What follows belongs to an exercise in optimizing a design on an open flow for small area and a short achievable clock period; a production flow would make more cautious choices. RTL that was checked went through simulation tests only; none was proved equivalent to the original. The series may have gaps, and a smaller design here may also do less where the tests do not look. Only the layout flow was run in runs 4 to 8 and 11; the RTL was not checked for function there.

**design.v**
```verilog
module folding_2(Xn,Yn,a,b,clk,switch,rst);
input [15:0] Xn,a,b;
input clk,switch,rst;
output reg [15:0] Yn;
reg ph;                   
reg phn;                  
reg rq;                   
reg [7:0] bone, btwo, bneg;    
reg [15:0] yo;            
reg [15:0] h2, h3, h4;    
reg [15:0] asn, acn;      
reg [15:0] xrn;           
wire sh = phn | rq;       
genvar gk, gi;
wire [255:0] bpn;         
wire [7:0] negn = ~bneg;
wire [15:0] cn = rst ? 16'd0 : (switch ? b : a);    
wire [16:0] ce = {cn, 1'b0};
wire [7:0] eone, etwo, eneg;
generate for (gk = 0; gk < 8; gk = gk + 1) begin : g_bo
  assign eone[gk] = ce[2*gk+1] ^ ce[2*gk];
  assign etwo[gk] = (ce[2*gk+2] & ~ce[2*gk+1] & ~ce[2*gk]) | (~ce[2*gk+2] & ce[2*gk+1] & ce[2*gk]);
  assign eneg[gk] = ce[2*gk+2];
  bpp0 q0 (yo[0], bone[gk], bneg[gk], bpn[gk*16]);
  for (gi = 1; gi < 16 - 2*gk; gi = gi + 1) begin : g_bpi
    bpp q (yo[gi], yo[gi-1], bone[gk], btwo[gk], bneg[gk], bpn[gk*16 + gi]);
  end
end endgenerate
wire [15:0] asg = asn | {16{phn}};
wire [15:0] acg = acn | {16{phn}};
wire [15:0] tsn, tcn, ysum;
wire s1, k2;
wire s3, k4;
wire s5, k6;
wire s7, k8;
wire s9, k10;
wire s11, k12;
wire s13, k14;
wire s15, k16;
wire s17, k18;
wire s19, k20;
wire s21, k22;
wire s23, k24;
wire s25, k26;
wire s27, k28;
wire s29, k30;
wire s31, k32;
wire s33, k34;
wire s35, k36;
wire s37, k38;
wire s39, k40;
wire s41, k42;
wire s43, k44;
wire s45, k46;
wire s47, k48;
wire s49, k50;
wire s51, k52;
wire s53, k54;
wire s55, k56;
wire s57, k58;
wire s59, k60;
wire s61, k62;
wire s63, k64;
wire s65, k66;
wire s67, k68;
wire s69, k70;
wire s71, k72;
wire s73, k74;
wire s75, k76;
wire s77, k78;
wire s79, k80;
wire s81, k82;
wire s83, k84;
wire s85, k86;
wire s87, k88;
wire s89, k90;
wire s91, k92;
wire s93, k94;
wire s95, k96;
wire s97, k98;
wire s99, k100;
wire s101, k102;
wire s103, k104;
wire s105, k106;
wire s107, k108;
wire s109, k110;
wire s111, k112;
wire s113, k114;
wire s115, k116;
wire s117, k118;
wire s119, k120;
wire s121, k122;
wire s123, k124;
wire s125, k126;
wire s127, k128;
wire s129;
wire s130;
wire s131;
wire s132;
wire s133;
wire s134;
wire s135;
wire s136;
fa u0 (negn[0], asg[0], acg[0], s1, k2);
fa u1 (asg[1], acg[1], bpn[1], s3, k4);
fa u2 (negn[1], asg[2], acg[2], s5, k6);
fa u3 (bpn[2], bpn[16], s5, s7, k8);
fa u4 (asg[3], acg[3], bpn[3], s9, k10);
fa u5 (bpn[17], k6, s9, s11, k12);
fa u6 (negn[2], asg[4], acg[4], s13, k14);
fa u7 (bpn[4], bpn[18], bpn[32], s15, k16);
fa u8 (s13, k10, s15, s17, k18);
fa u9 (asg[5], acg[5], bpn[5], s19, k20);
fa u10 (bpn[19], bpn[33], k14, s21, k22);
fa u11 (k16, s19, s21, s23, k24);
fa u12 (negn[3], asg[6], acg[6], s25, k26);
fa u13 (bpn[6], bpn[20], bpn[34], s27, k28);
fa u14 (bpn[48], s25, k20, s29, k30);
fa u15 (s27, k22, s29, s31, k32);
fa u16 (asg[7], acg[7], bpn[7], s33, k34);
fa u17 (bpn[21], bpn[35], bpn[49], s35, k36);
fa u18 (k26, k28, s33, s37, k38);
fa u19 (s35, k30, s37, s39, k40);
fa u20 (negn[4], asg[8], acg[8], s41, k42);
fa u21 (bpn[8], bpn[22], bpn[36], s43, k44);
fa u22 (bpn[50], bpn[64], s41, s45, k46);
fa u23 (k34, k36, s43, s47, k48);
fa u24 (s45, k38, s47, s49, k50);
fa u25 (asg[9], acg[9], bpn[9], s51, k52);
fa u26 (bpn[23], bpn[37], bpn[51], s53, k54);
fa u27 (bpn[65], k42, k44, s55, k56);
fa u28 (s51, s53, k46, s57, k58);
fa u29 (k48, s55, s57, s59, k60);
fa u30 (negn[5], asg[10], acg[10], s61, k62);
fa u31 (bpn[10], bpn[24], bpn[38], s63, k64);
fa u32 (bpn[52], bpn[66], bpn[80], s65, k66);
fa u33 (s61, k52, k54, s67, k68);
fa u34 (s63, s65, k56, s69, k70);
fa u35 (s67, k58, s69, s71, k72);
fa u36 (asg[11], acg[11], bpn[11], s73, k74);
fa u37 (bpn[25], bpn[39], bpn[53], s75, k76);
fa u38 (bpn[67], bpn[81], k62, s77, k78);
fa u39 (k64, k66, s73, s79, k80);
fa u40 (s75, s77, k68, s81, k82);
fa u41 (s79, k70, s81, s83, k84);
fa u42 (negn[6], asg[12], acg[12], s85, k86);
fa u43 (bpn[12], bpn[26], bpn[40], s87, k88);
fa u44 (bpn[54], bpn[68], bpn[82], s89, k90);
fa u45 (bpn[96], s85, k74, s91, k92);
fa u46 (k76, s87, s89, s93, k94);
fa u47 (k78, k80, s91, s95, k96);
fa u48 (s93, k82, s95, s97, k98);
fa u49 (asg[13], acg[13], bpn[13], s99, k100);
fa u50 (bpn[27], bpn[41], bpn[55], s101, k102);
fa u51 (bpn[69], bpn[83], bpn[97], s103, k104);
fa u52 (k86, k88, k90, s105, k106);
fa u53 (s99, s101, s103, s107, k108);
fa u54 (k92, k94, s105, s109, k110);
fa u55 (s107, k96, s109, s111, k112);
fa u56 (negn[7], asg[14], acg[14], s113, k114);
fa u57 (bpn[14], bpn[28], bpn[42], s115, k116);
fa u58 (bpn[56], bpn[70], bpn[84], s117, k118);
fa u59 (bpn[98], bpn[112], s113, s119, k120);
fa u60 (k100, k102, k104, s121, k122);
fa u61 (s115, s117, s119, s123, k124);
fa u62 (k106, k108, s121, s125, k126);
fa u63 (s123, k110, s125, s127, k128);
fa u64 (asg[15], acg[15], bpn[15], s129, );
fa u65 (bpn[29], bpn[43], bpn[57], s130, );
fa u66 (bpn[71], bpn[85], bpn[99], s131, );
fa u67 (bpn[113], k114, k116, s132, );
fa u68 (k118, s129, s130, s133, );
fa u69 (s131, k120, k122, s134, );
fa u70 (s132, s133, k124, s135, );
fa u71 (k126, s134, s135, s136, );
assign tsn = {k128, k112, k98, k84, k72, k60, k50, k40, k32, k24, k18, k12, k8, k4, k2, bpn[0]};
assign tcn = {s136, s127, s111, s97, s83, s71, s59, s49, s39, s31, s23, s17, s11, s7, s3, s1};
cpa u_cpa (asn, acn, xrn, ysum);
always @(posedge clk) begin
  ph <= ~switch;
  phn <= switch;
  rq <= rst;
  bone <= eone;
  btwo <= etwo;
  bneg <= eneg;
  yo <= sh ? h2 : h4;
  asn <= tsn;
  acn <= tcn;
  xrn <= ~Xn;
  if (sh) begin
    Yn <= (rst | rq) ? 16'd0 : ysum;
    h2 <= Yn;
    h3 <= h2;
    h4 <= h3;
  end
end
endmodule
module fa (a, b, c, s, co);
input a, b, c;
output s, co;
assign s = a ^ b ^ c;
assign co = (a & b) | (a & c) | (b & c);
endmodule
module bpp (y1, y0, one, two, neg, pn);
input y1, y0, one, two, neg;
output pn;
assign pn = ~(((y1 & one) | (y0 & two)) ^ neg);
endmodule
module bpp0 (y1, one, neg, pn);
input y1, one, neg;
output pn;
assign pn = ~((y1 & one) ^ neg);
endmodule
module cpa (sn, cn, xn, y);
input [15:0] sn, cn, xn;
output [15:0] y;
wire [15:0] rs, rc;
fa v0 (sn[0], cn[0], xn[0], rs[0], rc[0]);
fa v1 (sn[1], cn[1], xn[1], rs[1], rc[1]);
fa v2 (sn[2], cn[2], xn[2], rs[2], rc[2]);
fa v3 (sn[3], cn[3], xn[3], rs[3], rc[3]);
fa v4 (sn[4], cn[4], xn[4], rs[4], rc[4]);
fa v5 (sn[5], cn[5], xn[5], rs[5], rc[5]);
fa v6 (sn[6], cn[6], xn[6], rs[6], rc[6]);
fa v7 (sn[7], cn[7], xn[7], rs[7], rc[7]);
fa v8 (sn[8], cn[8], xn[8], rs[8], rc[8]);
fa v9 (sn[9], cn[9], xn[9], rs[9], rc[9]);
fa v10 (sn[10], cn[10], xn[10], rs[10], rc[10]);
fa v11 (sn[11], cn[11], xn[11], rs[11], rc[11]);
fa v12 (sn[12], cn[12], xn[12], rs[12], rc[12]);
fa v13 (sn[13], cn[13], xn[13], rs[13], rc[13]);
fa v14 (sn[14], cn[14], xn[14], rs[14], rc[14]);
fa v15 (sn[15], cn[15], xn[15], rs[15], );
assign rc[15] = 1'b1;
wire p0 = rs[0] ^ 1'b1;
wire k0 = rs[0] | 1'b1;
wire p1 = rs[1] ^ rc[0];
wire k1 = rs[1] & rc[0];
wire p2 = rs[2] ^ rc[1];
wire k2 = rs[2] & rc[1];
wire p3 = rs[3] ^ rc[2];
wire k3 = rs[3] & rc[2];
wire p4 = rs[4] ^ rc[3];
wire k4 = rs[4] & rc[3];
wire p5 = rs[5] ^ rc[4];
wire k5 = rs[5] & rc[4];
wire p6 = rs[6] ^ rc[5];
wire k6 = rs[6] & rc[5];
wire p7 = rs[7] ^ rc[6];
wire k7 = rs[7] & rc[6];
wire p8 = rs[8] ^ rc[7];
wire k8 = rs[8] & rc[7];
wire p9 = rs[9] ^ rc[8];
wire k9 = rs[9] & rc[8];
wire p10 = rs[10] ^ rc[9];
wire k10 = rs[10] & rc[9];
wire p11 = rs[11] ^ rc[10];
wire k11 = rs[11] & rc[10];
wire p12 = rs[12] ^ rc[11];
wire k12 = rs[12] & rc[11];
wire p13 = rs[13] ^ rc[12];
wire k13 = rs[13] & rc[12];
wire p14 = rs[14] ^ rc[13];
wire k14 = rs[14] & rc[13];
wire p15 = rs[15] ^ rc[14];
wire k15 = rs[15] & rc[14];
wire K0_1 = k1 | (p1 & k0);
wire K0_3 = k3 | (p3 & k2);
wire P0_3 = p3 & p2;
wire K0_5 = k5 | (p5 & k4);
wire P0_5 = p5 & p4;
wire K0_7 = k7 | (p7 & k6);
wire P0_7 = p7 & p6;
wire K0_9 = k9 | (p9 & k8);
wire P0_9 = p9 & p8;
wire K0_11 = k11 | (p11 & k10);
wire P0_11 = p11 & p10;
wire K0_13 = k13 | (p13 & k12);
wire P0_13 = p13 & p12;
wire K0_15 = k15 | (p15 & k14);
wire P0_15 = p15 & p14;
wire K1_2 = k2 | (p2 & K0_1);
wire K1_3 = K0_3 | (P0_3 & K0_1);
wire K1_6 = k6 | (p6 & K0_5);
wire P1_6 = p6 & P0_5;
wire K1_7 = K0_7 | (P0_7 & K0_5);
wire P1_7 = P0_7 & P0_5;
wire K1_10 = k10 | (p10 & K0_9);
wire P1_10 = p10 & P0_9;
wire K1_11 = K0_11 | (P0_11 & K0_9);
wire P1_11 = P0_11 & P0_9;
wire K1_14 = k14 | (p14 & K0_13);
wire P1_14 = p14 & P0_13;
wire K1_15 = K0_15 | (P0_15 & K0_13);
wire P1_15 = P0_15 & P0_13;
wire K2_4 = k4 | (p4 & K1_3);
wire K2_5 = K0_5 | (P0_5 & K1_3);
wire K2_6 = K1_6 | (P1_6 & K1_3);
wire K2_7 = K1_7 | (P1_7 & K1_3);
wire K2_12 = k12 | (p12 & K1_11);
wire P2_12 = p12 & P1_11;
wire K2_13 = K0_13 | (P0_13 & K1_11);
wire P2_13 = P0_13 & P1_11;
wire K2_14 = K1_14 | (P1_14 & K1_11);
wire P2_14 = P1_14 & P1_11;
wire K2_15 = K1_15 | (P1_15 & K1_11);
wire P2_15 = P1_15 & P1_11;
wire K3_8 = k8 | (p8 & K2_7);
wire K3_9 = K0_9 | (P0_9 & K2_7);
wire K3_10 = K1_10 | (P1_10 & K2_7);
wire K3_11 = K1_11 | (P1_11 & K2_7);
wire K3_12 = K2_12 | (P2_12 & K2_7);
wire K3_13 = K2_13 | (P2_13 & K2_7);
wire K3_14 = K2_14 | (P2_14 & K2_7);
wire K3_15 = K2_15 | (P2_15 & K2_7);
assign y = ~({p15, p14, p13, p12, p11, p10, p9, p8, p7, p6, p5, p4, p3, p2, p1, p0} ^ {K3_14, K3_13, K3_12, K3_11, K3_10, K3_9, K3_8, K2_7, K2_6, K2_5, K2_4, K1_3, K1_2, K0_1, k0, 1'b1});
endmodule
```
**flow/run.sh**
```bash
#!/bin/bash
# Own flow: the standard ORFS flow (standard.sh) with two changes:
#  - ports are buffered with sky130_fd_sc_hd__buf_1 (the resizer upsizes them where timing needs it)
#  - CTS uses clkbuf_4/clkbuf_8 and inserts no dummy loads
# Every tool's output goes to standard.log in the work folder (ORFS also keeps its own logs in orfs/logs).
set -euo pipefail
export BUFFER_PORTS_ARGS="-buffer_cell sky130_fd_sc_hd__buf_1"
export CTS_ARGS="-sink_clustering_enable -repair_clock_nets -dont_use_dummy_load -buf_list {sky130_fd_sc_hd__clkbuf_4 sky130_fd_sc_hd__clkbuf_8}"
bash standard.sh > standard.log 2>&1
```
**standard.sh**
```bash
#!/bin/bash
# synth_recipe.tcl (not shown) runs the flow's synth.tcl, then flattens the netlist and writes it again
# the make line also repeats each setting of config.mk as NAME=value (left out here)
make -C /OpenROAD-flow-scripts/flow DESIGN_CONFIG=/design/flow/config.mk WORK_HOME=/design/flow/orfs CLKGATE_MAP_FILE= SYNTH_SCRIPT=/design/flow/synth_recipe.tcl "${@:-finish}"
```
**config.mk**
```make
export PLATFORM = sky130hd
export DESIGN_NAME = folding_2
export DESIGN_NICKNAME = folding_2
export VERILOG_FILES = /design/flow/design.v
export SDC_FILE = /design/flow/constraint.sdc
export NUM_CORES = 4
export LEC_CHECK = 0
export ABC_CLOCK_PERIOD_IN_PS = 3000
export CAP_MARGIN = 20
export CORE_MARGIN = 2
export CORE_UTILIZATION = 40
export CTS_BUF_LIST = sky130_fd_sc_hd__clkbuf_4 sky130_fd_sc_hd__clkbuf_8
export SETUP_SLACK_MARGIN = 5
export SLEW_MARGIN = 20
export SYNTH_HIERARCHICAL = 1
export SYNTH_MINIMUM_KEEP_SIZE = 0
```
**constraint.sdc**
```tcl
create_clock -name core_clock -period 8.0 [get_ports {clk}]
set_input_delay 1.6000 -clock core_clock [delete_from_list [all_inputs] [get_ports {clk}]]
set_output_delay 1.6000 -clock core_clock [all_outputs]
set_load 0.01 [all_outputs]
```
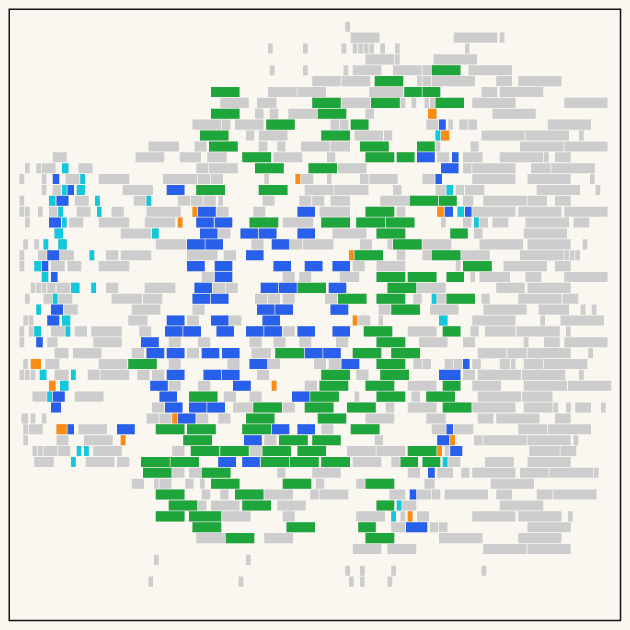
*Gate families picked out, run 1*
(4 px per µm)
adder and majority cells: marked green, cells 105, most used fa_1. NAND gates: marked orange, cells 17, most used nand2_1. NOR gates: marked cyan, cells 40, most used nor2_1. inverting AOI/OAI gates: marked blue, cells 92, most used a22oi_2.
multi-input gate share of total cell area: 50.6%
fin cells: 1003
commonest non-fill, non-tap cell in the layout: fa_1

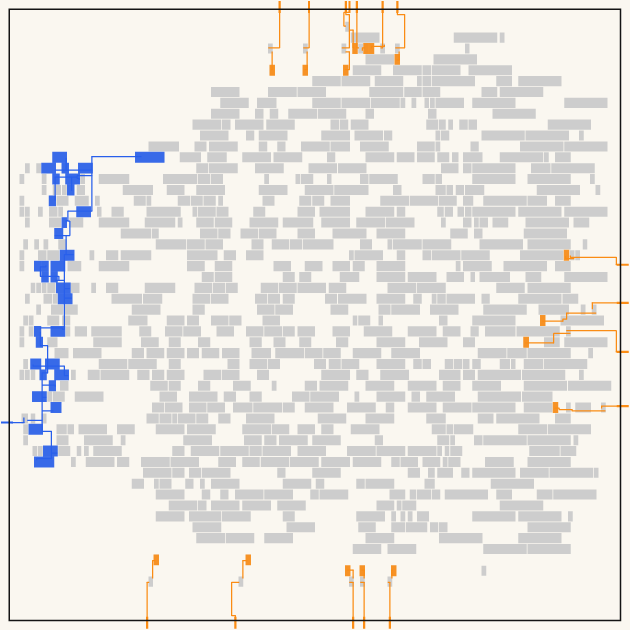
*Nets reached from selected ports, run 1*
(4 px per µm)
Xn: marked orange, direction input, edge 7 top, 5 bottom, 4 right, end cells 16, buffers 16, wire 261 µm. switch: marked blue, direction input, edge left, end cells 33, buffers 1, wire 192 µm.
port buffer count: 66
# IOs: 67

==> results.toml, run 1 <==
[floorplanning]
effective_utilization_at_floorplan_pct = 40.5
coreArea_um2 = 21800

[hold_path]
timing.hold.worst.start = "h3[15]"

[layout]
n_fill_cell = 2019
buffers_excl_clock = 69
sequential_cell_total = 154
fin_util_pct = 44.4

[grt]
grt_max_degree = 38
grt_first_pass_wirelength_mm = 28.4
vias_in_the_first_global_route = 5314

[synthesis]
synthSimpleGateAreaFrac_pct = 7.30
share_of_cell_area_taken_by_muxes_after_synthesis_pct = 4.73
synthMostInstantiatedCell = "fa_1"
syn-cell-area_um2 = 8810
synthDominantAreaCellType = "edfxtp_1"
netlist_top_cells_area = "edfxtp_1 22%, fa_1 21%, dfxtp_1 20%, a22oi_2 9.1%, xor2_1 8.2%"
combinational_family_with_the_most_area_after_synthesis = "adder cells"
seq_cells_post_synth = 154
async_flop_share_pct = 0

[sta]
worst_hold_slack_ns = 0.392
report.final.hold_viol_count = 0
setup_total_negative_slack_ns = 0

[clock_tree]
cts_root_buffer = "clkbuf_8"

[status]
status = "complete, no violations"

[setup_path]
critical_path_launch_point = "phn"
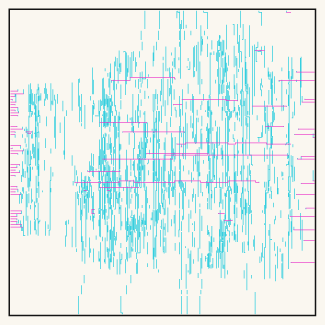
*Wiring by layer, run 1*
(2 px per µm) Two of the layers only.
metal 2: marked cyan, wire length 7800 µm. metal 3: marked magenta, wire length 738 µm.
total wirelength of the detailed-routed design: 17.4 mm
global-route usage over all layers: 15.5%
average wire per cell in the routed design: 17.3 µm
via count of the routed design: 4995

-- run 1: worst max-delay path, delay by kind of cell, from the launching register on --
kind / cells / cell delay (ns)
fa+ha+maj: 5 / 2.22
simple gates: 1 / 0.32
flops: 1 / 0.32
buf+inv: 1 / 0.16
-- run 1: per-layer routing --
metal | wire (µm) | GRT usage (%) | part of all wire [%] | vias to the layer above
met1 | 8690 | 22.8 | 50 | 2514
met4 | 125 | 3.70 | 0.72 | 0
met5 | 0 | 0 | 0 | -
met2 | 7800 | 23.4 | 45 | 100
met3 | 738 | 3.47 | 4.3 | 9
li1 | - | - | - | 2372
-- run 1: worst paths after layout --
kind / to / slack (ns) / cells past startpoint
max reg2reg: acn[15] / 4.84 / 7
min reg2reg: h4[15] / 0.39 / 0
max: acn[15] / 4.84 / 7
min: h4[15] / 0.39 / 0
-- run 1: Yosys stat by module, one instance, submodules excluded --
module,cells inside,flip-flops and latches
bpp,2,0
bpp0,2,0
cpa,80,0
fa,1,0
folding_2,337,154
==> run 2: changes to the inputs <==
==> run.sh (new file) <==
#!/bin/bash
# synth_recipe.tcl (not shown) runs the flow's synth.tcl, then flattens the netlist and writes it again
# the make line also repeats each setting of config.mk as NAME=value (left out here)
make -C /OpenROAD-flow-scripts/flow DESIGN_CONFIG=/design/flow/config.mk WORK_HOME=/design/flow/orfs CLKGATE_MAP_FILE= SYNTH_SCRIPT=/design/flow/synth_recipe.tcl finish
removed: flow/run.sh
removed: standard.sh
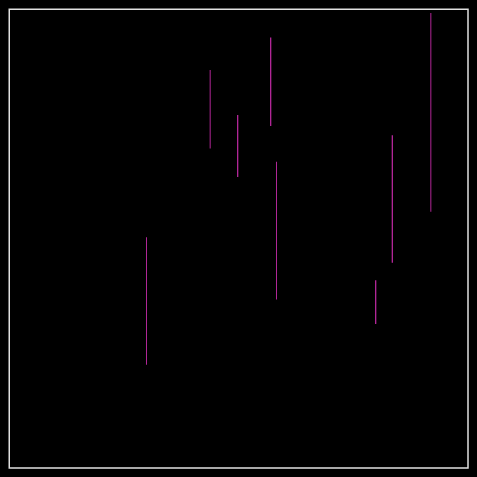
*The metal 4 layer, run 2*
(3 px per µm)
The wires run mostly vertical. The layer carries 286 µm of wire. The layer holds 1.6% of the routed length.

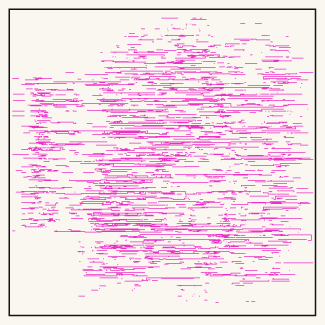
*The metal 1 layer, run 2*
(2 px per µm)
The longest straight run is 52.9 µm. The wires run mostly horizontal. The layer holds 49% of the routed length. The layer carries 8570 µm of wire.
via count of the routed design: 5074
total wirelength of the detailed-routed design: 17.4 mm
met1 track demand over resource: 23.3%

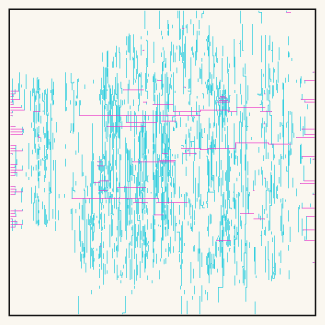
*Wiring by layer, run 2*
(2 px per µm) Two of the layers only.
metal 2: marked cyan, wire length 7910 µm. metal 3: marked magenta, wire length 607 µm.

==> results.toml, run 2 <==
[grt]
grt_max_degree = 34
vias_in_the_first_global_route = 5467
met2_usage_pct = 24.2
globalRoute.busiestLayer = "met2"
globalRouteMet3Util_pct = 2.73
number_of_antenna_violations_at_the_first_check_in_global_routing = 0
grt_first_pass_wirelength_mm = 29.2
global_route_usage_over_all_layers_pct = 15.9

[placed_design]
place.port_buffers = 66
hpwl_mm = 13.1

[synthesis]
seq_cells_post_synth = 154
synthDominantAreaCellType = "edfxtp_1"
async_flop_share_pct = 0
netlist_top_cells_area = "edfxtp_1 22%, fa_1 21%, dfxtp_1 20%, a22oi_2 9.1%, xor2_1 8.2%"
synthMostInstantiatedCell = "fa_1"
synth_edf_count = 64
syn-cell-area_um2 = 8810
synth-main-ff-cell = "dfxtp_1"

[layout]
fin_util_pct = 47.5
sequential_cell_area_um2 = 3780
finalInstanceArea_um2 = 10300
n_fill_cell = 1943
final_common_cell = "fa_1"

[clock_tree]
postCtsSetupBuffers = 0
cts.clk_slew.worst_paths_ns = 0.09
cts_root_buffer = "clkbuf_8"

[setup_path]
rr_worst_depth = 7
critical_path_launch_point = "phn"
crit-reg2reg-capture = "acn[15]"
worstSetupEndpoint = "acn[15]"
timing.reg2reg.setup_slack_ns = 4.82

[hold_path]
timing.hold.worst.start = "h3[4]"
timing.hold.worst_endpoint = "h4[4]"
worst_hold_path.num_cells = 0

[status]
status = "complete, no violations"

[floorplanning]
coreArea_um2 = 21800
ioPinCount = 67
effective_utilization_at_floorplan_pct = 40.5

[routing]
wl_per_cell_um = 17.0

[sta]
setup_total_negative_slack_ns = 0
number_of_pins_with_negative_max_slew_slack_in_the_final_report = 0
timing.clock.skew_ns = 0.0114
report.final.hold_viol_count = 0
==> run 2: cell counts after synthesis <==
Identical to the previous run, type by type.
==> run 2: worst max-delay path: stages (launching register included) <==
cell and delay, ns:
dfxtp_1 0.33, buf_12 0.16, or2_2 0.32, fa_1 0.53
fa_1 0.43, fa_2 0.35, fa_1 0.51, fa_1 0.42
==> run 2: metrics by stage <==
step	setup WS, ns	hold WS (ns)
after CTS	4.82	0.425
after global placement	4.76	0.404
after floorplan	4.93	0.400
after global routing	4.73	0.433
after detailed placement	4.70	0.406
final	4.82	0.422
==> run 2: cells by family after synthesis <==
group / count (synthesis) / share of synthesized area (%)
flops: 154 / 42.3
simple gates: 117 / 7.30
fa+ha+maj: 105 / 22.7
compound gates: 98 / 12.0
xor+xnor: 87 / 8.65
buf+inv: 49 / 2.37
mux: 39 / 4.73
==> run 2: cell type report <==
cell class                 instances  share of cell area (%)
clock buffer                      22                    2.63
clock inverter                    10                    1.62
inverter                          37                    1.34
multi-input combinational        446                    47.3
sequential                       154                    36.5
tap                              280                    3.39
timing repair buffer              71                    7.15
==> run 2: routing by layer <==
metal	up-vias	routed length (µm)
li1	2398	-
met1	2533	8570
met2	122	7910
met3	21	606
met4	0	285
met5	-	0
==> run 3: changes to the inputs <==
--- a/config.mk
+++ b/config.mk
@@ -6,4 +6,5 @@
 export NUM_CORES = 4
 export LEC_CHECK = 0
+export ABC_AREA = 1
 export ABC_CLOCK_PERIOD_IN_PS = 3000
 export CAP_MARGIN = 20
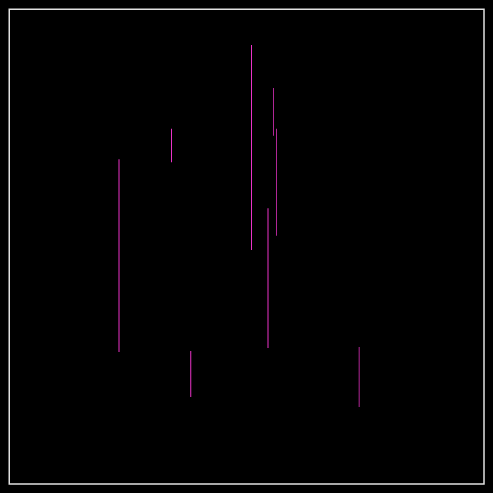
*The metal 4 layer, run 3*
(3 px per µm)
The layer holds 1.3% of the routed length. The wires run mostly vertical. The longest straight run is 68.0 µm.

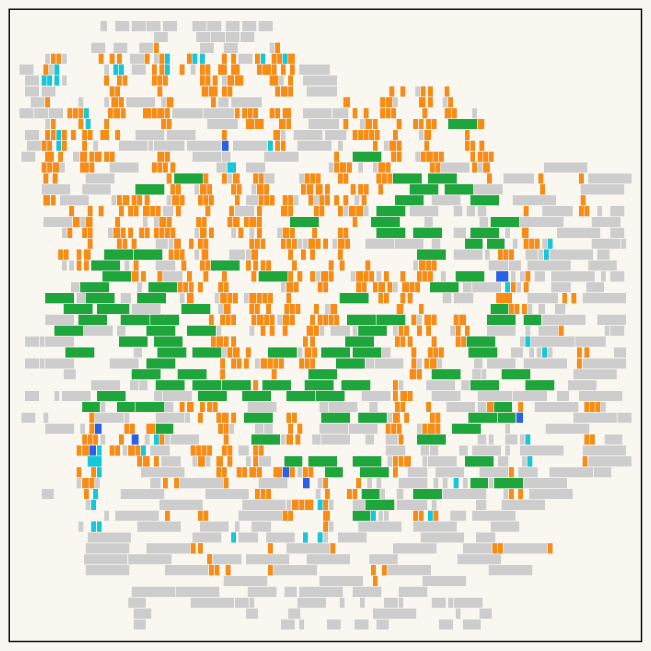
*Gate families picked out, run 3*
(4 px per µm)
inverting AOI/OAI gates: marked blue, cells 8, most used a21oi_1. NAND gates: marked orange, cells 637, most used nand2_1. adder and majority cells: marked green, cells 105, most used fa_1. NOR gates: marked cyan, cells 41, most used nor2_1, where spread over the die.

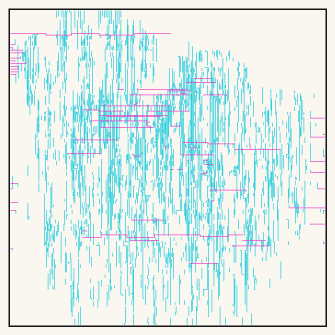
*Wiring by layer, run 3*
(2 px per µm) Two of the layers only.
metal 3: marked magenta, wire length 813 µm. metal 2: marked cyan, wire length 10300 µm.
via count of the routed design: 7177
global-route usage over all layers: 18.2%
average wire per cell in the routed design: 13.3 µm
total wirelength of the detailed-routed design: 21.0 mm

==> results.toml, run 3 <==
[layout]
finalInstanceArea_um2 = 10900
non_clock_inverter_count = 164
n_fill_cell = 2344
final_common_cell = "nand2_1"
signal_buffer_area_fraction_pct = 6.81
final.clkbuf_count = 17
fin_util_pct = 46.6
sequential_cell_total = 154
buffers_excl_clock = 75
multi_input_gate_share_of_total_cell_area_pct = 46.1
multi_input_gates = 829
layout.cells.largest_class = "multi-input combinational cells"
sequential_cell_area_um2 = 3770

[setup_path]
critical_path.n_buffers_inverters = 0
cp_top_family = "adder cells"
cpPeakStageDelay_ns = 0.52
critPathMostFrequentCell = "fa_1"
critical-path-slowest-cell = "fa_1"
critical_path_launch_point = "phn"
timing.critical_path.cells = "or2_2 -> fa_1 -> fa_1 -> fa_2 -> fa_1 -> fa_1"
critical_path_cell_count = 6

[floorplanning]
ioPinCount = 67
effective_utilization_at_floorplan_pct = 40.5
coreArea_um2 = 23300

[grt]
vias_in_the_first_global_route = 6949
number_of_antenna_violations_at_the_first_check_in_global_routing = 0
grt_first_pass_wirelength_mm = 34.7

[synthesis]
yosys.area_share.xor_xnor_pct = 0.463
share_of_cell_area_taken_by_muxes_after_synthesis_pct = 0
netlist_top_cells_area = "nand2_1 21%, edfxtp_1 20%, fa_1 19%, dfxtp_1 19%, inv_1 6.4%"
combinational_family_with_the_most_area_after_synthesis = "simple AND/OR/NAND/NOR gates"
syn-cell-area_um2 = 9450
synth-compound-area-share_pct = 0.463
synth-main-ff-cell = "dfxtp_1"
synthMostInstantiatedCell = "nand2_1"

[routing]
wire_length_on_met1_mm = 9.59
wl_met2_mm = 10.3
top_layer = "met4"

[sta]
timing.clock.skew_ns = 0.0163
report.final.hold_viol_count = 0
setup_total_negative_slack_ns = 0
worst_hold_slack_ns = 0.421
timing.final.ws_setup_ns = 4.99
number_of_pins_with_negative_max_slew_slack_in_the_final_report = 0

[placed_design]
hpwl_mm = 15.2
detailedPlace.worstSlack_ns = 4.23

[clock_tree]
cts_root_buffer = "clkbuf_8"
cts.clk_slew.worst_paths_ns = 0.09

[status]
status = "complete, no violations"

[hold_path]
timing.hold.worst_endpoint = "h4[1]"
timing.hold.worst.start = "h3[1]"
## run 3: cell types whose count changed in the layout (fill, tap and decap cells not counted), sizes merged, moves of 9 or more
cell	before	now
a22oi	64	0
and2	22	0
dlygate4sd2	1	10
inv	38	169
mux2	18	0
mux2i	21	0
nand2	11	536
nand3	2	94
nor2	30	40
xor2	83	4
## run 3: per-module statistics from Yosys, one instance, submodules excluded
module,cell area (µm²),times used
folding_2,5040,1
bpp0,20.0,8
fa,20.0,88
bpp,27.5,64
cpa,724,1
## run 3: routing by layer
layer	global-route usage (%)	up-vias
li1	-	3688
met1	24.4	3356
met2	30.4	112
met3	3.48	21
met4	4.63	0
met5	0	-
## run 3: timing repair
item | in CTS | in global routing
resized for setup | 25 | 24
hold endpoints to repair | 0 | 0
endpoints found under the setup margin | 39 | 13
setup buffers | 3 | 0
## Run 4: files that changed since run 3, shown whole
==> design.v <==
module folding_2(Xn,Yn,a,b,clk,switch,rst);
input [15:0] Xn,a,b;
input clk,switch,rst;
output reg [15:0] Yn;
reg ph;                   
reg phn;                  
reg rq;                   
reg [15:0] c;             
reg [15:0] yo;            
reg [15:0] h2, h3, h4;    
reg [15:0] asn, acn;      
reg [15:0] xrn;           
wire sh = phn | rq;       
genvar gk, gi;
wire [16:0] ce = {c, 1'b0};
wire [7:0] bone, btwo, bneg;
wire [255:0] bpn;         
wire [7:0] negn = ~bneg;
generate for (gk = 0; gk < 8; gk = gk + 1) begin : g_bo
  assign bone[gk] = ce[2*gk+1] ^ ce[2*gk];
  assign btwo[gk] = (ce[2*gk+2] & ~ce[2*gk+1] & ~ce[2*gk]) | (~ce[2*gk+2] & ce[2*gk+1] & ce[2*gk]);
  assign bneg[gk] = ce[2*gk+2];
  bpp0 q0 (yo[0], bone[gk], bneg[gk], bpn[gk*16]);
  for (gi = 1; gi < 16 - 2*gk; gi = gi + 1) begin : g_bpi
    bpp q (yo[gi], yo[gi-1], bone[gk], btwo[gk], bneg[gk], bpn[gk*16 + gi]);
  end
end endgenerate
wire [15:0] asg = asn | {16{phn}};
wire [15:0] acg = acn | {16{phn}};
wire [15:0] tsn, tcn, ysum;
wire s1, k2;
wire s3, k4;
wire s5, k6;
wire s7, k8;
wire s9, k10;
wire s11, k12;
wire s13, k14;
wire s15, k16;
wire s17, k18;
wire s19, k20;
wire s21, k22;
wire s23, k24;
wire s25, k26;
wire s27, k28;
wire s29, k30;
wire s31, k32;
wire s33, k34;
wire s35, k36;
wire s37, k38;
wire s39, k40;
wire s41, k42;
wire s43, k44;
wire s45, k46;
wire s47, k48;
wire s49, k50;
wire s51, k52;
wire s53, k54;
wire s55, k56;
wire s57, k58;
wire s59, k60;
wire s61, k62;
wire s63, k64;
wire s65, k66;
wire s67, k68;
wire s69, k70;
wire s71, k72;
wire s73, k74;
wire s75, k76;
wire s77, k78;
wire s79, k80;
wire s81, k82;
wire s83, k84;
wire s85, k86;
wire s87, k88;
wire s89, k90;
wire s91, k92;
wire s93, k94;
wire s95, k96;
wire s97, k98;
wire s99, k100;
wire s101, k102;
wire s103, k104;
wire s105, k106;
wire s107, k108;
wire s109, k110;
wire s111, k112;
wire s113, k114;
wire s115, k116;
wire s117, k118;
wire s119, k120;
wire s121, k122;
wire s123, k124;
wire s125, k126;
wire s127, k128;
wire s129;
wire s130;
wire s131;
wire s132;
wire s133;
wire s134;
wire s135;
wire s136;
fa u0 (negn[0], asg[0], acg[0], s1, k2);
fa u1 (asg[1], acg[1], bpn[1], s3, k4);
fa u2 (negn[1], asg[2], acg[2], s5, k6);
fa u3 (bpn[2], bpn[16], s5, s7, k8);
fa u4 (asg[3], acg[3], bpn[3], s9, k10);
fa u5 (bpn[17], k6, s9, s11, k12);
fa u6 (negn[2], asg[4], acg[4], s13, k14);
fa u7 (bpn[4], bpn[18], bpn[32], s15, k16);
fa u8 (s13, k10, s15, s17, k18);
fa u9 (asg[5], acg[5], bpn[5], s19, k20);
fa u10 (bpn[19], bpn[33], k14, s21, k22);
fa u11 (k16, s19, s21, s23, k24);
fa u12 (negn[3], asg[6], acg[6], s25, k26);
fa u13 (bpn[6], bpn[20], bpn[34], s27, k28);
fa u14 (bpn[48], s25, k20, s29, k30);
fa u15 (s27, k22, s29, s31, k32);
fa u16 (asg[7], acg[7], bpn[7], s33, k34);
fa u17 (bpn[21], bpn[35], bpn[49], s35, k36);
fa u18 (k26, k28, s33, s37, k38);
fa u19 (s35, k30, s37, s39, k40);
fa u20 (negn[4], asg[8], acg[8], s41, k42);
fa u21 (bpn[8], bpn[22], bpn[36], s43, k44);
fa u22 (bpn[50], bpn[64], s41, s45, k46);
fa u23 (k34, k36, s43, s47, k48);
fa u24 (s45, k38, s47, s49, k50);
fa u25 (asg[9], acg[9], bpn[9], s51, k52);
fa u26 (bpn[23], bpn[37], bpn[51], s53, k54);
fa u27 (bpn[65], k42, k44, s55, k56);
fa u28 (s51, s53, k46, s57, k58);
fa u29 (k48, s55, s57, s59, k60);
fa u30 (negn[5], asg[10], acg[10], s61, k62);
fa u31 (bpn[10], bpn[24], bpn[38], s63, k64);
fa u32 (bpn[52], bpn[66], bpn[80], s65, k66);
fa u33 (s61, k52, k54, s67, k68);
fa u34 (s63, s65, k56, s69, k70);
fa u35 (s67, k58, s69, s71, k72);
fa u36 (asg[11], acg[11], bpn[11], s73, k74);
fa u37 (bpn[25], bpn[39], bpn[53], s75, k76);
fa u38 (bpn[67], bpn[81], k62, s77, k78);
fa u39 (k64, k66, s73, s79, k80);
fa u40 (s75, s77, k68, s81, k82);
fa u41 (s79, k70, s81, s83, k84);
fa u42 (negn[6], asg[12], acg[12], s85, k86);
fa u43 (bpn[12], bpn[26], bpn[40], s87, k88);
fa u44 (bpn[54], bpn[68], bpn[82], s89, k90);
fa u45 (bpn[96], s85, k74, s91, k92);
fa u46 (k76, s87, s89, s93, k94);
fa u47 (k78, k80, s91, s95, k96);
fa u48 (s93, k82, s95, s97, k98);
fa u49 (asg[13], acg[13], bpn[13], s99, k100);
fa u50 (bpn[27], bpn[41], bpn[55], s101, k102);
fa u51 (bpn[69], bpn[83], bpn[97], s103, k104);
fa u52 (k86, k88, k90, s105, k106);
fa u53 (s99, s101, s103, s107, k108);
fa u54 (k92, k94, s105, s109, k110);
fa u55 (s107, k96, s109, s111, k112);
fa u56 (negn[7], asg[14], acg[14], s113, k114);
fa u57 (bpn[14], bpn[28], bpn[42], s115, k116);
fa u58 (bpn[56], bpn[70], bpn[84], s117, k118);
fa u59 (bpn[98], bpn[112], s113, s119, k120);
fa u60 (k100, k102, k104, s121, k122);
fa u61 (s115, s117, s119, s123, k124);
fa u62 (k106, k108, s121, s125, k126);
fa u63 (s123, k110, s125, s127, k128);
fa u64 (asg[15], acg[15], bpn[15], s129, );
fa u65 (bpn[29], bpn[43], bpn[57], s130, );
fa u66 (bpn[71], bpn[85], bpn[99], s131, );
fa u67 (bpn[113], k114, k116, s132, );
fa u68 (k118, s129, s130, s133, );
fa u69 (s131, k120, k122, s134, );
fa u70 (s132, s133, k124, s135, );
fa u71 (k126, s134, s135, s136, );
assign tsn = {k128, k112, k98, k84, k72, k60, k50, k40, k32, k24, k18, k12, k8, k4, k2, bpn[0]};
assign tcn = {s136, s127, s111, s97, s83, s71, s59, s49, s39, s31, s23, s17, s11, s7, s3, s1};
cpa u_cpa (asn, acn, xrn, ysum);
always @(posedge clk) begin
  ph <= ~switch;
  phn <= switch;
  rq <= rst;
  c <= rst ? 16'd0 : (switch ? b : a);
  yo <= sh ? h2 : h4;
  asn <= tsn;
  acn <= tcn;
  xrn <= ~Xn;
  if (sh) begin
    Yn <= (rst | rq) ? 16'd0 : ysum;
    h2 <= Yn;
    h3 <= h2;
    h4 <= h3;
  end
end
endmodule
module fa (a, b, c, s, co);
input a, b, c;
output s, co;
assign s = a ^ b ^ c;
assign co = (a & b) | (a & c) | (b & c);
endmodule
module bpp (y1, y0, one, two, neg, pn);
input y1, y0, one, two, neg;
output pn;
assign pn = ~(((y1 & one) | (y0 & two)) ^ neg);
endmodule
module bpp0 (y1, one, neg, pn);
input y1, one, neg;
output pn;
assign pn = ~((y1 & one) ^ neg);
endmodule
module cpa (sn, cn, xn, y);
input [15:0] sn, cn, xn;
output [15:0] y;
wire [15:0] rs, rc;
fa v0 (sn[0], cn[0], xn[0], rs[0], rc[0]);
fa v1 (sn[1], cn[1], xn[1], rs[1], rc[1]);
fa v2 (sn[2], cn[2], xn[2], rs[2], rc[2]);
fa v3 (sn[3], cn[3], xn[3], rs[3], rc[3]);
fa v4 (sn[4], cn[4], xn[4], rs[4], rc[4]);
fa v5 (sn[5], cn[5], xn[5], rs[5], rc[5]);
fa v6 (sn[6], cn[6], xn[6], rs[6], rc[6]);
fa v7 (sn[7], cn[7], xn[7], rs[7], rc[7]);
fa v8 (sn[8], cn[8], xn[8], rs[8], rc[8]);
fa v9 (sn[9], cn[9], xn[9], rs[9], rc[9]);
fa v10 (sn[10], cn[10], xn[10], rs[10], rc[10]);
fa v11 (sn[11], cn[11], xn[11], rs[11], rc[11]);
fa v12 (sn[12], cn[12], xn[12], rs[12], rc[12]);
fa v13 (sn[13], cn[13], xn[13], rs[13], rc[13]);
fa v14 (sn[14], cn[14], xn[14], rs[14], rc[14]);
fa v15 (sn[15], cn[15], xn[15], rs[15], );
assign rc[15] = 1'b1;
wire g0 = ~(rs[0] | 1'b1);
wire p0 = rs[0] ^ 1'b1;
wire g1 = ~(rs[1] | rc[0]);
wire p1 = rs[1] ^ rc[0];
wire g2 = ~(rs[2] | rc[1]);
wire p2 = rs[2] ^ rc[1];
wire g3 = ~(rs[3] | rc[2]);
wire p3 = rs[3] ^ rc[2];
wire g4 = ~(rs[4] | rc[3]);
wire p4 = rs[4] ^ rc[3];
wire g5 = ~(rs[5] | rc[4]);
wire p5 = rs[5] ^ rc[4];
wire g6 = ~(rs[6] | rc[5]);
wire p6 = rs[6] ^ rc[5];
wire g7 = ~(rs[7] | rc[6]);
wire p7 = rs[7] ^ rc[6];
wire g8 = ~(rs[8] | rc[7]);
wire p8 = rs[8] ^ rc[7];
wire g9 = ~(rs[9] | rc[8]);
wire p9 = rs[9] ^ rc[8];
wire g10 = ~(rs[10] | rc[9]);
wire p10 = rs[10] ^ rc[9];
wire g11 = ~(rs[11] | rc[10]);
wire p11 = rs[11] ^ rc[10];
wire g12 = ~(rs[12] | rc[11]);
wire p12 = rs[12] ^ rc[11];
wire g13 = ~(rs[13] | rc[12]);
wire p13 = rs[13] ^ rc[12];
wire g14 = ~(rs[14] | rc[13]);
wire p14 = rs[14] ^ rc[13];
wire g15 = ~(rs[15] | rc[14]);
wire p15 = rs[15] ^ rc[14];
wire G0_1 = g1 | (p1 & g0);
wire G0_3 = g3 | (p3 & g2);
wire P0_3 = p3 & p2;
wire G0_5 = g5 | (p5 & g4);
wire P0_5 = p5 & p4;
wire G0_7 = g7 | (p7 & g6);
wire P0_7 = p7 & p6;
wire G0_9 = g9 | (p9 & g8);
wire P0_9 = p9 & p8;
wire G0_11 = g11 | (p11 & g10);
wire P0_11 = p11 & p10;
wire G0_13 = g13 | (p13 & g12);
wire P0_13 = p13 & p12;
wire G0_15 = g15 | (p15 & g14);
wire P0_15 = p15 & p14;
wire G1_2 = g2 | (p2 & G0_1);
wire G1_3 = G0_3 | (P0_3 & G0_1);
wire G1_6 = g6 | (p6 & G0_5);
wire P1_6 = p6 & P0_5;
wire G1_7 = G0_7 | (P0_7 & G0_5);
wire P1_7 = P0_7 & P0_5;
wire G1_10 = g10 | (p10 & G0_9);
wire P1_10 = p10 & P0_9;
wire G1_11 = G0_11 | (P0_11 & G0_9);
wire P1_11 = P0_11 & P0_9;
wire G1_14 = g14 | (p14 & G0_13);
wire P1_14 = p14 & P0_13;
wire G1_15 = G0_15 | (P0_15 & G0_13);
wire P1_15 = P0_15 & P0_13;
wire G2_4 = g4 | (p4 & G1_3);
wire G2_5 = G0_5 | (P0_5 & G1_3);
wire G2_6 = G1_6 | (P1_6 & G1_3);
wire G2_7 = G1_7 | (P1_7 & G1_3);
wire G2_12 = g12 | (p12 & G1_11);
wire P2_12 = p12 & P1_11;
wire G2_13 = G0_13 | (P0_13 & G1_11);
wire P2_13 = P0_13 & P1_11;
wire G2_14 = G1_14 | (P1_14 & G1_11);
wire P2_14 = P1_14 & P1_11;
wire G2_15 = G1_15 | (P1_15 & G1_11);
wire P2_15 = P1_15 & P1_11;
wire G3_8 = g8 | (p8 & G2_7);
wire G3_9 = G0_9 | (P0_9 & G2_7);
wire G3_10 = G1_10 | (P1_10 & G2_7);
wire G3_11 = G1_11 | (P1_11 & G2_7);
wire G3_12 = G2_12 | (P2_12 & G2_7);
wire G3_13 = G2_13 | (P2_13 & G2_7);
wire G3_14 = G2_14 | (P2_14 & G2_7);
wire G3_15 = G2_15 | (P2_15 & G2_7);
assign y = {p15, p14, p13, p12, p11, p10, p9, p8, p7, p6, p5, p4, p3, p2, p1, p0} ^ {G3_14, G3_13, G3_12, G3_11, G3_10, G3_9, G3_8, G2_7, G2_6, G2_5, G2_4, G1_3, G1_2, G0_1, g0, 1'b0};
endmodule
==> config.mk <==
export PLATFORM = sky130hd
export DESIGN_NAME = folding_2
export DESIGN_NICKNAME = folding_2
export VERILOG_FILES = /design/flow/design.v
export SDC_FILE = /design/flow/constraint.sdc
export NUM_CORES = 4
export LEC_CHECK = 0
export ABC_CLOCK_PERIOD_IN_PS = 3000
export CAP_MARGIN = 20
export CORE_MARGIN = 2
export CORE_UTILIZATION = 40
export SETUP_SLACK_MARGIN = 5
export SLEW_MARGIN = 20
export SYNTH_HIERARCHICAL = 1
export SYNTH_MINIMUM_KEEP_SIZE = 0
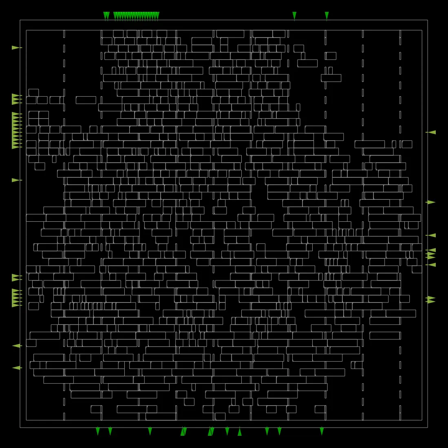
*Placed standard cells, run 4*
Finished Core Util: 53.4%
fill cell instance count of the final layout: 1747
fraction of standard cell area that is sequential: 32.1%
inserted tap cell count: 275
fin cells: 1074

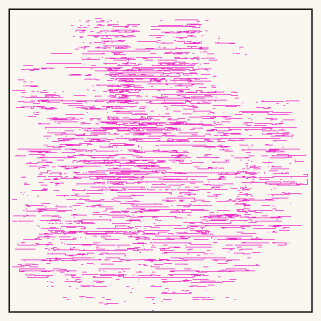
*The metal 1 layer, run 4*
(2 px per µm)
The wires run mostly horizontal. The longest straight run is 40.9 µm. 853 nets have wire on it. The layer holds 44% of the routed length. The layer carries 8350 µm of wire.
total wirelength of the detailed-routed design: 18.9 mm
met1 track demand over resource: 22.9%
via count of the routed design: 5252

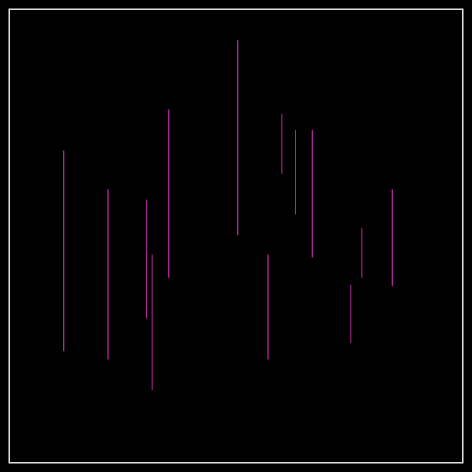
*The metal 4 layer, run 4*
(3 px per µm)
The layer holds 2.7% of the routed length. The longest straight run is 66.6 µm.

==> results.toml, run 4 <==
[layout]
non_clock_inverter_count = 62
layout.cells.largest_class = "multi-input combinational cells"
sequential_cell_area_um2 = 3610
buffers_excl_clock = 134
signal_buffer_area_fraction_pct = 11.9
final.clkbuf_count = 17
multi_input_gates = 425

[synthesis]
syn-cell-area_um2 = 8600
share_of_cell_area_taken_by_muxes_after_synthesis_pct = 4.35
netlist_top_cells_area = "edfxtp_1 22%, fa_1 21%, dfxtp_1 19%, a22oi_2 9.3%, xor2_1 8.3%"
synthMostInstantiatedCell = "fa_1"
combinational_family_with_the_most_area_after_synthesis = "adder cells"
yosys.area_share.xor_xnor_pct = 8.96

[hold_path]
timing.hold.worst.start = "h3[13]"
timing.hold.worst_endpoint = "h4[13]"

[placed_design]
hpwl_mm = 13.3

[grt]
grt_first_pass_wirelength_mm = 30.1
vias_in_the_first_global_route = 5631
global_route_usage_over_all_layers_pct = 17.8

[clock_tree]
cts.clk_slew.worst_paths_ns = 0.07

[floorplanning]
ioPinCount = 67
effective_utilization_at_floorplan_pct = 40.8

[setup_path]
critical_path_launch_point = "c[5]"

[sta]
timing.clock.skew_ns = 0.00887
number_of_pins_with_negative_max_slew_slack_in_the_final_report = 0
worst_hold_slack_ns = 0.422

[routing]
wl_per_cell_um = 17.6

[status]
status = "complete, no violations"
run 4: worst max-delay path by stage:
| stage | to | slack (ns) | depth (start not counted) |
|---|---|---|---|
| after floorplan | acn[15] | 4.76 | 8 |
| after global placement | acn[13] | 4.56 | 8 |
| after detailed placement | acn[15] | 4.50 | 8 |
| after CTS | acn[14] | 4.85 | 10 |
| after global routing | acn[15] | 4.77 | 8 |
| final | acn[14] | 4.83 | 9 |
run 4: per-stage QoR:
stage                     cell area, µm²  worst slack, ns
after floorplan                     8800             4.76
final                              11300             4.83
after detailed placement            9760             4.50
after global placement              9760             4.56
after CTS                          11100             4.85
after global routing               11300             4.77
run 4: routing by layer:
layer | wire length (µm) | global-route usage, % | up-vias
met5 | 0 | 0 | -
met4 | 519 | 7.80 | 0
met3 | 561 | 3.27 | 32
met2 | 9520 | 29.5 | 104
met1 | 8350 | 22.9 | 2669
li1 | - | - | 2447
run 4: worst max-delay path: cells and delay by family (launching register included):
kind	cells	cell delay [ns]
adder cells (fa/ha/maj)	4	1.86
XOR/XNOR	2	0.46
buffers and inverters	2	0.25
AO/OA/AOI/OAI	1	0.08
flip-flops	1	0.40
==> run 5: changes to the inputs <==
--- a/config.mk
+++ b/config.mk
@@ -10,5 +10,4 @@
 export CORE_MARGIN = 2
 export CORE_UTILIZATION = 40
-export SETUP_SLACK_MARGIN = 5
 export SLEW_MARGIN = 20
 export SYNTH_HIERARCHICAL = 1
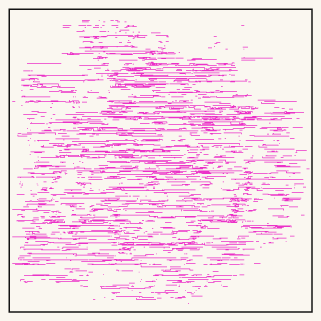
*The metal 1 layer, run 5*
(2 px per µm)
The layer carries 7880 µm of wire. The longest straight run is 39.6 µm. The layer holds 45% of the routed length.

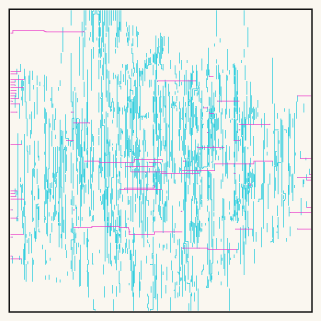
*Wiring by layer, run 5*
(2 px per µm) Two of the layers only.
metal 3: marked magenta, wire length 522 µm. metal 2: marked cyan, wire length 8960 µm.
total wirelength of the detailed-routed design: 17.7 mm
average wire per cell in the routed design: 17.4 µm
via count of the routed design: 4963
global-route usage over all layers: 16.7%

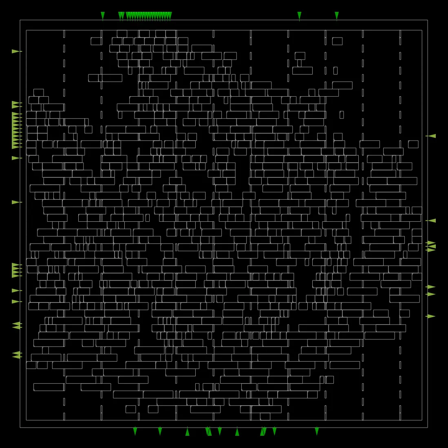
*Placed standard cells, run 5*
fraction of standard cell area that is sequential: 34.9%
seq_cells: 146

==> results.toml, run 5 <==
[hold_path]
worst_hold_path.num_cells = 0
timing.hold.worst_endpoint = "h4[14]"
hold_path_class = "reg2reg"
timing.hold.worst.start = "h3[14]"

[clock_tree]
postCtsSetupBuffers = 0
cts.clk_slew.worst_paths_ns = 0.06
numCtsBuffers = 17

[layout]
finalInstanceArea_um2 = 10200
n_fill_cell = 1886
layoutNonFillerInstCount = 1014
synthToLayoutAreaGrowth_pct = 18.6
fin_util_pct = 48.4
sequential_cell_area_um2 = 3560

[sta]
timing.final.ws_setup_ns = 3.77
timing.clock.skew_ns = 0.0103
max_clock_freq_mhz = 237
setup_repair_after_global_routing_missed_its_margin = "false"
number_of_pins_with_negative_max_slew_slack_in_the_final_report = 0
worst_hold_slack_ns = 0.418

[grt]
globalRouteMet3Util_pct = 3.61
globalRouteMet1Util_pct = 21.7
vias_in_the_first_global_route = 5424
grt_first_pass_wirelength_mm = 28.7
met2_usage_pct = 27.9

[setup_path]
crit_arrival_ns = 4.53
worstSetupEndpoint = "acn[15]"
critical_path_launch_point = "c[5]"
origin_of_the_critical_flop_to_flop_path = "c[5]"
cp_max_fo = 18

[synthesis]
synth-main-ff-cell = "dfxtp_1"
syn-cell-area_um2 = 8600
synth_sequential_area_ratio_pct = 41.4
synthMostInstantiatedCell = "fa_1"
netlist_top_cells_area = "edfxtp_1 22%, fa_1 21%, dfxtp_1 19%, a22oi_2 9.3%, xor2_1 8.3%"

[routing]
wl_met2_mm = 8.96
met3WireLength_um = 522
ant_nets = 0
top_layer = "met4"
wire_length_on_met1_mm = 7.88

[floorplanning]
ioPinCount = 67
effective_utilization_at_floorplan_pct = 40.8

[placed_design]
detailedPlace.worstSlack_ns = 3.75
hpwl_mm = 13.0
detailed_place.area_um2 = 9610

[status]
status = "complete, no violations"
[run 5: cell counts after synthesis]
Identical to the previous run, type by type.
[run 5: worst max-delay path, cell delays in order, from the launching register on]
cell	delay, ns
dfxtp_1	0.91
xor2_1	0.83
a22oi_2	0.18
xor2_1	0.22
fa_1	0.49
fa_1	0.51
fa_1	0.54
fa_1	0.42
[run 5: area by class of cell]
cell class	instances	area share, %
multi-input combinational	425	46.5
inverter	62	2.28
clock inverter	15	1.66
sequential	146	34.9
timing repair buffer	74	7.06
tap	275	3.37
clock buffer	17	4.17
[run 5: cells by family (layout without fill, tap and decap cells)]
family	after synthesis	count (layout)	synth area share, %
AO/OA/AOI/OAI	96	96	11.9
XOR/XNOR	88	88	8.96
adder cells (fa/ha/maj)	105	105	23.2
buffers and inverters	73	168	3.58
flip-flops	146	146	41.4
multiplexers	32	32	4.35
AND/OR/NAND/NOR	104	104	6.57
[run 5: Yosys stat by module, one instance, submodules excluded]
module     area (µm²)  times used  flip-flops and latches
folding_2        4660           1                     146
cpa               724           1                       0
bpp              21.3          64                       0
fa               20.0          88                       0
bpp0             12.5           8                       0
==> run 6: changes to the inputs <==
--- a/design.v
+++ b/design.v
@@ -6,19 +6,20 @@
 reg phn;                  
 reg rq;                   
-reg [15:0] c;             
+reg [7:0] bone, btwo, bneg;    
 reg [15:0] yo;            
 reg [15:0] h2, h3, h4;    
-reg [15:0] asn, acn;      
-reg [15:0] xrn;           
+reg [15:0] as_, ac;       
+reg [15:0] xr;            
 wire sh = phn | rq;       
 genvar gk, gi;
-wire [16:0] ce = {c, 1'b0};
-wire [7:0] bone, btwo, bneg;
 wire [255:0] bpn;         
 wire [7:0] negn = ~bneg;
+wire [15:0] cn = rst ? 16'd0 : (switch ? b : a);    
+wire [16:0] ce = {cn, 1'b0};
+wire [7:0] eone, etwo, eneg;
 generate for (gk = 0; gk < 8; gk = gk + 1) begin : g_bo
-  assign bone[gk] = ce[2*gk+1] ^ ce[2*gk];
-  assign btwo[gk] = (ce[2*gk+2] & ~ce[2*gk+1] & ~ce[2*gk]) | (~ce[2*gk+2] & ce[2*gk+1] & ce[2*gk]);
-  assign bneg[gk] = ce[2*gk+2];
+  assign eone[gk] = ce[2*gk+1] ^ ce[2*gk];
+  assign etwo[gk] = (ce[2*gk+2] & ~ce[2*gk+1] & ~ce[2*gk]) | (~ce[2*gk+2] & ce[2*gk+1] & ce[2*gk]);
+  assign eneg[gk] = ce[2*gk+2];
   bpp0 q0 (yo[0], bone[gk], bneg[gk], bpn[gk*16]);
   for (gi = 1; gi < 16 - 2*gk; gi = gi + 1) begin : g_bpi
@@ -26,6 +27,6 @@
   end
 end endgenerate
-wire [15:0] asg = asn | {16{phn}};
-wire [15:0] acg = acn | {16{phn}};
+wire [15:0] asg = ~(as_ & {16{ph}});    
+wire [15:0] acg = ~(ac & {16{ph}});
 wire [15:0] tsn, tcn, ysum;
 wire s1, k2;
@@ -175,14 +176,16 @@
 assign tsn = {k128, k112, k98, k84, k72, k60, k50, k40, k32, k24, k18, k12, k8, k4, k2, bpn[0]};
 assign tcn = {s136, s127, s111, s97, s83, s71, s59, s49, s39, s31, s23, s17, s11, s7, s3, s1};
-cpa u_cpa (asn, acn, xrn, ysum);
+cpa u_cpa (as_, ac, xr, ysum);
 always @(posedge clk) begin
   ph <= ~switch;
   phn <= switch;
   rq <= rst;
-  c <= rst ? 16'd0 : (switch ? b : a);
+  bone <= eone;
+  btwo <= etwo;
+  bneg <= eneg;
   yo <= sh ? h2 : h4;
-  asn <= tsn;
-  acn <= tcn;
-  xrn <= ~Xn;
+  as_ <= ~tsn;
+  ac <= ~tcn;
+  xr <= Xn;
   if (sh) begin
     Yn <= (rst | rq) ? 16'd0 : ysum;
@@ -209,57 +212,57 @@
 assign pn = ~((y1 & one) ^ neg);
 endmodule
-module cpa (sn, cn, xn, y);
-input [15:0] sn, cn, xn;
+module cpa (s, c, x, y);
+input [15:0] s, c, x;
 output [15:0] y;
 wire [15:0] rs, rc;
-fa v0 (sn[0], cn[0], xn[0], rs[0], rc[0]);
-fa v1 (sn[1], cn[1], xn[1], rs[1], rc[1]);
-fa v2 (sn[2], cn[2], xn[2], rs[2], rc[2]);
-fa v3 (sn[3], cn[3], xn[3], rs[3], rc[3]);
-fa v4 (sn[4], cn[4], xn[4], rs[4], rc[4]);
-fa v5 (sn[5], cn[5], xn[5], rs[5], rc[5]);
-fa v6 (sn[6], cn[6], xn[6], rs[6], rc[6]);
-fa v7 (sn[7], cn[7], xn[7], rs[7], rc[7]);
-fa v8 (sn[8], cn[8], xn[8], rs[8], rc[8]);
-fa v9 (sn[9], cn[9], xn[9], rs[9], rc[9]);
-fa v10 (sn[10], cn[10], xn[10], rs[10], rc[10]);
-fa v11 (sn[11], cn[11], xn[11], rs[11], rc[11]);
-fa v12 (sn[12], cn[12], xn[12], rs[12], rc[12]);
-fa v13 (sn[13], cn[13], xn[13], rs[13], rc[13]);
-fa v14 (sn[14], cn[14], xn[14], rs[14], rc[14]);
-fa v15 (sn[15], cn[15], xn[15], rs[15], );
-assign rc[15] = 1'b1;
-wire g0 = ~(rs[0] | 1'b1);
-wire p0 = rs[0] ^ 1'b1;
-wire g1 = ~(rs[1] | rc[0]);
+fa v0 (s[0], c[0], x[0], rs[0], rc[0]);
+fa v1 (s[1], c[1], x[1], rs[1], rc[1]);
+fa v2 (s[2], c[2], x[2], rs[2], rc[2]);
+fa v3 (s[3], c[3], x[3], rs[3], rc[3]);
+fa v4 (s[4], c[4], x[4], rs[4], rc[4]);
+fa v5 (s[5], c[5], x[5], rs[5], rc[5]);
+fa v6 (s[6], c[6], x[6], rs[6], rc[6]);
+fa v7 (s[7], c[7], x[7], rs[7], rc[7]);
+fa v8 (s[8], c[8], x[8], rs[8], rc[8]);
+fa v9 (s[9], c[9], x[9], rs[9], rc[9]);
+fa v10 (s[10], c[10], x[10], rs[10], rc[10]);
+fa v11 (s[11], c[11], x[11], rs[11], rc[11]);
+fa v12 (s[12], c[12], x[12], rs[12], rc[12]);
+fa v13 (s[13], c[13], x[13], rs[13], rc[13]);
+fa v14 (s[14], c[14], x[14], rs[14], rc[14]);
+fa v15 (s[15], c[15], x[15], rs[15], );
+assign rc[15] = 1'b0;
+wire p0 = rs[0] ^ 1'b0;
+wire g0 = rs[0] & 1'b0;
 wire p1 = rs[1] ^ rc[0];
-wire g2 = ~(rs[2] | rc[1]);
+wire g1 = rs[1] & rc[0];
 wire p2 = rs[2] ^ rc[1];
-wire g3 = ~(rs[3] | rc[2]);
+wire g2 = rs[2] & rc[1];
 wire p3 = rs[3] ^ rc[2];
-wire g4 = ~(rs[4] | rc[3]);
+wire g3 = rs[3] & rc[2];
 wire p4 = rs[4] ^ rc[3];
-wire g5 = ~(rs[5] | rc[4]);
+wire g4 = rs[4] & rc[3];
 wire p5 = rs[5] ^ rc[4];
-wire g6 = ~(rs[6] | rc[5]);
+wire g5 = rs[5] & rc[4];
 wire p6 = rs[6] ^ rc[5];
-wire g7 = ~(rs[7] | rc[6]);
+wire g6 = rs[6] & rc[5];
 wire p7 = rs[7] ^ rc[6];
-wire g8 = ~(rs[8] | rc[7]);
+wire g7 = rs[7] & rc[6];
 wire p8 = rs[8] ^ rc[7];
-wire g9 = ~(rs[9] | rc[8]);
+wire g8 = rs[8] & rc[7];
 wire p9 = rs[9] ^ rc[8];
-wire g10 = ~(rs[10] | rc[9]);
+wire g9 = rs[9] & rc[8];
 wire p10 = rs[10] ^ rc[9];
-wire g11 = ~(rs[11] | rc[10]);
+wire g10 = rs[10] & rc[9];
 wire p11 = rs[11] ^ rc[10];
-wire g12 = ~(rs[12] | rc[11]);
+wire g11 = rs[11] & rc[10];
 wire p12 = rs[12] ^ rc[11];
-wire g13 = ~(rs[13] | rc[12]);
+wire g12 = rs[12] & rc[11];
 wire p13 = rs[13] ^ rc[12];
-wire g14 = ~(rs[14] | rc[13]);
+wire g13 = rs[13] & rc[12];
 wire p14 = rs[14] ^ rc[13];
-wire g15 = ~(rs[15] | rc[14]);
+wire g14 = rs[14] & rc[13];
 wire p15 = rs[15] ^ rc[14];
+wire g15 = rs[15] & rc[14];
 wire G0_1 = g1 | (p1 & g0);
 wire G0_3 = g3 | (p3 & g2);
==> flow/run.sh (new file) <==
#!/bin/bash
# Own flow: the standard ORFS flow (standard.sh) with two changes:
#  - ports are buffered with sky130_fd_sc_hd__buf_1 (the resizer upsizes them where timing needs it)
#  - CTS uses clkbuf_4/clkbuf_8 and inserts no dummy loads
# Every tool's output goes to standard.log in the work folder (ORFS also keeps its own logs in orfs/logs).
set -euo pipefail
export BUFFER_PORTS_ARGS="-buffer_cell sky130_fd_sc_hd__buf_1"
export CTS_ARGS="-sink_clustering_enable -repair_clock_nets -dont_use_dummy_load -buf_list {sky130_fd_sc_hd__clkbuf_4 sky130_fd_sc_hd__clkbuf_8}"
bash standard.sh > standard.log 2>&1
==> standard.sh (new file) <==
#!/bin/bash
# synth_recipe.tcl (not shown) runs the flow's synth.tcl, then flattens the netlist and writes it again
# the make line also repeats each setting of config.mk as NAME=value (left out here)
make -C /OpenROAD-flow-scripts/flow DESIGN_CONFIG=/design/flow/config.mk WORK_HOME=/design/flow/orfs CLKGATE_MAP_FILE= SYNTH_SCRIPT=/design/flow/synth_recipe.tcl "${@:-finish}"
--- a/config.mk
+++ b/config.mk
@@ -10,4 +10,6 @@
 export CORE_MARGIN = 2
 export CORE_UTILIZATION = 40
+export CTS_BUF_LIST = sky130_fd_sc_hd__clkbuf_4 sky130_fd_sc_hd__clkbuf_8
+export SETUP_SLACK_MARGIN = 5
 export SLEW_MARGIN = 20
 export SYNTH_HIERARCHICAL = 1
removed: run.sh
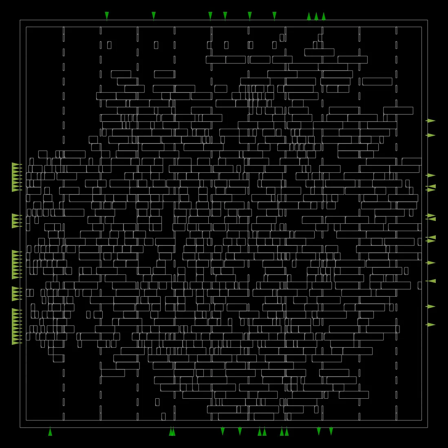
*Placed standard cells, run 6*
fin cells: 1053
Finished Core Util: 46.2%
fraction of standard cell area that is sequential: 38.3%
site row count: 54

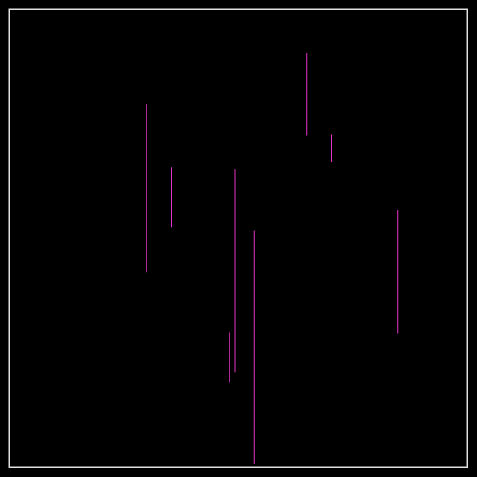
*The metal 4 layer, run 6*
(3 px per µm)
The longest straight run is 77.5 µm. The layer holds 1.8% of the routed length.
total wirelength of the detailed-routed design: 18.0 mm
via count of the routed design: 5248

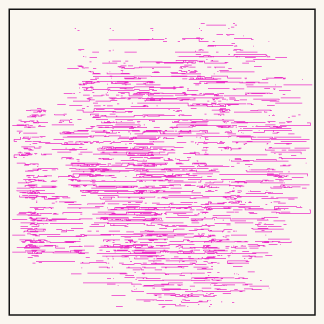
*The metal 1 layer, run 6*
(2 px per µm)
The layer holds 48% of the routed length. The layer carries 8630 µm of wire. The wires run mostly horizontal. The longest straight run is 43.7 µm. 813 nets have wire on it.

==> results.toml, run 6 <==
[status]
status = "complete, no violations"

[clock_tree]
numCtsBuffers = 17

[layout]
buffers_excl_clock = 102
signal_buffer_area_fraction_pct = 5.47
finalInstanceArea_um2 = 10000
sequential_cell_area_um2 = 3830
non_clock_inverter_count = 52
n_fill_cell = 1990
sequential_cell_total = 155
final-clk-cell-share_pct = 2.34
multi_input_gate_share_of_total_cell_area_pct = 48.5

[floorplanning]
num_tap_cells = 280
effective_utilization_at_floorplan_pct = 40.5

[setup_path]
cp_max_fo = 6
critical_path_launch_point = "bone[0]"
crit_arrival_ns = 3.29
origin_of_the_critical_flop_to_flop_path = "bone[0]"

[routing]
wl_met2_mm = 8.31
wire_length_on_met1_mm = 8.63
top_layer = "met4"
ant_nets = 0

[sta]
max_clock_freq_mhz = 337
setup_repair_after_global_routing_missed_its_margin = "true"
timing.clock.skew_ns = 0.0363
worst_hold_slack_ns = 0.417
timing.final.ws_setup_ns = 5.03

[synthesis]
post_synth_fa_ha_maj_area_fraction_pct = 22.7
share_of_cell_area_taken_by_muxes_after_synthesis_pct = 4.49
syn-cell-area_um2 = 8780
synth_sequential_area_ratio_pct = 42.6
synth-compound-area-share_pct = 12.1
netlist_top_cells_area = "edfxtp_1 22%, dfxtp_1 21%, fa_1 21%, a22oi_2 9.1%, xor2_1 8.1%"

[placed_design]
hpwl_mm = 12.9

[hold_path]
timing.hold.worst_endpoint = "h4[10]"

[grt]
vias_in_the_first_global_route = 5636
[run 6: Yosys stat by module, one instance, submodules excluded]
module | flops+latches | times used | area, µm²
bpp0 | 0 | 8 | 12.5
folding_2 | 155 | 1 | 4930
fa | 0 | 88 | 20.0
bpp | 0 | 64 | 21.3
cpa | 0 | 1 | 626
[run 6: worst max-delay path: stages, from the launching register on]
cell and delay [ns]:
dfxtp_4 0.39, buf_12 0.15, a22oi_2 0.22, xor2_2 0.12
fa_1 0.46, fa_1 0.53, fa_1 0.44, fa_1 0.50
inv_1 0.04
[run 6: metal layers]
metal,vias to the layer above,track usage [%]
met1,2653,21.9
met4,0,5.34
met2,107,25.2
li1,2469,-
met3,19,3.81
met5,-,0
==> run 7: changes to the inputs <==
--- a/design.v
+++ b/design.v
@@ -94,12 +94,21 @@
 wire s125, k126;
 wire s127, k128;
-wire s129;
-wire s130;
-wire s131;
-wire s132;
-wire s133;
-wire s134;
-wire s135;
-wire s136;
+wire x129 = ~(asg[15] ^ acg[15]);
+wire x130 = ~(x129 ^ bpn[15]);
+wire x131 = ~(bpn[29] ^ bpn[43]);
+wire x132 = ~(bpn[57] ^ bpn[71]);
+wire x133 = ~(bpn[85] ^ bpn[99]);
+wire x134 = ~(bpn[113] ^ k114);
+wire x135 = ~(x130 ^ x131);
+wire x136 = ~(x132 ^ x133);
+wire x137 = ~(x134 ^ k116);
+wire x138 = ~(k118 ^ x135);
+wire x139 = ~(x136 ^ x137);
+wire x140 = ~(k120 ^ x138);
+wire x141 = ~(k122 ^ x139);
+wire x142 = ~(x140 ^ x141);
+wire x143 = ~(k124 ^ x142);
+wire x144 = ~(k126 ^ x143);
+wire x145 = ~(x144 ^ k128);
 fa u0 (negn[0], asg[0], acg[0], s1, k2);
 fa u1 (asg[1], acg[1], bpn[1], s3, k4);
@@ -166,14 +175,6 @@
 fa u62 (k106, k108, s121, s125, k126);
 fa u63 (s123, k110, s125, s127, k128);
-fa u64 (asg[15], acg[15], bpn[15], s129, );
-fa u65 (bpn[29], bpn[43], bpn[57], s130, );
-fa u66 (bpn[71], bpn[85], bpn[99], s131, );
-fa u67 (bpn[113], k114, k116, s132, );
-fa u68 (k118, s129, s130, s133, );
-fa u69 (s131, k120, k122, s134, );
-fa u70 (s132, s133, k124, s135, );
-fa u71 (k126, s134, s135, s136, );
-assign tsn = {k128, k112, k98, k84, k72, k60, k50, k40, k32, k24, k18, k12, k8, k4, k2, bpn[0]};
-assign tcn = {s136, s127, s111, s97, s83, s71, s59, s49, s39, s31, s23, s17, s11, s7, s3, s1};
+assign tsn = {x145, k112, k98, k84, k72, k60, k50, k40, k32, k24, k18, k12, k8, k4, k2, bpn[0]};
+assign tcn = {1'b1, s127, s111, s97, s83, s71, s59, s49, s39, s31, s23, s17, s11, s7, s3, s1};
 cpa u_cpa (as_, ac, xr, ysum);
 always @(posedge clk) begin
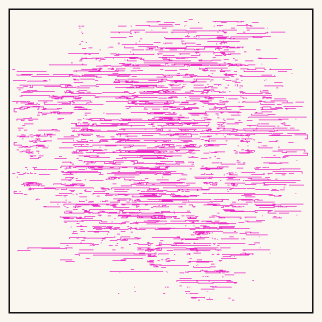
*The metal 1 layer, run 7*
(2 px per µm)
The layer carries 8530 µm of wire. 816 nets have wire on it. The wires run mostly horizontal. The longest straight run is 45.6 µm.

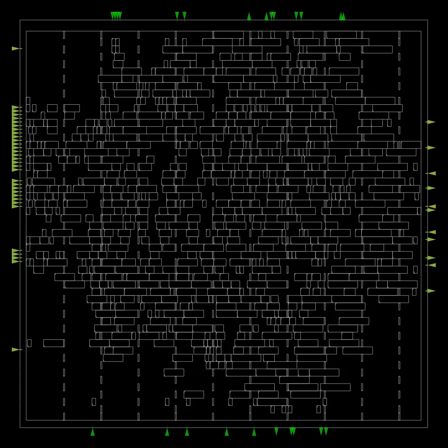
*Placed standard cells, run 7*
Finished Core Util: 47.0%
fill cell instance count of the final layout: 1917

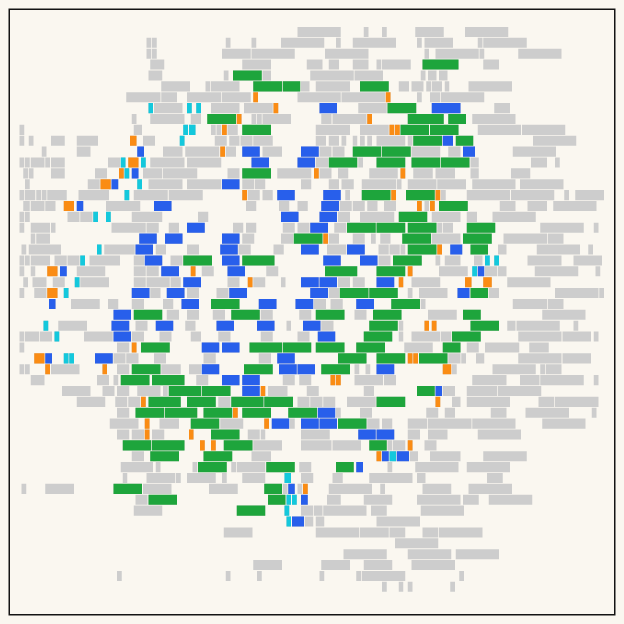
*Gate families picked out, run 7*
(4 px per µm)
NOR gates: marked cyan, cells 30, most used nor2_1. inverting AOI/OAI gates: marked blue, cells 84, most used a22oi_2. NAND gates: marked orange, cells 55, most used nand2_1. adder and majority cells: marked green, cells 97, most used fa_1.
multi-input gate share of total cell area: 47.9%
fin cells: 1043

==> results.toml, run 7 <==
[status]
status = "complete, no violations"

[grt]
number_of_antenna_violations_at_the_first_check_in_global_routing = 0
globalRouteMet3Util_pct = 4.19
globalRouteMet1Util_pct = 23.6
vias_in_the_first_global_route = 5533
met2_usage_pct = 27.0

[placed_design]
hpwl_mm = 12.8

[sta]
finalSetupViolations = 0
timing.final.ws_setup_ns = 4.60
setup_repair_after_global_routing_missed_its_margin = "true"
max_clock_freq_mhz = 294
worst_hold_slack_ns = 0.406

[synthesis]
syn-cell-area_um2 = 8640
post_synth_fa_ha_maj_area_fraction_pct = 21.2
netlist_top_cells_area = "edfxtp_1 22%, dfxtp_1 21%, fa_1 19%, a22oi_2 9.3%, xor2_1 7.6%"
share_of_cell_area_taken_by_muxes_after_synthesis_pct = 4.39
synth_sequential_area_ratio_pct = 43.1
synth-compound-area-share_pct = 11.7

[setup_path]
crit_path_end_kind = "flip-flop"
critical-path-slowest-cell = "fa_1"
critical_path.n_buffers_inverters = 0
origin_of_the_critical_flop_to_flop_path = "bone[2]"
cp_max_fo = 12
timing.critical_path.cells = "a22oi_2 -> xor2_1 -> fa_2 -> fa_1 -> fa_1 -> fa_2 -> xnor2_2 -> xnor2_1 -> xnor3_1 -> xnor2_1"
cp_top_family = "adder cells"
crit_arrival_ns = 3.73

[routing]
top_layer = "met4"
drt-total-wl_mm = 18.4
vias = 5177
wire_length_on_met1_mm = 8.53
ant_nets = 0
wl_met2_mm = 8.77
detail_route.vias_per_cell = 4.96
firstDrtPassIters = 4

[hold_path]
timing.hold.worst_endpoint = "h4[3]"

[layout]
sequential_cell_area_um2 = 3820
drive_above_1_share_pct = 25.9

[clock_tree]
clkSinkCount = 154

[floorplanning]
placement_rows = 53
-- run 7: changes by cell type in the layout (fill, tap and decap cells not counted), sizes merged, moves of 2 or more --
cell | previous run | this run
xnor2 | 7 | 27
buf | 101 | 109
fa | 91 | 83
nor3 | 9 | 3
xor2 | 81 | 75
a32oi | 5 | 0
and2 | 22 | 17
mux2i | 21 | 16
nand3b | 1 | 6
nor2 | 32 | 27
or3b | 1 | 4
inv | 52 | 50
-- run 7: worst max-delay path by stage --
stage | from | endpoint | cells past startpoint
after floorplan | yo[1] | as_[15] | 10
after global placement | ph | as_[15] | 9
after detailed placement | ph | as_[15] | 9
after CTS | yo[2] | as_[15] | 10
after global routing | yo[13] | as_[15] | 10
final | bone[2] | as_[15] | 10
-- run 7: layout make-up --
class                           instances  share of cell area [%]
Clock buffer                           17                    2.36
Inverter                               50                    1.89
Multi-Input combinational cell        437                    47.9
Sequential cell                       154                    38.5
Tap cell                              275                    3.47
Timing Repair Buffer                  110                    5.88
-- run 7: modules after synthesis, one instance, submodules excluded --
module	cells inside	cell area (µm²)	times used
bpp	2	21.3	64
bpp0	2	12.5	8
cpa	80	626	1
fa	1	20.0	80
folding_2	349	4960	1
==> run 8: changes to the inputs <==
--- a/flow/run.sh
+++ b/flow/run.sh
@@ -6,4 +6,4 @@
 set -euo pipefail
 export BUFFER_PORTS_ARGS="-buffer_cell sky130_fd_sc_hd__buf_1"
-export CTS_ARGS="-sink_clustering_enable -repair_clock_nets -dont_use_dummy_load -buf_list {sky130_fd_sc_hd__clkbuf_4 sky130_fd_sc_hd__clkbuf_8}"
+export CTS_ARGS="-sink_clustering_enable -sink_clustering_size 25 -repair_clock_nets -dont_use_dummy_load -buf_list {sky130_fd_sc_hd__clkbuf_4 sky130_fd_sc_hd__clkbuf_8}"
 bash standard.sh > standard.log 2>&1
--- a/config.mk
+++ b/config.mk
@@ -9,6 +9,5 @@
 export CAP_MARGIN = 20
 export CORE_MARGIN = 2
-export CORE_UTILIZATION = 40
-export CTS_BUF_LIST = sky130_fd_sc_hd__clkbuf_4 sky130_fd_sc_hd__clkbuf_8
+export CORE_UTILIZATION = 65
 export SETUP_SLACK_MARGIN = 5
 export SLEW_MARGIN = 20
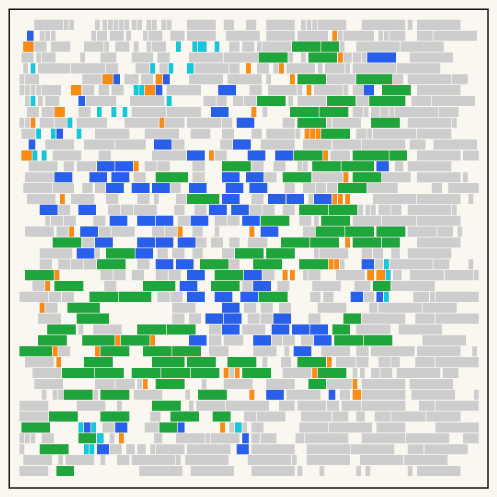
*Gate families picked out, run 8*
(4 px per µm)
inverting AOI/OAI gates: marked blue, cells 84, most used a22oi_2. NAND gates: marked orange, cells 55, most used nand2_1, where spread over the die. NOR gates: marked cyan, cells 30, most used nor2_1. adder and majority cells: marked green, cells 97, most used fa_1, where spread over the die.

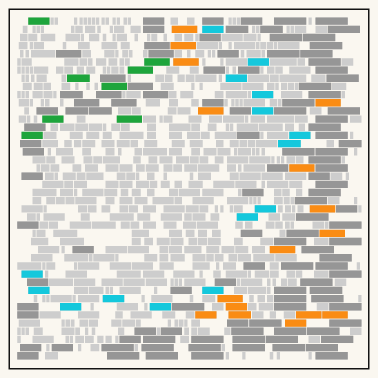
*Sequential cells colored by netlist name, run 8*
(3 px per µm) Other sequential cells in the stronger gray, the rest of the logic in the fainter gray.
btwo: marked green, flops 8, where upper left. yo: marked orange, flops 16. ac: marked cyan, flops 15, where spread over the die.
Another 115 sequential cells are not colored.

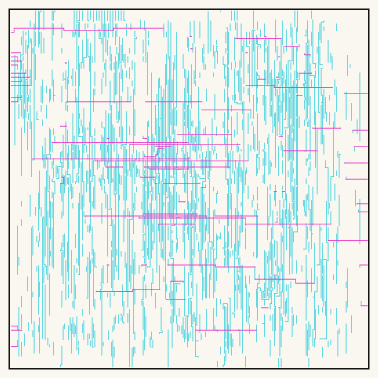
*Wiring by layer, run 8*
(3 px per µm) Two of the layers only.
metal 3: marked magenta, wire length 844 µm. metal 2: marked cyan, wire length 8940 µm.
global-route usage over all layers: 26.7%
total wirelength of the detailed-routed design: 17.9 mm
via count of the routed design: 5181

==> results.toml, run 8 <==
[setup_path]
crit_path_end_kind = "flip-flop"
critical_path.n_buffers_inverters = 0
critical-path-slowest-cell = "fa_1"
crit_arrival_ns = 3.70

[grt]
globalRouteMet1Util_pct = 34.8
vias_in_the_first_global_route = 5503
globalRouteMet3Util_pct = 6.42
number_of_antenna_violations_at_the_first_check_in_global_routing = 0

[routing]
top_layer = "met4"
wire_length_on_met1_mm = 7.65
ant_nets = 0
wl_met2_mm = 8.94

[layout]
fin_util_pct = 74.8
buffers_excl_clock = 104
multi_input_gates = 437
n_fill_cell = 915
sequential_cell_area_um2 = 3830

[status]
status = "complete, no violations"

[sta]
worst_hold_slack_ns = 0.416
setup_repair_after_global_routing_missed_its_margin = "true"
max_clock_freq_mhz = 295

[floorplanning]
placement_rows = 42

[synthesis]
netlist_top_cells_area = "edfxtp_1 22%, dfxtp_1 21%, fa_1 19%, a22oi_2 9.3%, xor2_1 7.6%"
[run 8: cell types whose count changed in the layout (fill, tap and decap cells not counted), sizes merged]
| cell | delta |
|---|---|
| clkbuf | -1 |
| buf | -5 |
[run 8: logic make-up (layout without fill, tap and decap cells)]
group,count (synthesis),in the layout,share of synthesized area [%]
DFF,154,154,43.1
AOI/OAI and AO/OA,95,95,11.7
other,1,1,0.0434
xor gates and xnor gates,103,103,10.6
buffers and inverters,62,171,3.07
adders and majority gates,97,97,21.2
muxes,33,33,4.39
and+or+nand+nor,108,108,5.92
[run 8: timing repair]
item | in CTS | in global routing
pin swaps | 11 | 11
gates resized for setup | 23 | 23
buffers inserted | 31 | 3
endpoints found under the setup margin | 15 | 8
hold endpoints to repair | 0 | 0
==> run 9: changes to the inputs <==
--- a/design.v
+++ b/design.v
@@ -94,21 +94,21 @@
 wire s125, k126;
 wire s127, k128;
-wire x129 = ~(asg[15] ^ acg[15]);
-wire x130 = ~(x129 ^ bpn[15]);
-wire x131 = ~(bpn[29] ^ bpn[43]);
-wire x132 = ~(bpn[57] ^ bpn[71]);
-wire x133 = ~(bpn[85] ^ bpn[99]);
-wire x134 = ~(bpn[113] ^ k114);
-wire x135 = ~(x130 ^ x131);
-wire x136 = ~(x132 ^ x133);
-wire x137 = ~(x134 ^ k116);
-wire x138 = ~(k118 ^ x135);
-wire x139 = ~(x136 ^ x137);
-wire x140 = ~(k120 ^ x138);
-wire x141 = ~(k122 ^ x139);
-wire x142 = ~(x140 ^ x141);
-wire x143 = ~(k124 ^ x142);
-wire x144 = ~(k126 ^ x143);
-wire x145 = ~(x144 ^ k128);
+wire x129;
+wire x130;
+wire x131;
+wire x132;
+wire x133;
+wire x134;
+wire x135;
+wire x136;
+wire x137;
+wire x138;
+wire x139;
+wire x140;
+wire x141;
+wire x142;
+wire x143;
+wire x144;
+wire x145;
 fa u0 (negn[0], asg[0], acg[0], s1, k2);
 fa u1 (asg[1], acg[1], bpn[1], s3, k4);
@@ -175,4 +175,21 @@
 fa u62 (k106, k108, s121, s125, k126);
 fa u63 (s123, k110, s125, s127, k128);
+xnr z0 (asg[15], acg[15], x129);
+xnr z1 (x129, bpn[15], x130);
+xnr z2 (bpn[29], bpn[43], x131);
+xnr z3 (bpn[57], bpn[71], x132);
+xnr z4 (bpn[85], bpn[99], x133);
+xnr z5 (bpn[113], k114, x134);
+xnr z6 (x130, x131, x135);
+xnr z7 (x132, x133, x136);
+xnr z8 (x134, k116, x137);
+xnr z9 (k118, x135, x138);
+xnr z10 (x136, x137, x139);
+xnr z11 (k120, x138, x140);
+xnr z12 (k122, x139, x141);
+xnr z13 (x140, x141, x142);
+xnr z14 (k124, x142, x143);
+xnr z15 (k126, x143, x144);
+xnr z16 (x144, k128, x145);
 assign tsn = {x145, k112, k98, k84, k72, k60, k50, k40, k32, k24, k18, k12, k8, k4, k2, bpn[0]};
 assign tcn = {1'b1, s127, s111, s97, s83, s71, s59, s49, s39, s31, s23, s17, s11, s7, s3, s1};
@@ -203,4 +220,9 @@
 assign co = (a & b) | (a & c) | (b & c);
 endmodule
+module xnr (an, bn, sn);
+input an, bn;
+output sn;
+assign sn = ~(an ^ bn);
+endmodule
 module bpp (y1, y0, one, two, neg, pn);
 input y1, y0, one, two, neg;
==> flow/run.sh (replaced) <==
#!/bin/bash
# Own flow: the standard ORFS flow (standard.sh) with two changes:
#  - ports are buffered with sky130_fd_sc_hd__buf_1 (the resizer upsizes them where timing needs it)
#  - timing repair aims at 5.3 ns of setup slack (a 2.7 ns period)
#  - CTS uses clkbuf_4/clkbuf_8 and inserts no dummy loads
# Every tool's output goes to standard.log in the work folder (ORFS also keeps its own logs in orfs/logs).
set -euo pipefail
export BUFFER_PORTS_ARGS="-buffer_cell sky130_fd_sc_hd__buf_1"
export SETUP_SLACK_MARGIN=5.3
export CTS_ARGS="-sink_clustering_enable -repair_clock_nets -dont_use_dummy_load -buf_list {sky130_fd_sc_hd__clkbuf_4 sky130_fd_sc_hd__clkbuf_8}"
bash standard.sh > standard.log 2>&1
--- a/config.mk
+++ b/config.mk
@@ -9,6 +9,5 @@
 export CAP_MARGIN = 20
 export CORE_MARGIN = 2
-export CORE_UTILIZATION = 65
-export SETUP_SLACK_MARGIN = 5
+export CORE_UTILIZATION = 40
 export SLEW_MARGIN = 20
 export SYNTH_HIERARCHICAL = 1
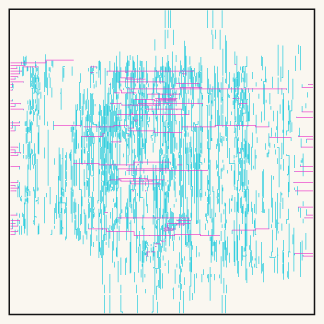
*Wiring by layer, run 9*
(2 px per µm) Two of the layers only.
metal 2: marked cyan, wire length 9980 µm. metal 3: marked magenta, wire length 1110 µm.

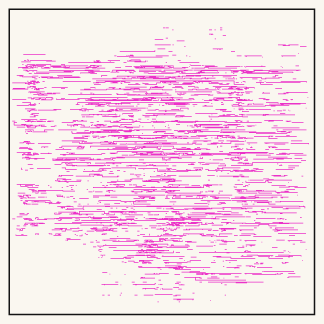
*The metal 1 layer, run 9*
(2 px per µm)
The layer holds 43% of the routed length. The layer carries 8600 µm of wire. The longest straight run is 69.0 µm.
total wirelength of the detailed-routed design: 20.1 mm
met1 track demand over resource: 22.9%

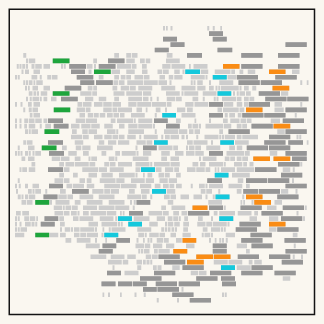
*Sequential cells colored by netlist name, run 9*
(2 px per µm) Other sequential cells in the stronger gray, the rest of the logic in the fainter gray.
yo: marked orange, flops 16. btwo: marked green, flops 8. ac: marked cyan, flops 15.
Another 115 sequential cells are not colored.

==> results.toml, run 9 <==
[grt]
global_route_usage_over_all_layers_pct = 17.9
grt_first_pass_wirelength_mm = 31.8
grt_max_degree = 65
number_of_antenna_violations_at_the_first_check_in_global_routing = 0
vias_in_the_first_global_route = 5992

[sta]
worst_hold_slack_ns = 0.425
max_clock_freq_mhz = 346

[synthesis]
netlist_top_cells_area = "edfxtp_1 22%, dfxtp_1 21%, fa_1 19%, a22oi_2 9.1%, xor2_1 8.1%"
synth_largest_type_area_fraction_pct = 22.0

[layout]
non_clock_inverter_count = 51
buffers_excl_clock = 144
multi_input_gates = 457
sequential_cell_area_um2 = 3840
fin_util_pct = 48.7

[hold_path]
worst_hold_path.num_cells = 0
timing.hold.worst.start = "h3[2]"

[clock_tree]
post_cts_resized = 49

[routing]
ant_nets = 0
vias = 5620

[floorplanning]
placement_rows = 54
die_y_um = 152
effective_utilization_at_floorplan_pct = 40.5

[setup_path]
timing.critical_path.required_ns = 8.33
origin_of_the_critical_flop_to_flop_path = "bone[0]"
crit_arrival_ns = 3.22

[placed_design]
detailedPlace.worstSlack_ns = 4.51

[status]
status = "complete, no violations"
==> run 9: critical path, cell delays in order, from the launching register on <==
cell and delay, ns:
dfxtp_4 0.38, a22oi_2 0.23, xor2_2 0.23, fa_2 0.48, fa_2 0.40, fa_1 0.48
fa_2 0.55, inv_2 0.03
==> run 9: logic make-up after synthesis <==
kind of cell | after synthesis | share of synthesized area [%]
multiplexers | 37 | 4.50
AO/OA/AOI/OAI | 101 | 12.2
flip-flops | 154 | 42.5
other | 2 | 0.0858
AND/OR/NAND/NOR | 115 | 6.18
adder cells (fa/ha/maj) | 97 | 21.0
XOR/XNOR | 105 | 10.5
buffers and inverters | 64 | 3.04
==> run 9: Yosys stat by module (local to each module, per instance) <==
| module | flip-flops and latches | cell area, µm² | copies in the design |
|---|---|---|---|
| bpp0 | 0 | 12.5 | 8 |
| xnr | 0 | 8.76 | 17 |
| folding_2 | 154 | 4910 | 1 |
| bpp | 0 | 21.3 | 64 |
| fa | 0 | 20.0 | 80 |
| cpa | 0 | 626 | 1 |
==> run 9: metal layers <==
metal	wire length (µm)	global-route usage (%)	share of wire [%]
met4	462	5.87	2.3
met2	9980	29.9	50
met1	8600	22.9	43
met5	0	0	0
met3	1110	4.36	5.5
==> run 10: changes to the inputs <==
==> flow/run.sh (replaced) <==
#!/bin/bash
# Own flow: the standard ORFS flow (standard.sh) with two changes:
#  - ports are buffered with sky130_fd_sc_hd__buf_1 (the resizer upsizes them where timing needs it)
#  - CTS uses clkbuf_4/clkbuf_8 and inserts no dummy loads
# Every tool's output goes to standard.log in the work folder (ORFS also keeps its own logs in orfs/logs).
set -euo pipefail
export BUFFER_PORTS_ARGS="-buffer_cell sky130_fd_sc_hd__buf_1"
export CTS_ARGS="-sink_clustering_enable -repair_clock_nets -dont_use_dummy_load -buf_list {sky130_fd_sc_hd__clkbuf_4 sky130_fd_sc_hd__clkbuf_8}"
bash standard.sh > standard.log 2>&1
--- a/config.mk
+++ b/config.mk
@@ -10,4 +10,6 @@
 export CORE_MARGIN = 2
 export CORE_UTILIZATION = 40
+export CTS_BUF_LIST = sky130_fd_sc_hd__clkbuf_4 sky130_fd_sc_hd__clkbuf_8
+export SETUP_SLACK_MARGIN = 5
 export SLEW_MARGIN = 20
 export SYNTH_HIERARCHICAL = 1
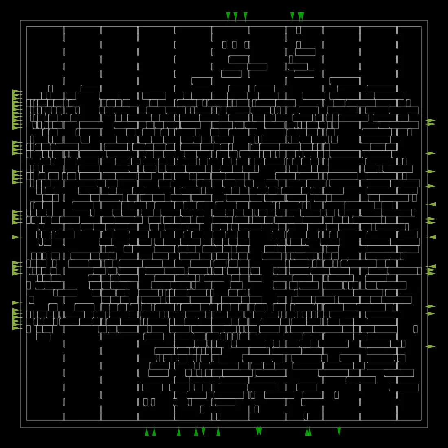
*Placed standard cells, run 10*
Finished Core Util: 45.4%
fill cell instance count of the final layout: 1997

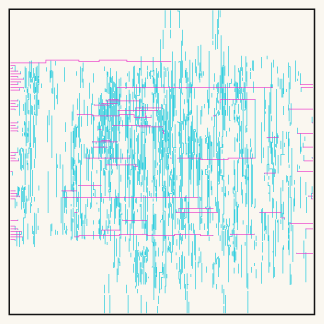
*Wiring by layer, run 10*
(2 px per µm) Two of the layers only.
metal 2: marked cyan, wire length 8960 µm. metal 3: marked magenta, wire length 870 µm.

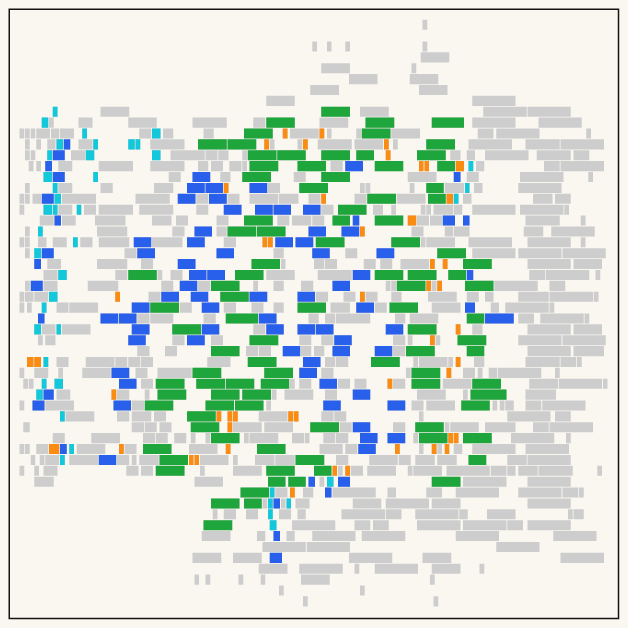
*Gate families picked out, run 10*
(4 px per µm)
NAND gates: marked orange, cells 49, most used nand2_1. NOR gates: marked cyan, cells 42, most used nor2_1. adder and majority cells: marked green, cells 97, most used fa_1. inverting AOI/OAI gates: marked blue, cells 90, most used a22oi_2.
fin cells: 1046
multi-input gate share of total cell area: 49.1%

==> results.toml, run 10 <==
[setup_path]
critPathMostFrequentCell = "fa_1"
crit_arrival_ns = 3.30
critical_path.n_buffers_inverters = 1
critical_path_launch_point = "yo[1]"
critical-path-slowest-cell = "dfxtp_4"
cp_top_family = "adder cells"
origin_of_the_critical_flop_to_flop_path = "yo[1]"
timing.critical_path.cells = "a22oi_2 -> xor2_1 -> fa_1 -> fa_1 -> fa_1 -> fa_1 -> xnor2_1 -> inv_1"
timing.critical_path.required_ns = 8.33
cpPeakStageDelay_ns = 0.56

[routing]
firstDrtPassIters = 4
detail_route.vias_per_cell = 4.98
drt-total-wl_mm = 18.3
ant_nets = 0
wl_per_cell_um = 17.5
vias = 5214

[floorplanning]
ioPinCount = 67
effective_utilization_at_floorplan_pct = 40.5
placement_rows = 54
die_y_um = 152

[synthesis]
synth_largest_type_area_fraction_pct = 22.0
synth_edf_count = 64
netlist_top_cells_area = "edfxtp_1 22%, dfxtp_1 21%, fa_1 19%, a22oi_2 9.1%, xor2_1 8.1%"
yosys_warnings = 7

[grt]
vias_in_the_first_global_route = 5634
grt_first_pass_wirelength_mm = 29.2
number_of_antenna_violations_at_the_first_check_in_global_routing = 0
grt_max_degree = 65
global_route_usage_over_all_layers_pct = 16.2

[sta]
worst_hold_slack_ns = 0.413
max_clock_freq_mhz = 336
worst_pin_slew_ns = 0.788
timing.final.ws_setup_ns = 5.03
number_of_pins_with_negative_max_slew_slack_in_the_final_report = 0

[clock_tree]
post_cts_resized = 37
cts_root_buffer = "clkbuf_8"
cts_max_level = 4
hold_buf_cts = 0

[layout]
drive_above_1_share_pct = 21.7
synthToLayoutAreaGrowth_pct = 12.1

[status]
status = "complete, no violations"

[placed_design]
detailedPlace.worstSlack_ns = 4.49

[hold_path]
timing.hold.worst.start = "h3[14]"
==> run 10: cell counts after synthesis <==
Identical to the previous run, type by type.
==> run 10: path summary, 6_finish.rpt <==
| path | end | cells after the start |
|---|---|---|
| hold / removal | h4[14] | 0 |
| setup / recovery | as_[15] | 8 |
| hold reg to reg | h4[14] | 0 |
| setup reg to reg | as_[15] | 8 |
==> run 10: cell families after synthesis <==
group	synth area share [%]
AOI/OAI and AO/OA	12.2
xor gates and xnor gates	10.5
adders and majority gates	21.0
buffers and inverters	3.04
DFF	42.5
muxes	4.50
other	0.0858
and+or+nand+nor	6.18
==> run 10: per-layer routing <==
metal	up-vias	share of wire (%)	GRT usage, %
met4	0	1.1	4.36
li1	2471	-	-
met3	10	4.8	3.59
met5	-	0	0
met2	127	49	26.4
met1	2606	45	21.9
==> run 10: layout make-up <==
cell class | count | area, µm² | area share, %
Clock buffer | 17 | 234 | 2.38
Inverter | 51 | 191 | 1.95
Multi-Input combinational cell | 457 | 4820 | 49.1
Sequential cell | 154 | 3800 | 38.8
Tap cell | 280 | 350 | 3.57
Timing Repair Buffer | 87 | 414 | 4.22
==> run 11: changes to the inputs <==
--- a/design.v
+++ b/design.v
@@ -8,7 +8,7 @@
 reg [7:0] bone, btwo, bneg;    
 reg [15:0] yo;            
-reg [15:0] h2, h3, h4;    
+reg [15:0] h2, h3;        
+reg [15:0] h4;            
 reg [15:0] as_, ac;       
-reg [15:0] xr;            
 wire sh = phn | rq;       
 genvar gk, gi;
@@ -194,5 +194,5 @@
 assign tsn = {x145, k112, k98, k84, k72, k60, k50, k40, k32, k24, k18, k12, k8, k4, k2, bpn[0]};
 assign tcn = {1'b1, s127, s111, s97, s83, s71, s59, s49, s39, s31, s23, s17, s11, s7, s3, s1};
-cpa u_cpa (as_, ac, xr, ysum);
+cpa u_cpa (as_, ac, h4, ysum);
 always @(posedge clk) begin
   ph <= ~switch;
@@ -205,10 +205,9 @@
   as_ <= ~tsn;
   ac <= ~tcn;
-  xr <= Xn;
+  h4 <= phn ? h3 : Xn;
   if (sh) begin
     Yn <= (rst | rq) ? 16'd0 : ysum;
     h2 <= Yn;
     h3 <= h2;
-    h4 <= h3;
   end
 end
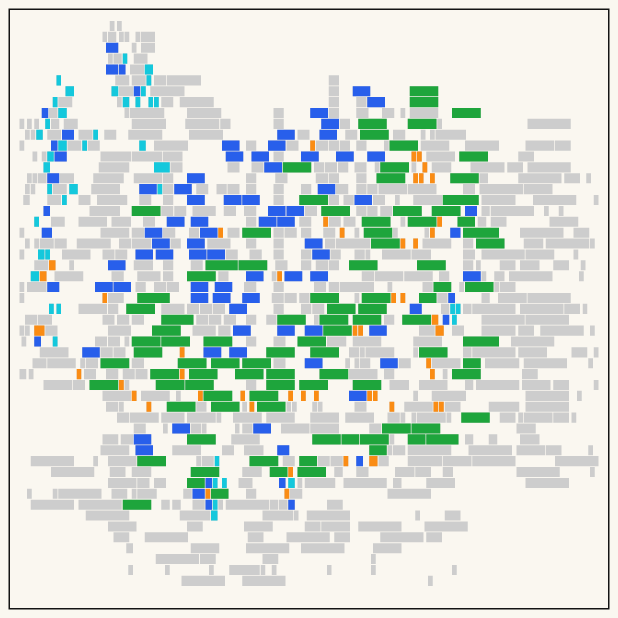
*Gate families picked out, run 11*
(4 px per µm)
adder and majority cells: marked green, cells 97, most used fa_1. inverting AOI/OAI gates: marked blue, cells 90, most used a22oi_2. NAND gates: marked orange, cells 49, most used nand2_1. NOR gates: marked cyan, cells 42, most used nor2_1.
multi-input gate share of total cell area: 50.7%
fin cells: 1094

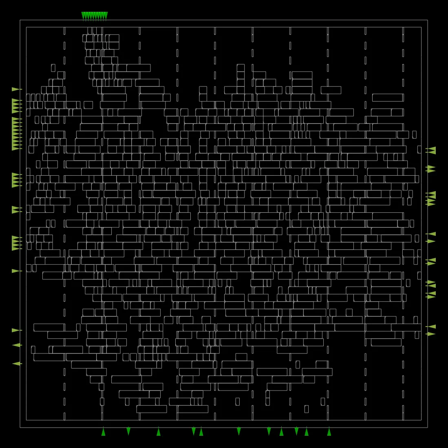
*Placed standard cells, run 11*
Finished Core Util: 47.8%
site row count: 53
fill cell instance count of the final layout: 1896
seq_cells: 138
Core ar.: 20900 µm²

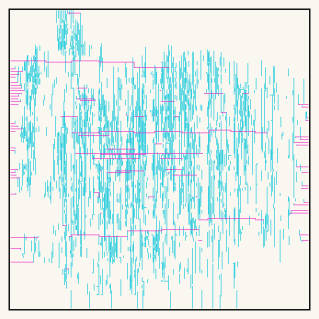
*Wiring by layer, run 11*
(2 px per µm) Two of the layers only.
metal 2: marked cyan, wire length 9500 µm. metal 3: marked magenta, wire length 763 µm.

==> results.toml, run 11 <==
[status]
status = "complete, no violations"

[synthesis]
yosys.area_share.xor_xnor_pct = 10.9
combinational_family_with_the_most_area_after_synthesis = "adder cells"
synth-compound-area-share_pct = 12.6
yosys_warnings = 7
synth_largest_type_area_fraction_pct = 21.3
share_of_cell_area_taken_by_muxes_after_synthesis_pct = 6.78
post_synth_fa_ha_maj_area_fraction_pct = 21.7
netlist_top_cells_area = "dfxtp_1 21%, fa_1 20%, edfxtp_1 17%, a22oi_2 9.5%, xor2_1 8.4%"

[setup_path]
crit_arrival_ns = 3.26
critical-path-slowest-cell = "fa_1"

[grt]
grt_first_pass_wirelength_mm = 29.7
vias_in_the_first_global_route = 5645
global_route_usage_over_all_layers_pct = 17.4
grt_max_degree = 34
number_of_antenna_violations_at_the_first_check_in_global_routing = 0

[routing]
detail_route.vias_per_cell = 4.96
drt-total-wl_mm = 19.0
firstDrtPassIters = 4
wire_length_on_met1_mm = 8.38
met3WireLength_um = 763

[floorplanning]
effective_utilization_at_floorplan_pct = 40.5

[sta]
number_of_pins_with_negative_max_slew_slack_in_the_final_report = 0
worst_pin_slew_ns = 1.00
max_clock_freq_mhz = 342
timing.final.ws_setup_ns = 5.08

[layout]
synthToLayoutAreaGrowth_pct = 17.9
drive_above_1_share_pct = 30.3

[placed_design]
detailedPlace.worstSlack_ns = 4.48

[clock_tree]
hold_buf_cts = 0
run 11: cell count changes in the layout (fill, tap and decap cells not counted), moves of 4 or more:
| cell | change |
|---|---|
| buf_4 | +53 |
| edfxtp_1 | -16 |
| mux2_2 | +16 |
| dfxtp_1 | -4 |
| xor2_1 | -4 |
| xor2_2 | +4 |
run 11: metal layers:
layer  up-vias  track usage, %
met2       108            28.9
met1      2718            22.7
li1       2571               -
met4         0            4.81
met5         -               0
met3        25            4.15
run 11: worst paths after layout:
| check | cells past startpoint | end | startpoint | slack [ns] |
|---|---|---|---|---|
| max | 8 | ac[12] | bone[0] | 5.08 |
| min | 0 | h2[3] | Yn[3] | 0.44 |
| max reg2reg | 8 | ac[12] | bone[0] | 5.08 |
| min reg2reg | 0 | h2[3] | Yn[3] | 0.44 |
run 11: cell type report:
cell class              instances  area, µm²  area share (%)
well taps                     275        344            3.45
inverters                      51        193            1.93
multi-input cells             473       5060            50.7
flip-flops and latches        138       3330            33.4
repair buffers                140        822            8.24
clock buffers                  17        234            2.34
run 11: timing repair:
action / CTS / global route
gates resized for setup: 30 / 36
endpoints found under the setup margin: 41 / 6
buffers inserted: 0 / 71
pin swaps: 1 / 14
gates cloned: 0 / 0
==> run 12: changes to the inputs <==
--- a/design.v
+++ b/design.v
@@ -8,7 +8,7 @@
 reg [7:0] bone, btwo, bneg;    
 reg [15:0] yo;            
-reg [15:0] h2, h3;        
-reg [15:0] h4;            
+reg [15:0] h2, h3, h4;    
 reg [15:0] as_, ac;       
+reg [15:0] xr;            
 wire sh = phn | rq;       
 genvar gk, gi;
@@ -194,5 +194,5 @@
 assign tsn = {x145, k112, k98, k84, k72, k60, k50, k40, k32, k24, k18, k12, k8, k4, k2, bpn[0]};
 assign tcn = {1'b1, s127, s111, s97, s83, s71, s59, s49, s39, s31, s23, s17, s11, s7, s3, s1};
-cpa u_cpa (as_, ac, h4, ysum);
+cpa u_cpa (as_, ac, xr, ysum);
 always @(posedge clk) begin
   ph <= ~switch;
@@ -205,9 +205,10 @@
   as_ <= ~tsn;
   ac <= ~tcn;
-  h4 <= phn ? h3 : Xn;
+  xr <= Xn;
   if (sh) begin
     Yn <= (rst | rq) ? 16'd0 : ysum;
     h2 <= Yn;
     h3 <= h2;
+    h4 <= h3;
   end
 end
--- a/flow/run.sh
+++ b/flow/run.sh
@@ -6,4 +6,4 @@
 set -euo pipefail
 export BUFFER_PORTS_ARGS="-buffer_cell sky130_fd_sc_hd__buf_1"
-export CTS_ARGS="-sink_clustering_enable -repair_clock_nets -dont_use_dummy_load -buf_list {sky130_fd_sc_hd__clkbuf_4 sky130_fd_sc_hd__clkbuf_8}"
+export CTS_ARGS="-sink_clustering_enable -sink_clustering_size 40 -sink_clustering_max_diameter 150 -repair_clock_nets -dont_use_dummy_load -buf_list {sky130_fd_sc_hd__clkbuf_4 sky130_fd_sc_hd__clkbuf_8}"
 bash standard.sh > standard.log 2>&1
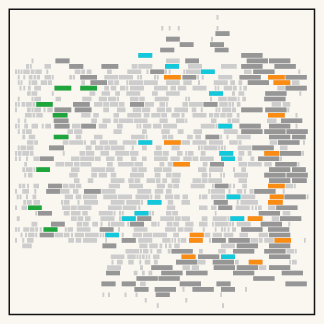
*Sequential cells colored by netlist name, run 12*
(2 px per µm) Other sequential cells in the stronger gray, the rest of the logic in the fainter gray.
yo: marked orange, flops 16. ac: marked cyan, flops 15. btwo: marked green, flops 8.
Another 115 sequential cells are not colored.

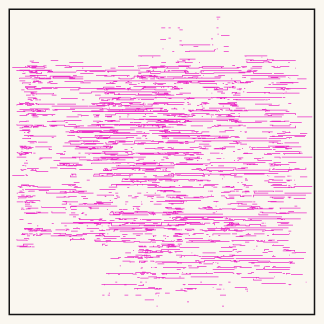
*The metal 1 layer, run 12*
(2 px per µm)
The longest straight run is 78.2 µm. The wires run mostly horizontal.
met1 track demand over resource: 21.9%
total wirelength of the detailed-routed design: 18.3 mm
via count of the routed design: 5214

==> results.toml, run 12 <==
[setup_path]
critical_path_cell_count = 8
critical_path_launch_point = "yo[1]"
timing.reg2reg.setup_slack_ns = 5.03
crit_arrival_ns = 3.30
timing.critical_path.cells = "a22oi_2 -> xor2_1 -> fa_1 -> fa_1 -> fa_1 -> fa_1 -> xnor2_1 -> inv_1"
kind_of_launch_point_of_the_worst_setup_path = "flip-flop"
critical-path-slowest-cell = "dfxtp_4"
worstSetupEndpoint = "as_[15]"
origin_of_the_critical_flop_to_flop_path = "yo[1]"

[grt]
grt_first_pass_wirelength_mm = 29.2
number_of_antenna_violations_at_the_first_check_in_global_routing = 0
grt_max_degree = 65
met2_usage_pct = 26.4
globalRouteMet3Util_pct = 3.59
vias_in_the_first_global_route = 5634
globalRoute.busiestLayer = "met2"
global_route_usage_over_all_layers_pct = 16.2

[clock_tree]
post_cts_resized = 37
postCtsSetupBuffers = 10
hold_buf_cts = 0

[layout]
multi_input_area_um2 = 4820
fin_util_pct = 45.4
synthToLayoutAreaGrowth_pct = 12.1
layoutNonFillerInstCount = 1046
n_fill_cell = 1997
drive_above_1_share_pct = 21.7

[synthesis]
synth_largest_type_area_fraction_pct = 22.0
yosysUniqueCellTypes = 42
synth-main-ff-cell = "dfxtp_1"
yosys_warnings = 7

[status]
status = "complete, no violations"

[routing]
detail_route.vias_per_cell = 4.98
firstDrtPassIters = 4

[placed_design]
detailedPlace.worstSlack_ns = 4.49

[floorplanning]
coreArea_um2 = 21600
effective_utilization_at_floorplan_pct = 40.5
placement_rows = 54

[sta]
worst_pin_slew_ns = 0.788
timing.final.ws_setup_ns = 5.03
number_of_pins_with_negative_max_slew_slack_in_the_final_report = 0
min_cycle_time_layout_ns = 2.97
max_clock_freq_mhz = 336
timing.clock.skew_ns = 0.0268

[hold_path]
timing.hold.worst_endpoint = "h4[14]"
timing.hold.worst.start = "h3[14]"
run 12: logic make-up (layout without fill, tap and decap cells):
group                    count (synthesis)  after routing  share of synthesized area [%]
AO/OA/AOI/OAI                          101            101                           12.2
adder cells (fa/ha/maj)                 97             97                           21.0
flip-flops                             154            154                           42.5
XOR/XNOR                               105            105                           10.5
buffers and inverters                   64            155                           3.04
multiplexers                            37             37                           4.50
other                                    2              2                         0.0858
AND/OR/NAND/NOR                        115            115                           6.18
run 12: per-module statistics from Yosys, one instance, submodules excluded:
module | cells | times used
folding_2 | 354 | 1
fa | 1 | 80
cpa | 80 | 1
xnr | 1 | 17
bpp0 | 2 | 8
bpp | 2 | 64
run 12: routing by layer:
layer	up-vias	wire [µm]
met1	2606	8260
met2	127	8960
met4	0	209
li1	2471	-
met3	10	870
met5	-	0
run 12: final cells by class:
type / count / area share, %
Multi-Input combinational cell: 457 / 49.1
Sequential cell: 154 / 38.8
Timing Repair Buffer: 87 / 4.22
Tap cell: 280 / 3.57
Clock buffer: 17 / 2.38
Inverter: 51 / 1.95
==> run 13: changes to the inputs <==
--- a/design.v
+++ b/design.v
@@ -8,11 +8,10 @@
 reg [7:0] bone, btwo, bneg;    
 reg [15:0] yo;            
-reg [15:0] h2, h3, h4;    
+reg [15:0] h2, h3;        
+reg [15:0] h4;            
 reg [15:0] as_, ac;       
-reg [15:0] xr;            
 wire sh = phn | rq;       
 genvar gk, gi;
 wire [255:0] bpn;         
-wire [7:0] negn = ~bneg;
 wire [15:0] cn = rst ? 16'd0 : (switch ? b : a);    
 wire [16:0] ce = {cn, 1'b0};
@@ -27,7 +26,7 @@
   end
 end endgenerate
-wire [15:0] asg = ~(as_ & {16{ph}});    
-wire [15:0] acg = ~(ac & {16{ph}});
-wire [15:0] tsn, tcn, ysum;
+wire [15:0] asg = as_ & {16{ph}};       
+wire [15:0] acg = ac & {16{ph}};
+wire [15:0] tsn, tcn, ysum;    
 wire s1, k2;
 wire s3, k4;
@@ -111,11 +110,11 @@
 wire x144;
 wire x145;
-fa u0 (negn[0], asg[0], acg[0], s1, k2);
+fa u0 (bneg[0], asg[0], acg[0], s1, k2);
 fa u1 (asg[1], acg[1], bpn[1], s3, k4);
-fa u2 (negn[1], asg[2], acg[2], s5, k6);
+fa u2 (bneg[1], asg[2], acg[2], s5, k6);
 fa u3 (bpn[2], bpn[16], s5, s7, k8);
 fa u4 (asg[3], acg[3], bpn[3], s9, k10);
 fa u5 (bpn[17], k6, s9, s11, k12);
-fa u6 (negn[2], asg[4], acg[4], s13, k14);
+fa u6 (bneg[2], asg[4], acg[4], s13, k14);
 fa u7 (bpn[4], bpn[18], bpn[32], s15, k16);
 fa u8 (s13, k10, s15, s17, k18);
@@ -123,5 +122,5 @@
 fa u10 (bpn[19], bpn[33], k14, s21, k22);
 fa u11 (k16, s19, s21, s23, k24);
-fa u12 (negn[3], asg[6], acg[6], s25, k26);
+fa u12 (bneg[3], asg[6], acg[6], s25, k26);
 fa u13 (bpn[6], bpn[20], bpn[34], s27, k28);
 fa u14 (bpn[48], s25, k20, s29, k30);
@@ -131,5 +130,5 @@
 fa u18 (k26, k28, s33, s37, k38);
 fa u19 (s35, k30, s37, s39, k40);
-fa u20 (negn[4], asg[8], acg[8], s41, k42);
+fa u20 (bneg[4], asg[8], acg[8], s41, k42);
 fa u21 (bpn[8], bpn[22], bpn[36], s43, k44);
 fa u22 (bpn[50], bpn[64], s41, s45, k46);
@@ -141,5 +140,5 @@
 fa u28 (s51, s53, k46, s57, k58);
 fa u29 (k48, s55, s57, s59, k60);
-fa u30 (negn[5], asg[10], acg[10], s61, k62);
+fa u30 (bneg[5], asg[10], acg[10], s61, k62);
 fa u31 (bpn[10], bpn[24], bpn[38], s63, k64);
 fa u32 (bpn[52], bpn[66], bpn[80], s65, k66);
@@ -153,5 +152,5 @@
 fa u40 (s75, s77, k68, s81, k82);
 fa u41 (s79, k70, s81, s83, k84);
-fa u42 (negn[6], asg[12], acg[12], s85, k86);
+fa u42 (bneg[6], asg[12], acg[12], s85, k86);
 fa u43 (bpn[12], bpn[26], bpn[40], s87, k88);
 fa u44 (bpn[54], bpn[68], bpn[82], s89, k90);
@@ -167,5 +166,5 @@
 fa u54 (k92, k94, s105, s109, k110);
 fa u55 (s107, k96, s109, s111, k112);
-fa u56 (negn[7], asg[14], acg[14], s113, k114);
+fa u56 (bneg[7], asg[14], acg[14], s113, k114);
 fa u57 (bpn[14], bpn[28], bpn[42], s115, k116);
 fa u58 (bpn[56], bpn[70], bpn[84], s117, k118);
@@ -193,6 +192,6 @@
 xnr z16 (x144, k128, x145);
 assign tsn = {x145, k112, k98, k84, k72, k60, k50, k40, k32, k24, k18, k12, k8, k4, k2, bpn[0]};
-assign tcn = {1'b1, s127, s111, s97, s83, s71, s59, s49, s39, s31, s23, s17, s11, s7, s3, s1};
-cpa u_cpa (as_, ac, xr, ysum);
+assign tcn = {1'b0, s127, s111, s97, s83, s71, s59, s49, s39, s31, s23, s17, s11, s7, s3, s1};
+cpa u_cpa (as_, ac, h4, ysum);
 always @(posedge clk) begin
   ph <= ~switch;
@@ -203,12 +202,11 @@
   bneg <= eneg;
   yo <= sh ? h2 : h4;
-  as_ <= ~tsn;
-  ac <= ~tcn;
-  xr <= Xn;
+  as_ <= tsn;
+  ac <= tcn;
+  h4 <= phn ? h3 : Xn;
   if (sh) begin
     Yn <= (rst | rq) ? 16'd0 : ysum;
     h2 <= Yn;
     h3 <= h2;
-    h4 <= h3;
   end
 end
@@ -223,15 +221,15 @@
 input an, bn;
 output sn;
-assign sn = ~(an ^ bn);
+assign sn = an ^ bn;
 endmodule
 module bpp (y1, y0, one, two, neg, pn);
 input y1, y0, one, two, neg;
 output pn;
-assign pn = ~(((y1 & one) | (y0 & two)) ^ neg);
+assign pn = ((y1 & one) | (y0 & two)) ^ neg;
 endmodule
 module bpp0 (y1, one, neg, pn);
 input y1, one, neg;
 output pn;
-assign pn = ~((y1 & one) ^ neg);
+assign pn = (y1 & one) ^ neg;
 endmodule
 module cpa (s, c, x, y);
--- a/flow/run.sh
+++ b/flow/run.sh
@@ -6,4 +6,4 @@
 set -euo pipefail
 export BUFFER_PORTS_ARGS="-buffer_cell sky130_fd_sc_hd__buf_1"
-export CTS_ARGS="-sink_clustering_enable -sink_clustering_size 40 -sink_clustering_max_diameter 150 -repair_clock_nets -dont_use_dummy_load -buf_list {sky130_fd_sc_hd__clkbuf_4 sky130_fd_sc_hd__clkbuf_8}"
+export CTS_ARGS="-sink_clustering_enable -repair_clock_nets -dont_use_dummy_load -buf_list {sky130_fd_sc_hd__clkbuf_4 sky130_fd_sc_hd__clkbuf_8}"
 bash standard.sh > standard.log 2>&1
--- a/config.mk
+++ b/config.mk
@@ -10,7 +10,7 @@
 export CORE_MARGIN = 2
 export CORE_UTILIZATION = 40
-export CTS_BUF_LIST = sky130_fd_sc_hd__clkbuf_4 sky130_fd_sc_hd__clkbuf_8
 export SETUP_SLACK_MARGIN = 5
 export SLEW_MARGIN = 20
 export SYNTH_HIERARCHICAL = 1
 export SYNTH_MINIMUM_KEEP_SIZE = 0
+export TNS_END_PERCENT = 0
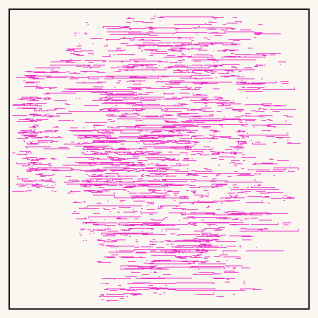
*The metal 1 layer, run 13*
(2 px per µm)
The longest straight run is 42.8 µm. 779 nets have wire on it. The layer carries 8270 µm of wire. The layer holds 48% of the routed length. The wires run mostly horizontal.

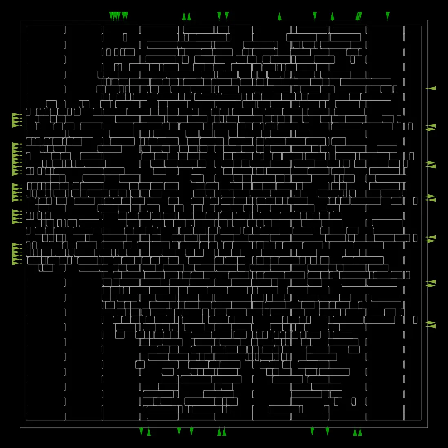
*Placed standard cells, run 13*
fin cells: 1009
fill cell instance count of the final layout: 1921
Finished Core Util: 45.3%

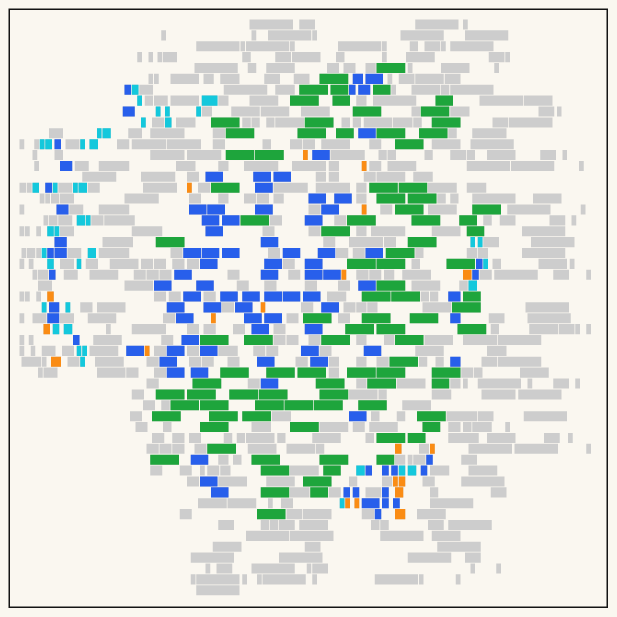
*Gate families picked out, run 13*
(4 px per µm)
inverting AOI/OAI gates: marked blue, cells 98, most used a22oi_2. NOR gates: marked cyan, cells 41, most used nor2_1. NAND gates: marked orange, cells 20, most used nand2_1. adder and majority cells: marked green, cells 97, most used fa_1.

==> results.toml, run 13 <==
[layout]
non_clock_inverter_count = 8
signal_buffer_area_fraction_pct = 4.62
sequential_cell_total = 138
final-clk-cell-share_pct = 2.48
buffers_excl_clock = 91

[sta]
number_of_pins_with_negative_max_slew_slack_in_the_final_report = 0
timing.clock.skew_ns = 0.0298
timing.final.ws_setup_ns = 5.09
min_cycle_time_layout_ns = 2.91

[setup_path]
critical_path_cell_count = 7
crit_arrival_ns = 3.22
critical-path-slowest-cell = "dfxtp_2"
origin_of_the_critical_flop_to_flop_path = "btwo[3]"

[grt]
grt_max_degree = 49
globalRouteMet3Util_pct = 3.85
vias_in_the_first_global_route = 5309
globalRoute.busiestLayer = "met2"

[floorplanning]
placement_rows = 53

[routing]
vias = 5039
firstDrtPassIters = 4
detail_route.vias_per_cell = 4.99
drt-total-wl_mm = 17.2
wl_met2_mm = 7.85

[synthesis]
synth_largest_type_area_fraction_pct = 21.4
yosysUniqueCellTypes = 44

[clock_tree]
hold_buf_cts = 0

[status]
status = "complete, no violations"
-- run 13: cell types whose count changed in the layout (fill, tap and decap cells not counted), moves of 6 or more --
cell,before,now
xnor2_1,24,75
xor2_1,78,30
inv_1,50,7
nand2_1,43,12
and2_1,22,52
edfxtp_1,64,48
mux2_2,16,32
buf_4,19,25
o21ai_0,0,6
-- run 13: logic make-up (layout without fill, tap and decap cells) --
kind of cell	Yosys count	in the layout	synth area share [%]
adder cells (fa/ha/maj)	97	97	21.8
XOR/XNOR	105	105	10.9
AO/OA/AOI/OAI	106	106	12.9
flip-flops	138	138	38.5
multiplexers	53	53	6.82
AND/OR/NAND/NOR	117	117	7.60
buffers and inverters	24	116	1.46
other	1	2	0.0445
-- run 13: worst register-to-register path, stage by stage (launching register included) --
cell	delay, ns
dfxtp_2	0.51
a22oi_2	0.09
xnor2_1	0.24
fa_1	0.48
fa_1	0.43
fa_1	0.48
fa_1	0.38
xor2_1	0.17
-- run 13: timing repair --
| item | 4_1_cts | 5_1_grt |
|---|---|---|
| resized for setup | 25 | 19 |
| pin swaps | 0 | 3 |
| endpoints found under the setup margin | 12 | 7 |
| setup buffers | 0 | 21 |

==> notes/layouts.md <==
Pictures saved along the way, in no particular order.

Wiring by layer.
(2 px per µm) Two of the layers only.
shot_01.png
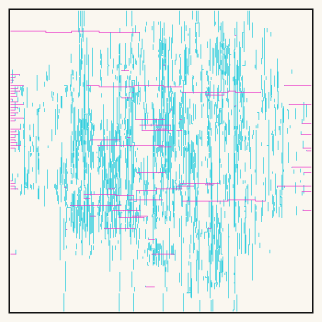
shot_02.png
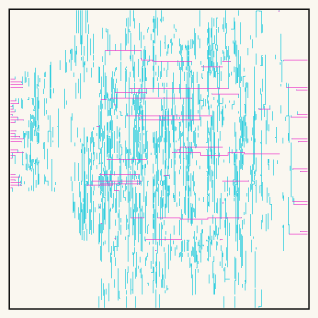
shot_03.png
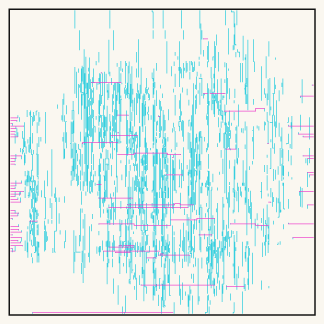
shot_04.png
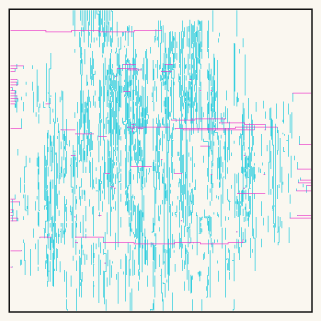
run 6: shot_03.png
run 7: shot_01.png
run 13: shot_02.png
run 4: shot_04.png

Key to shot_04.png:
metal 2: marked cyan, wire length 9520 µm. metal 3: marked magenta, wire length 562 µm.

re-timing with driven ports:
No port has a modelled driver above. Below, the same layouts with a new extraction and two added sets of constraints. Step 1 (the two cells are an assumption about what drives the block):
set clk [get_ports {clk}]
set_driving_cell -lib_cell sky130_fd_sc_hd__clkbuf_16 $clk
set_driving_cell -lib_cell sky130_fd_sc_hd__buf_2 [delete_from_list [all_inputs] $clk]
Step 2 times the ports against the registers' clock, not the clock port: input delays grow and output delays shrink by t, the midpoint of the rising clock arrivals with the driver on. Three values: ideal ports, drivers, drivers and shift; two values: the first two.
run | t (ns) | setup slack, ns | worst data-port slew with drivers (ns)
run 1 | 0.480 | 4.840 / 4.840 / 4.840 | 0.03
run 2 | 0.479 | 4.820 / 4.820 / 4.693 | 0.04
run 3 | 0.513 | 4.988 / 4.988 / 4.872 | 0.04
run 4 | 0.473 | 4.834 / 4.834 / 4.737 | 0.04
run 5 | 0.474 | 3.773 / 3.773 / 3.773 | 0.04
run 6 | 0.481 | 5.033 / 5.033 / 4.891 | 0.03
run 7 | 0.491 | 4.598 / 4.598 / 4.598 | 0.03
run 8 | 0.475 | 4.613 / 4.613 / 4.613 | 0.03
run 9 | 0.481 | 5.110 / 5.110 / 5.095 | 0.03
run 10 | 0.481 | 5.026 / 5.026 / 4.865 | 0.03
run 11 | 0.482 | 5.080 / 5.080 / 4.847 | 0.05
run 12 | 0.481 | 5.026 / 5.026 / 4.865 | 0.03
run 13 | 0.466 | 5.091 / 5.091 / 4.873 | 0.03
After both steps setup and hold are still met in every run listed. The setup slack of run 11, which loses most, moves by 0.000 ns with the drivers and by -0.233 ns with both steps.
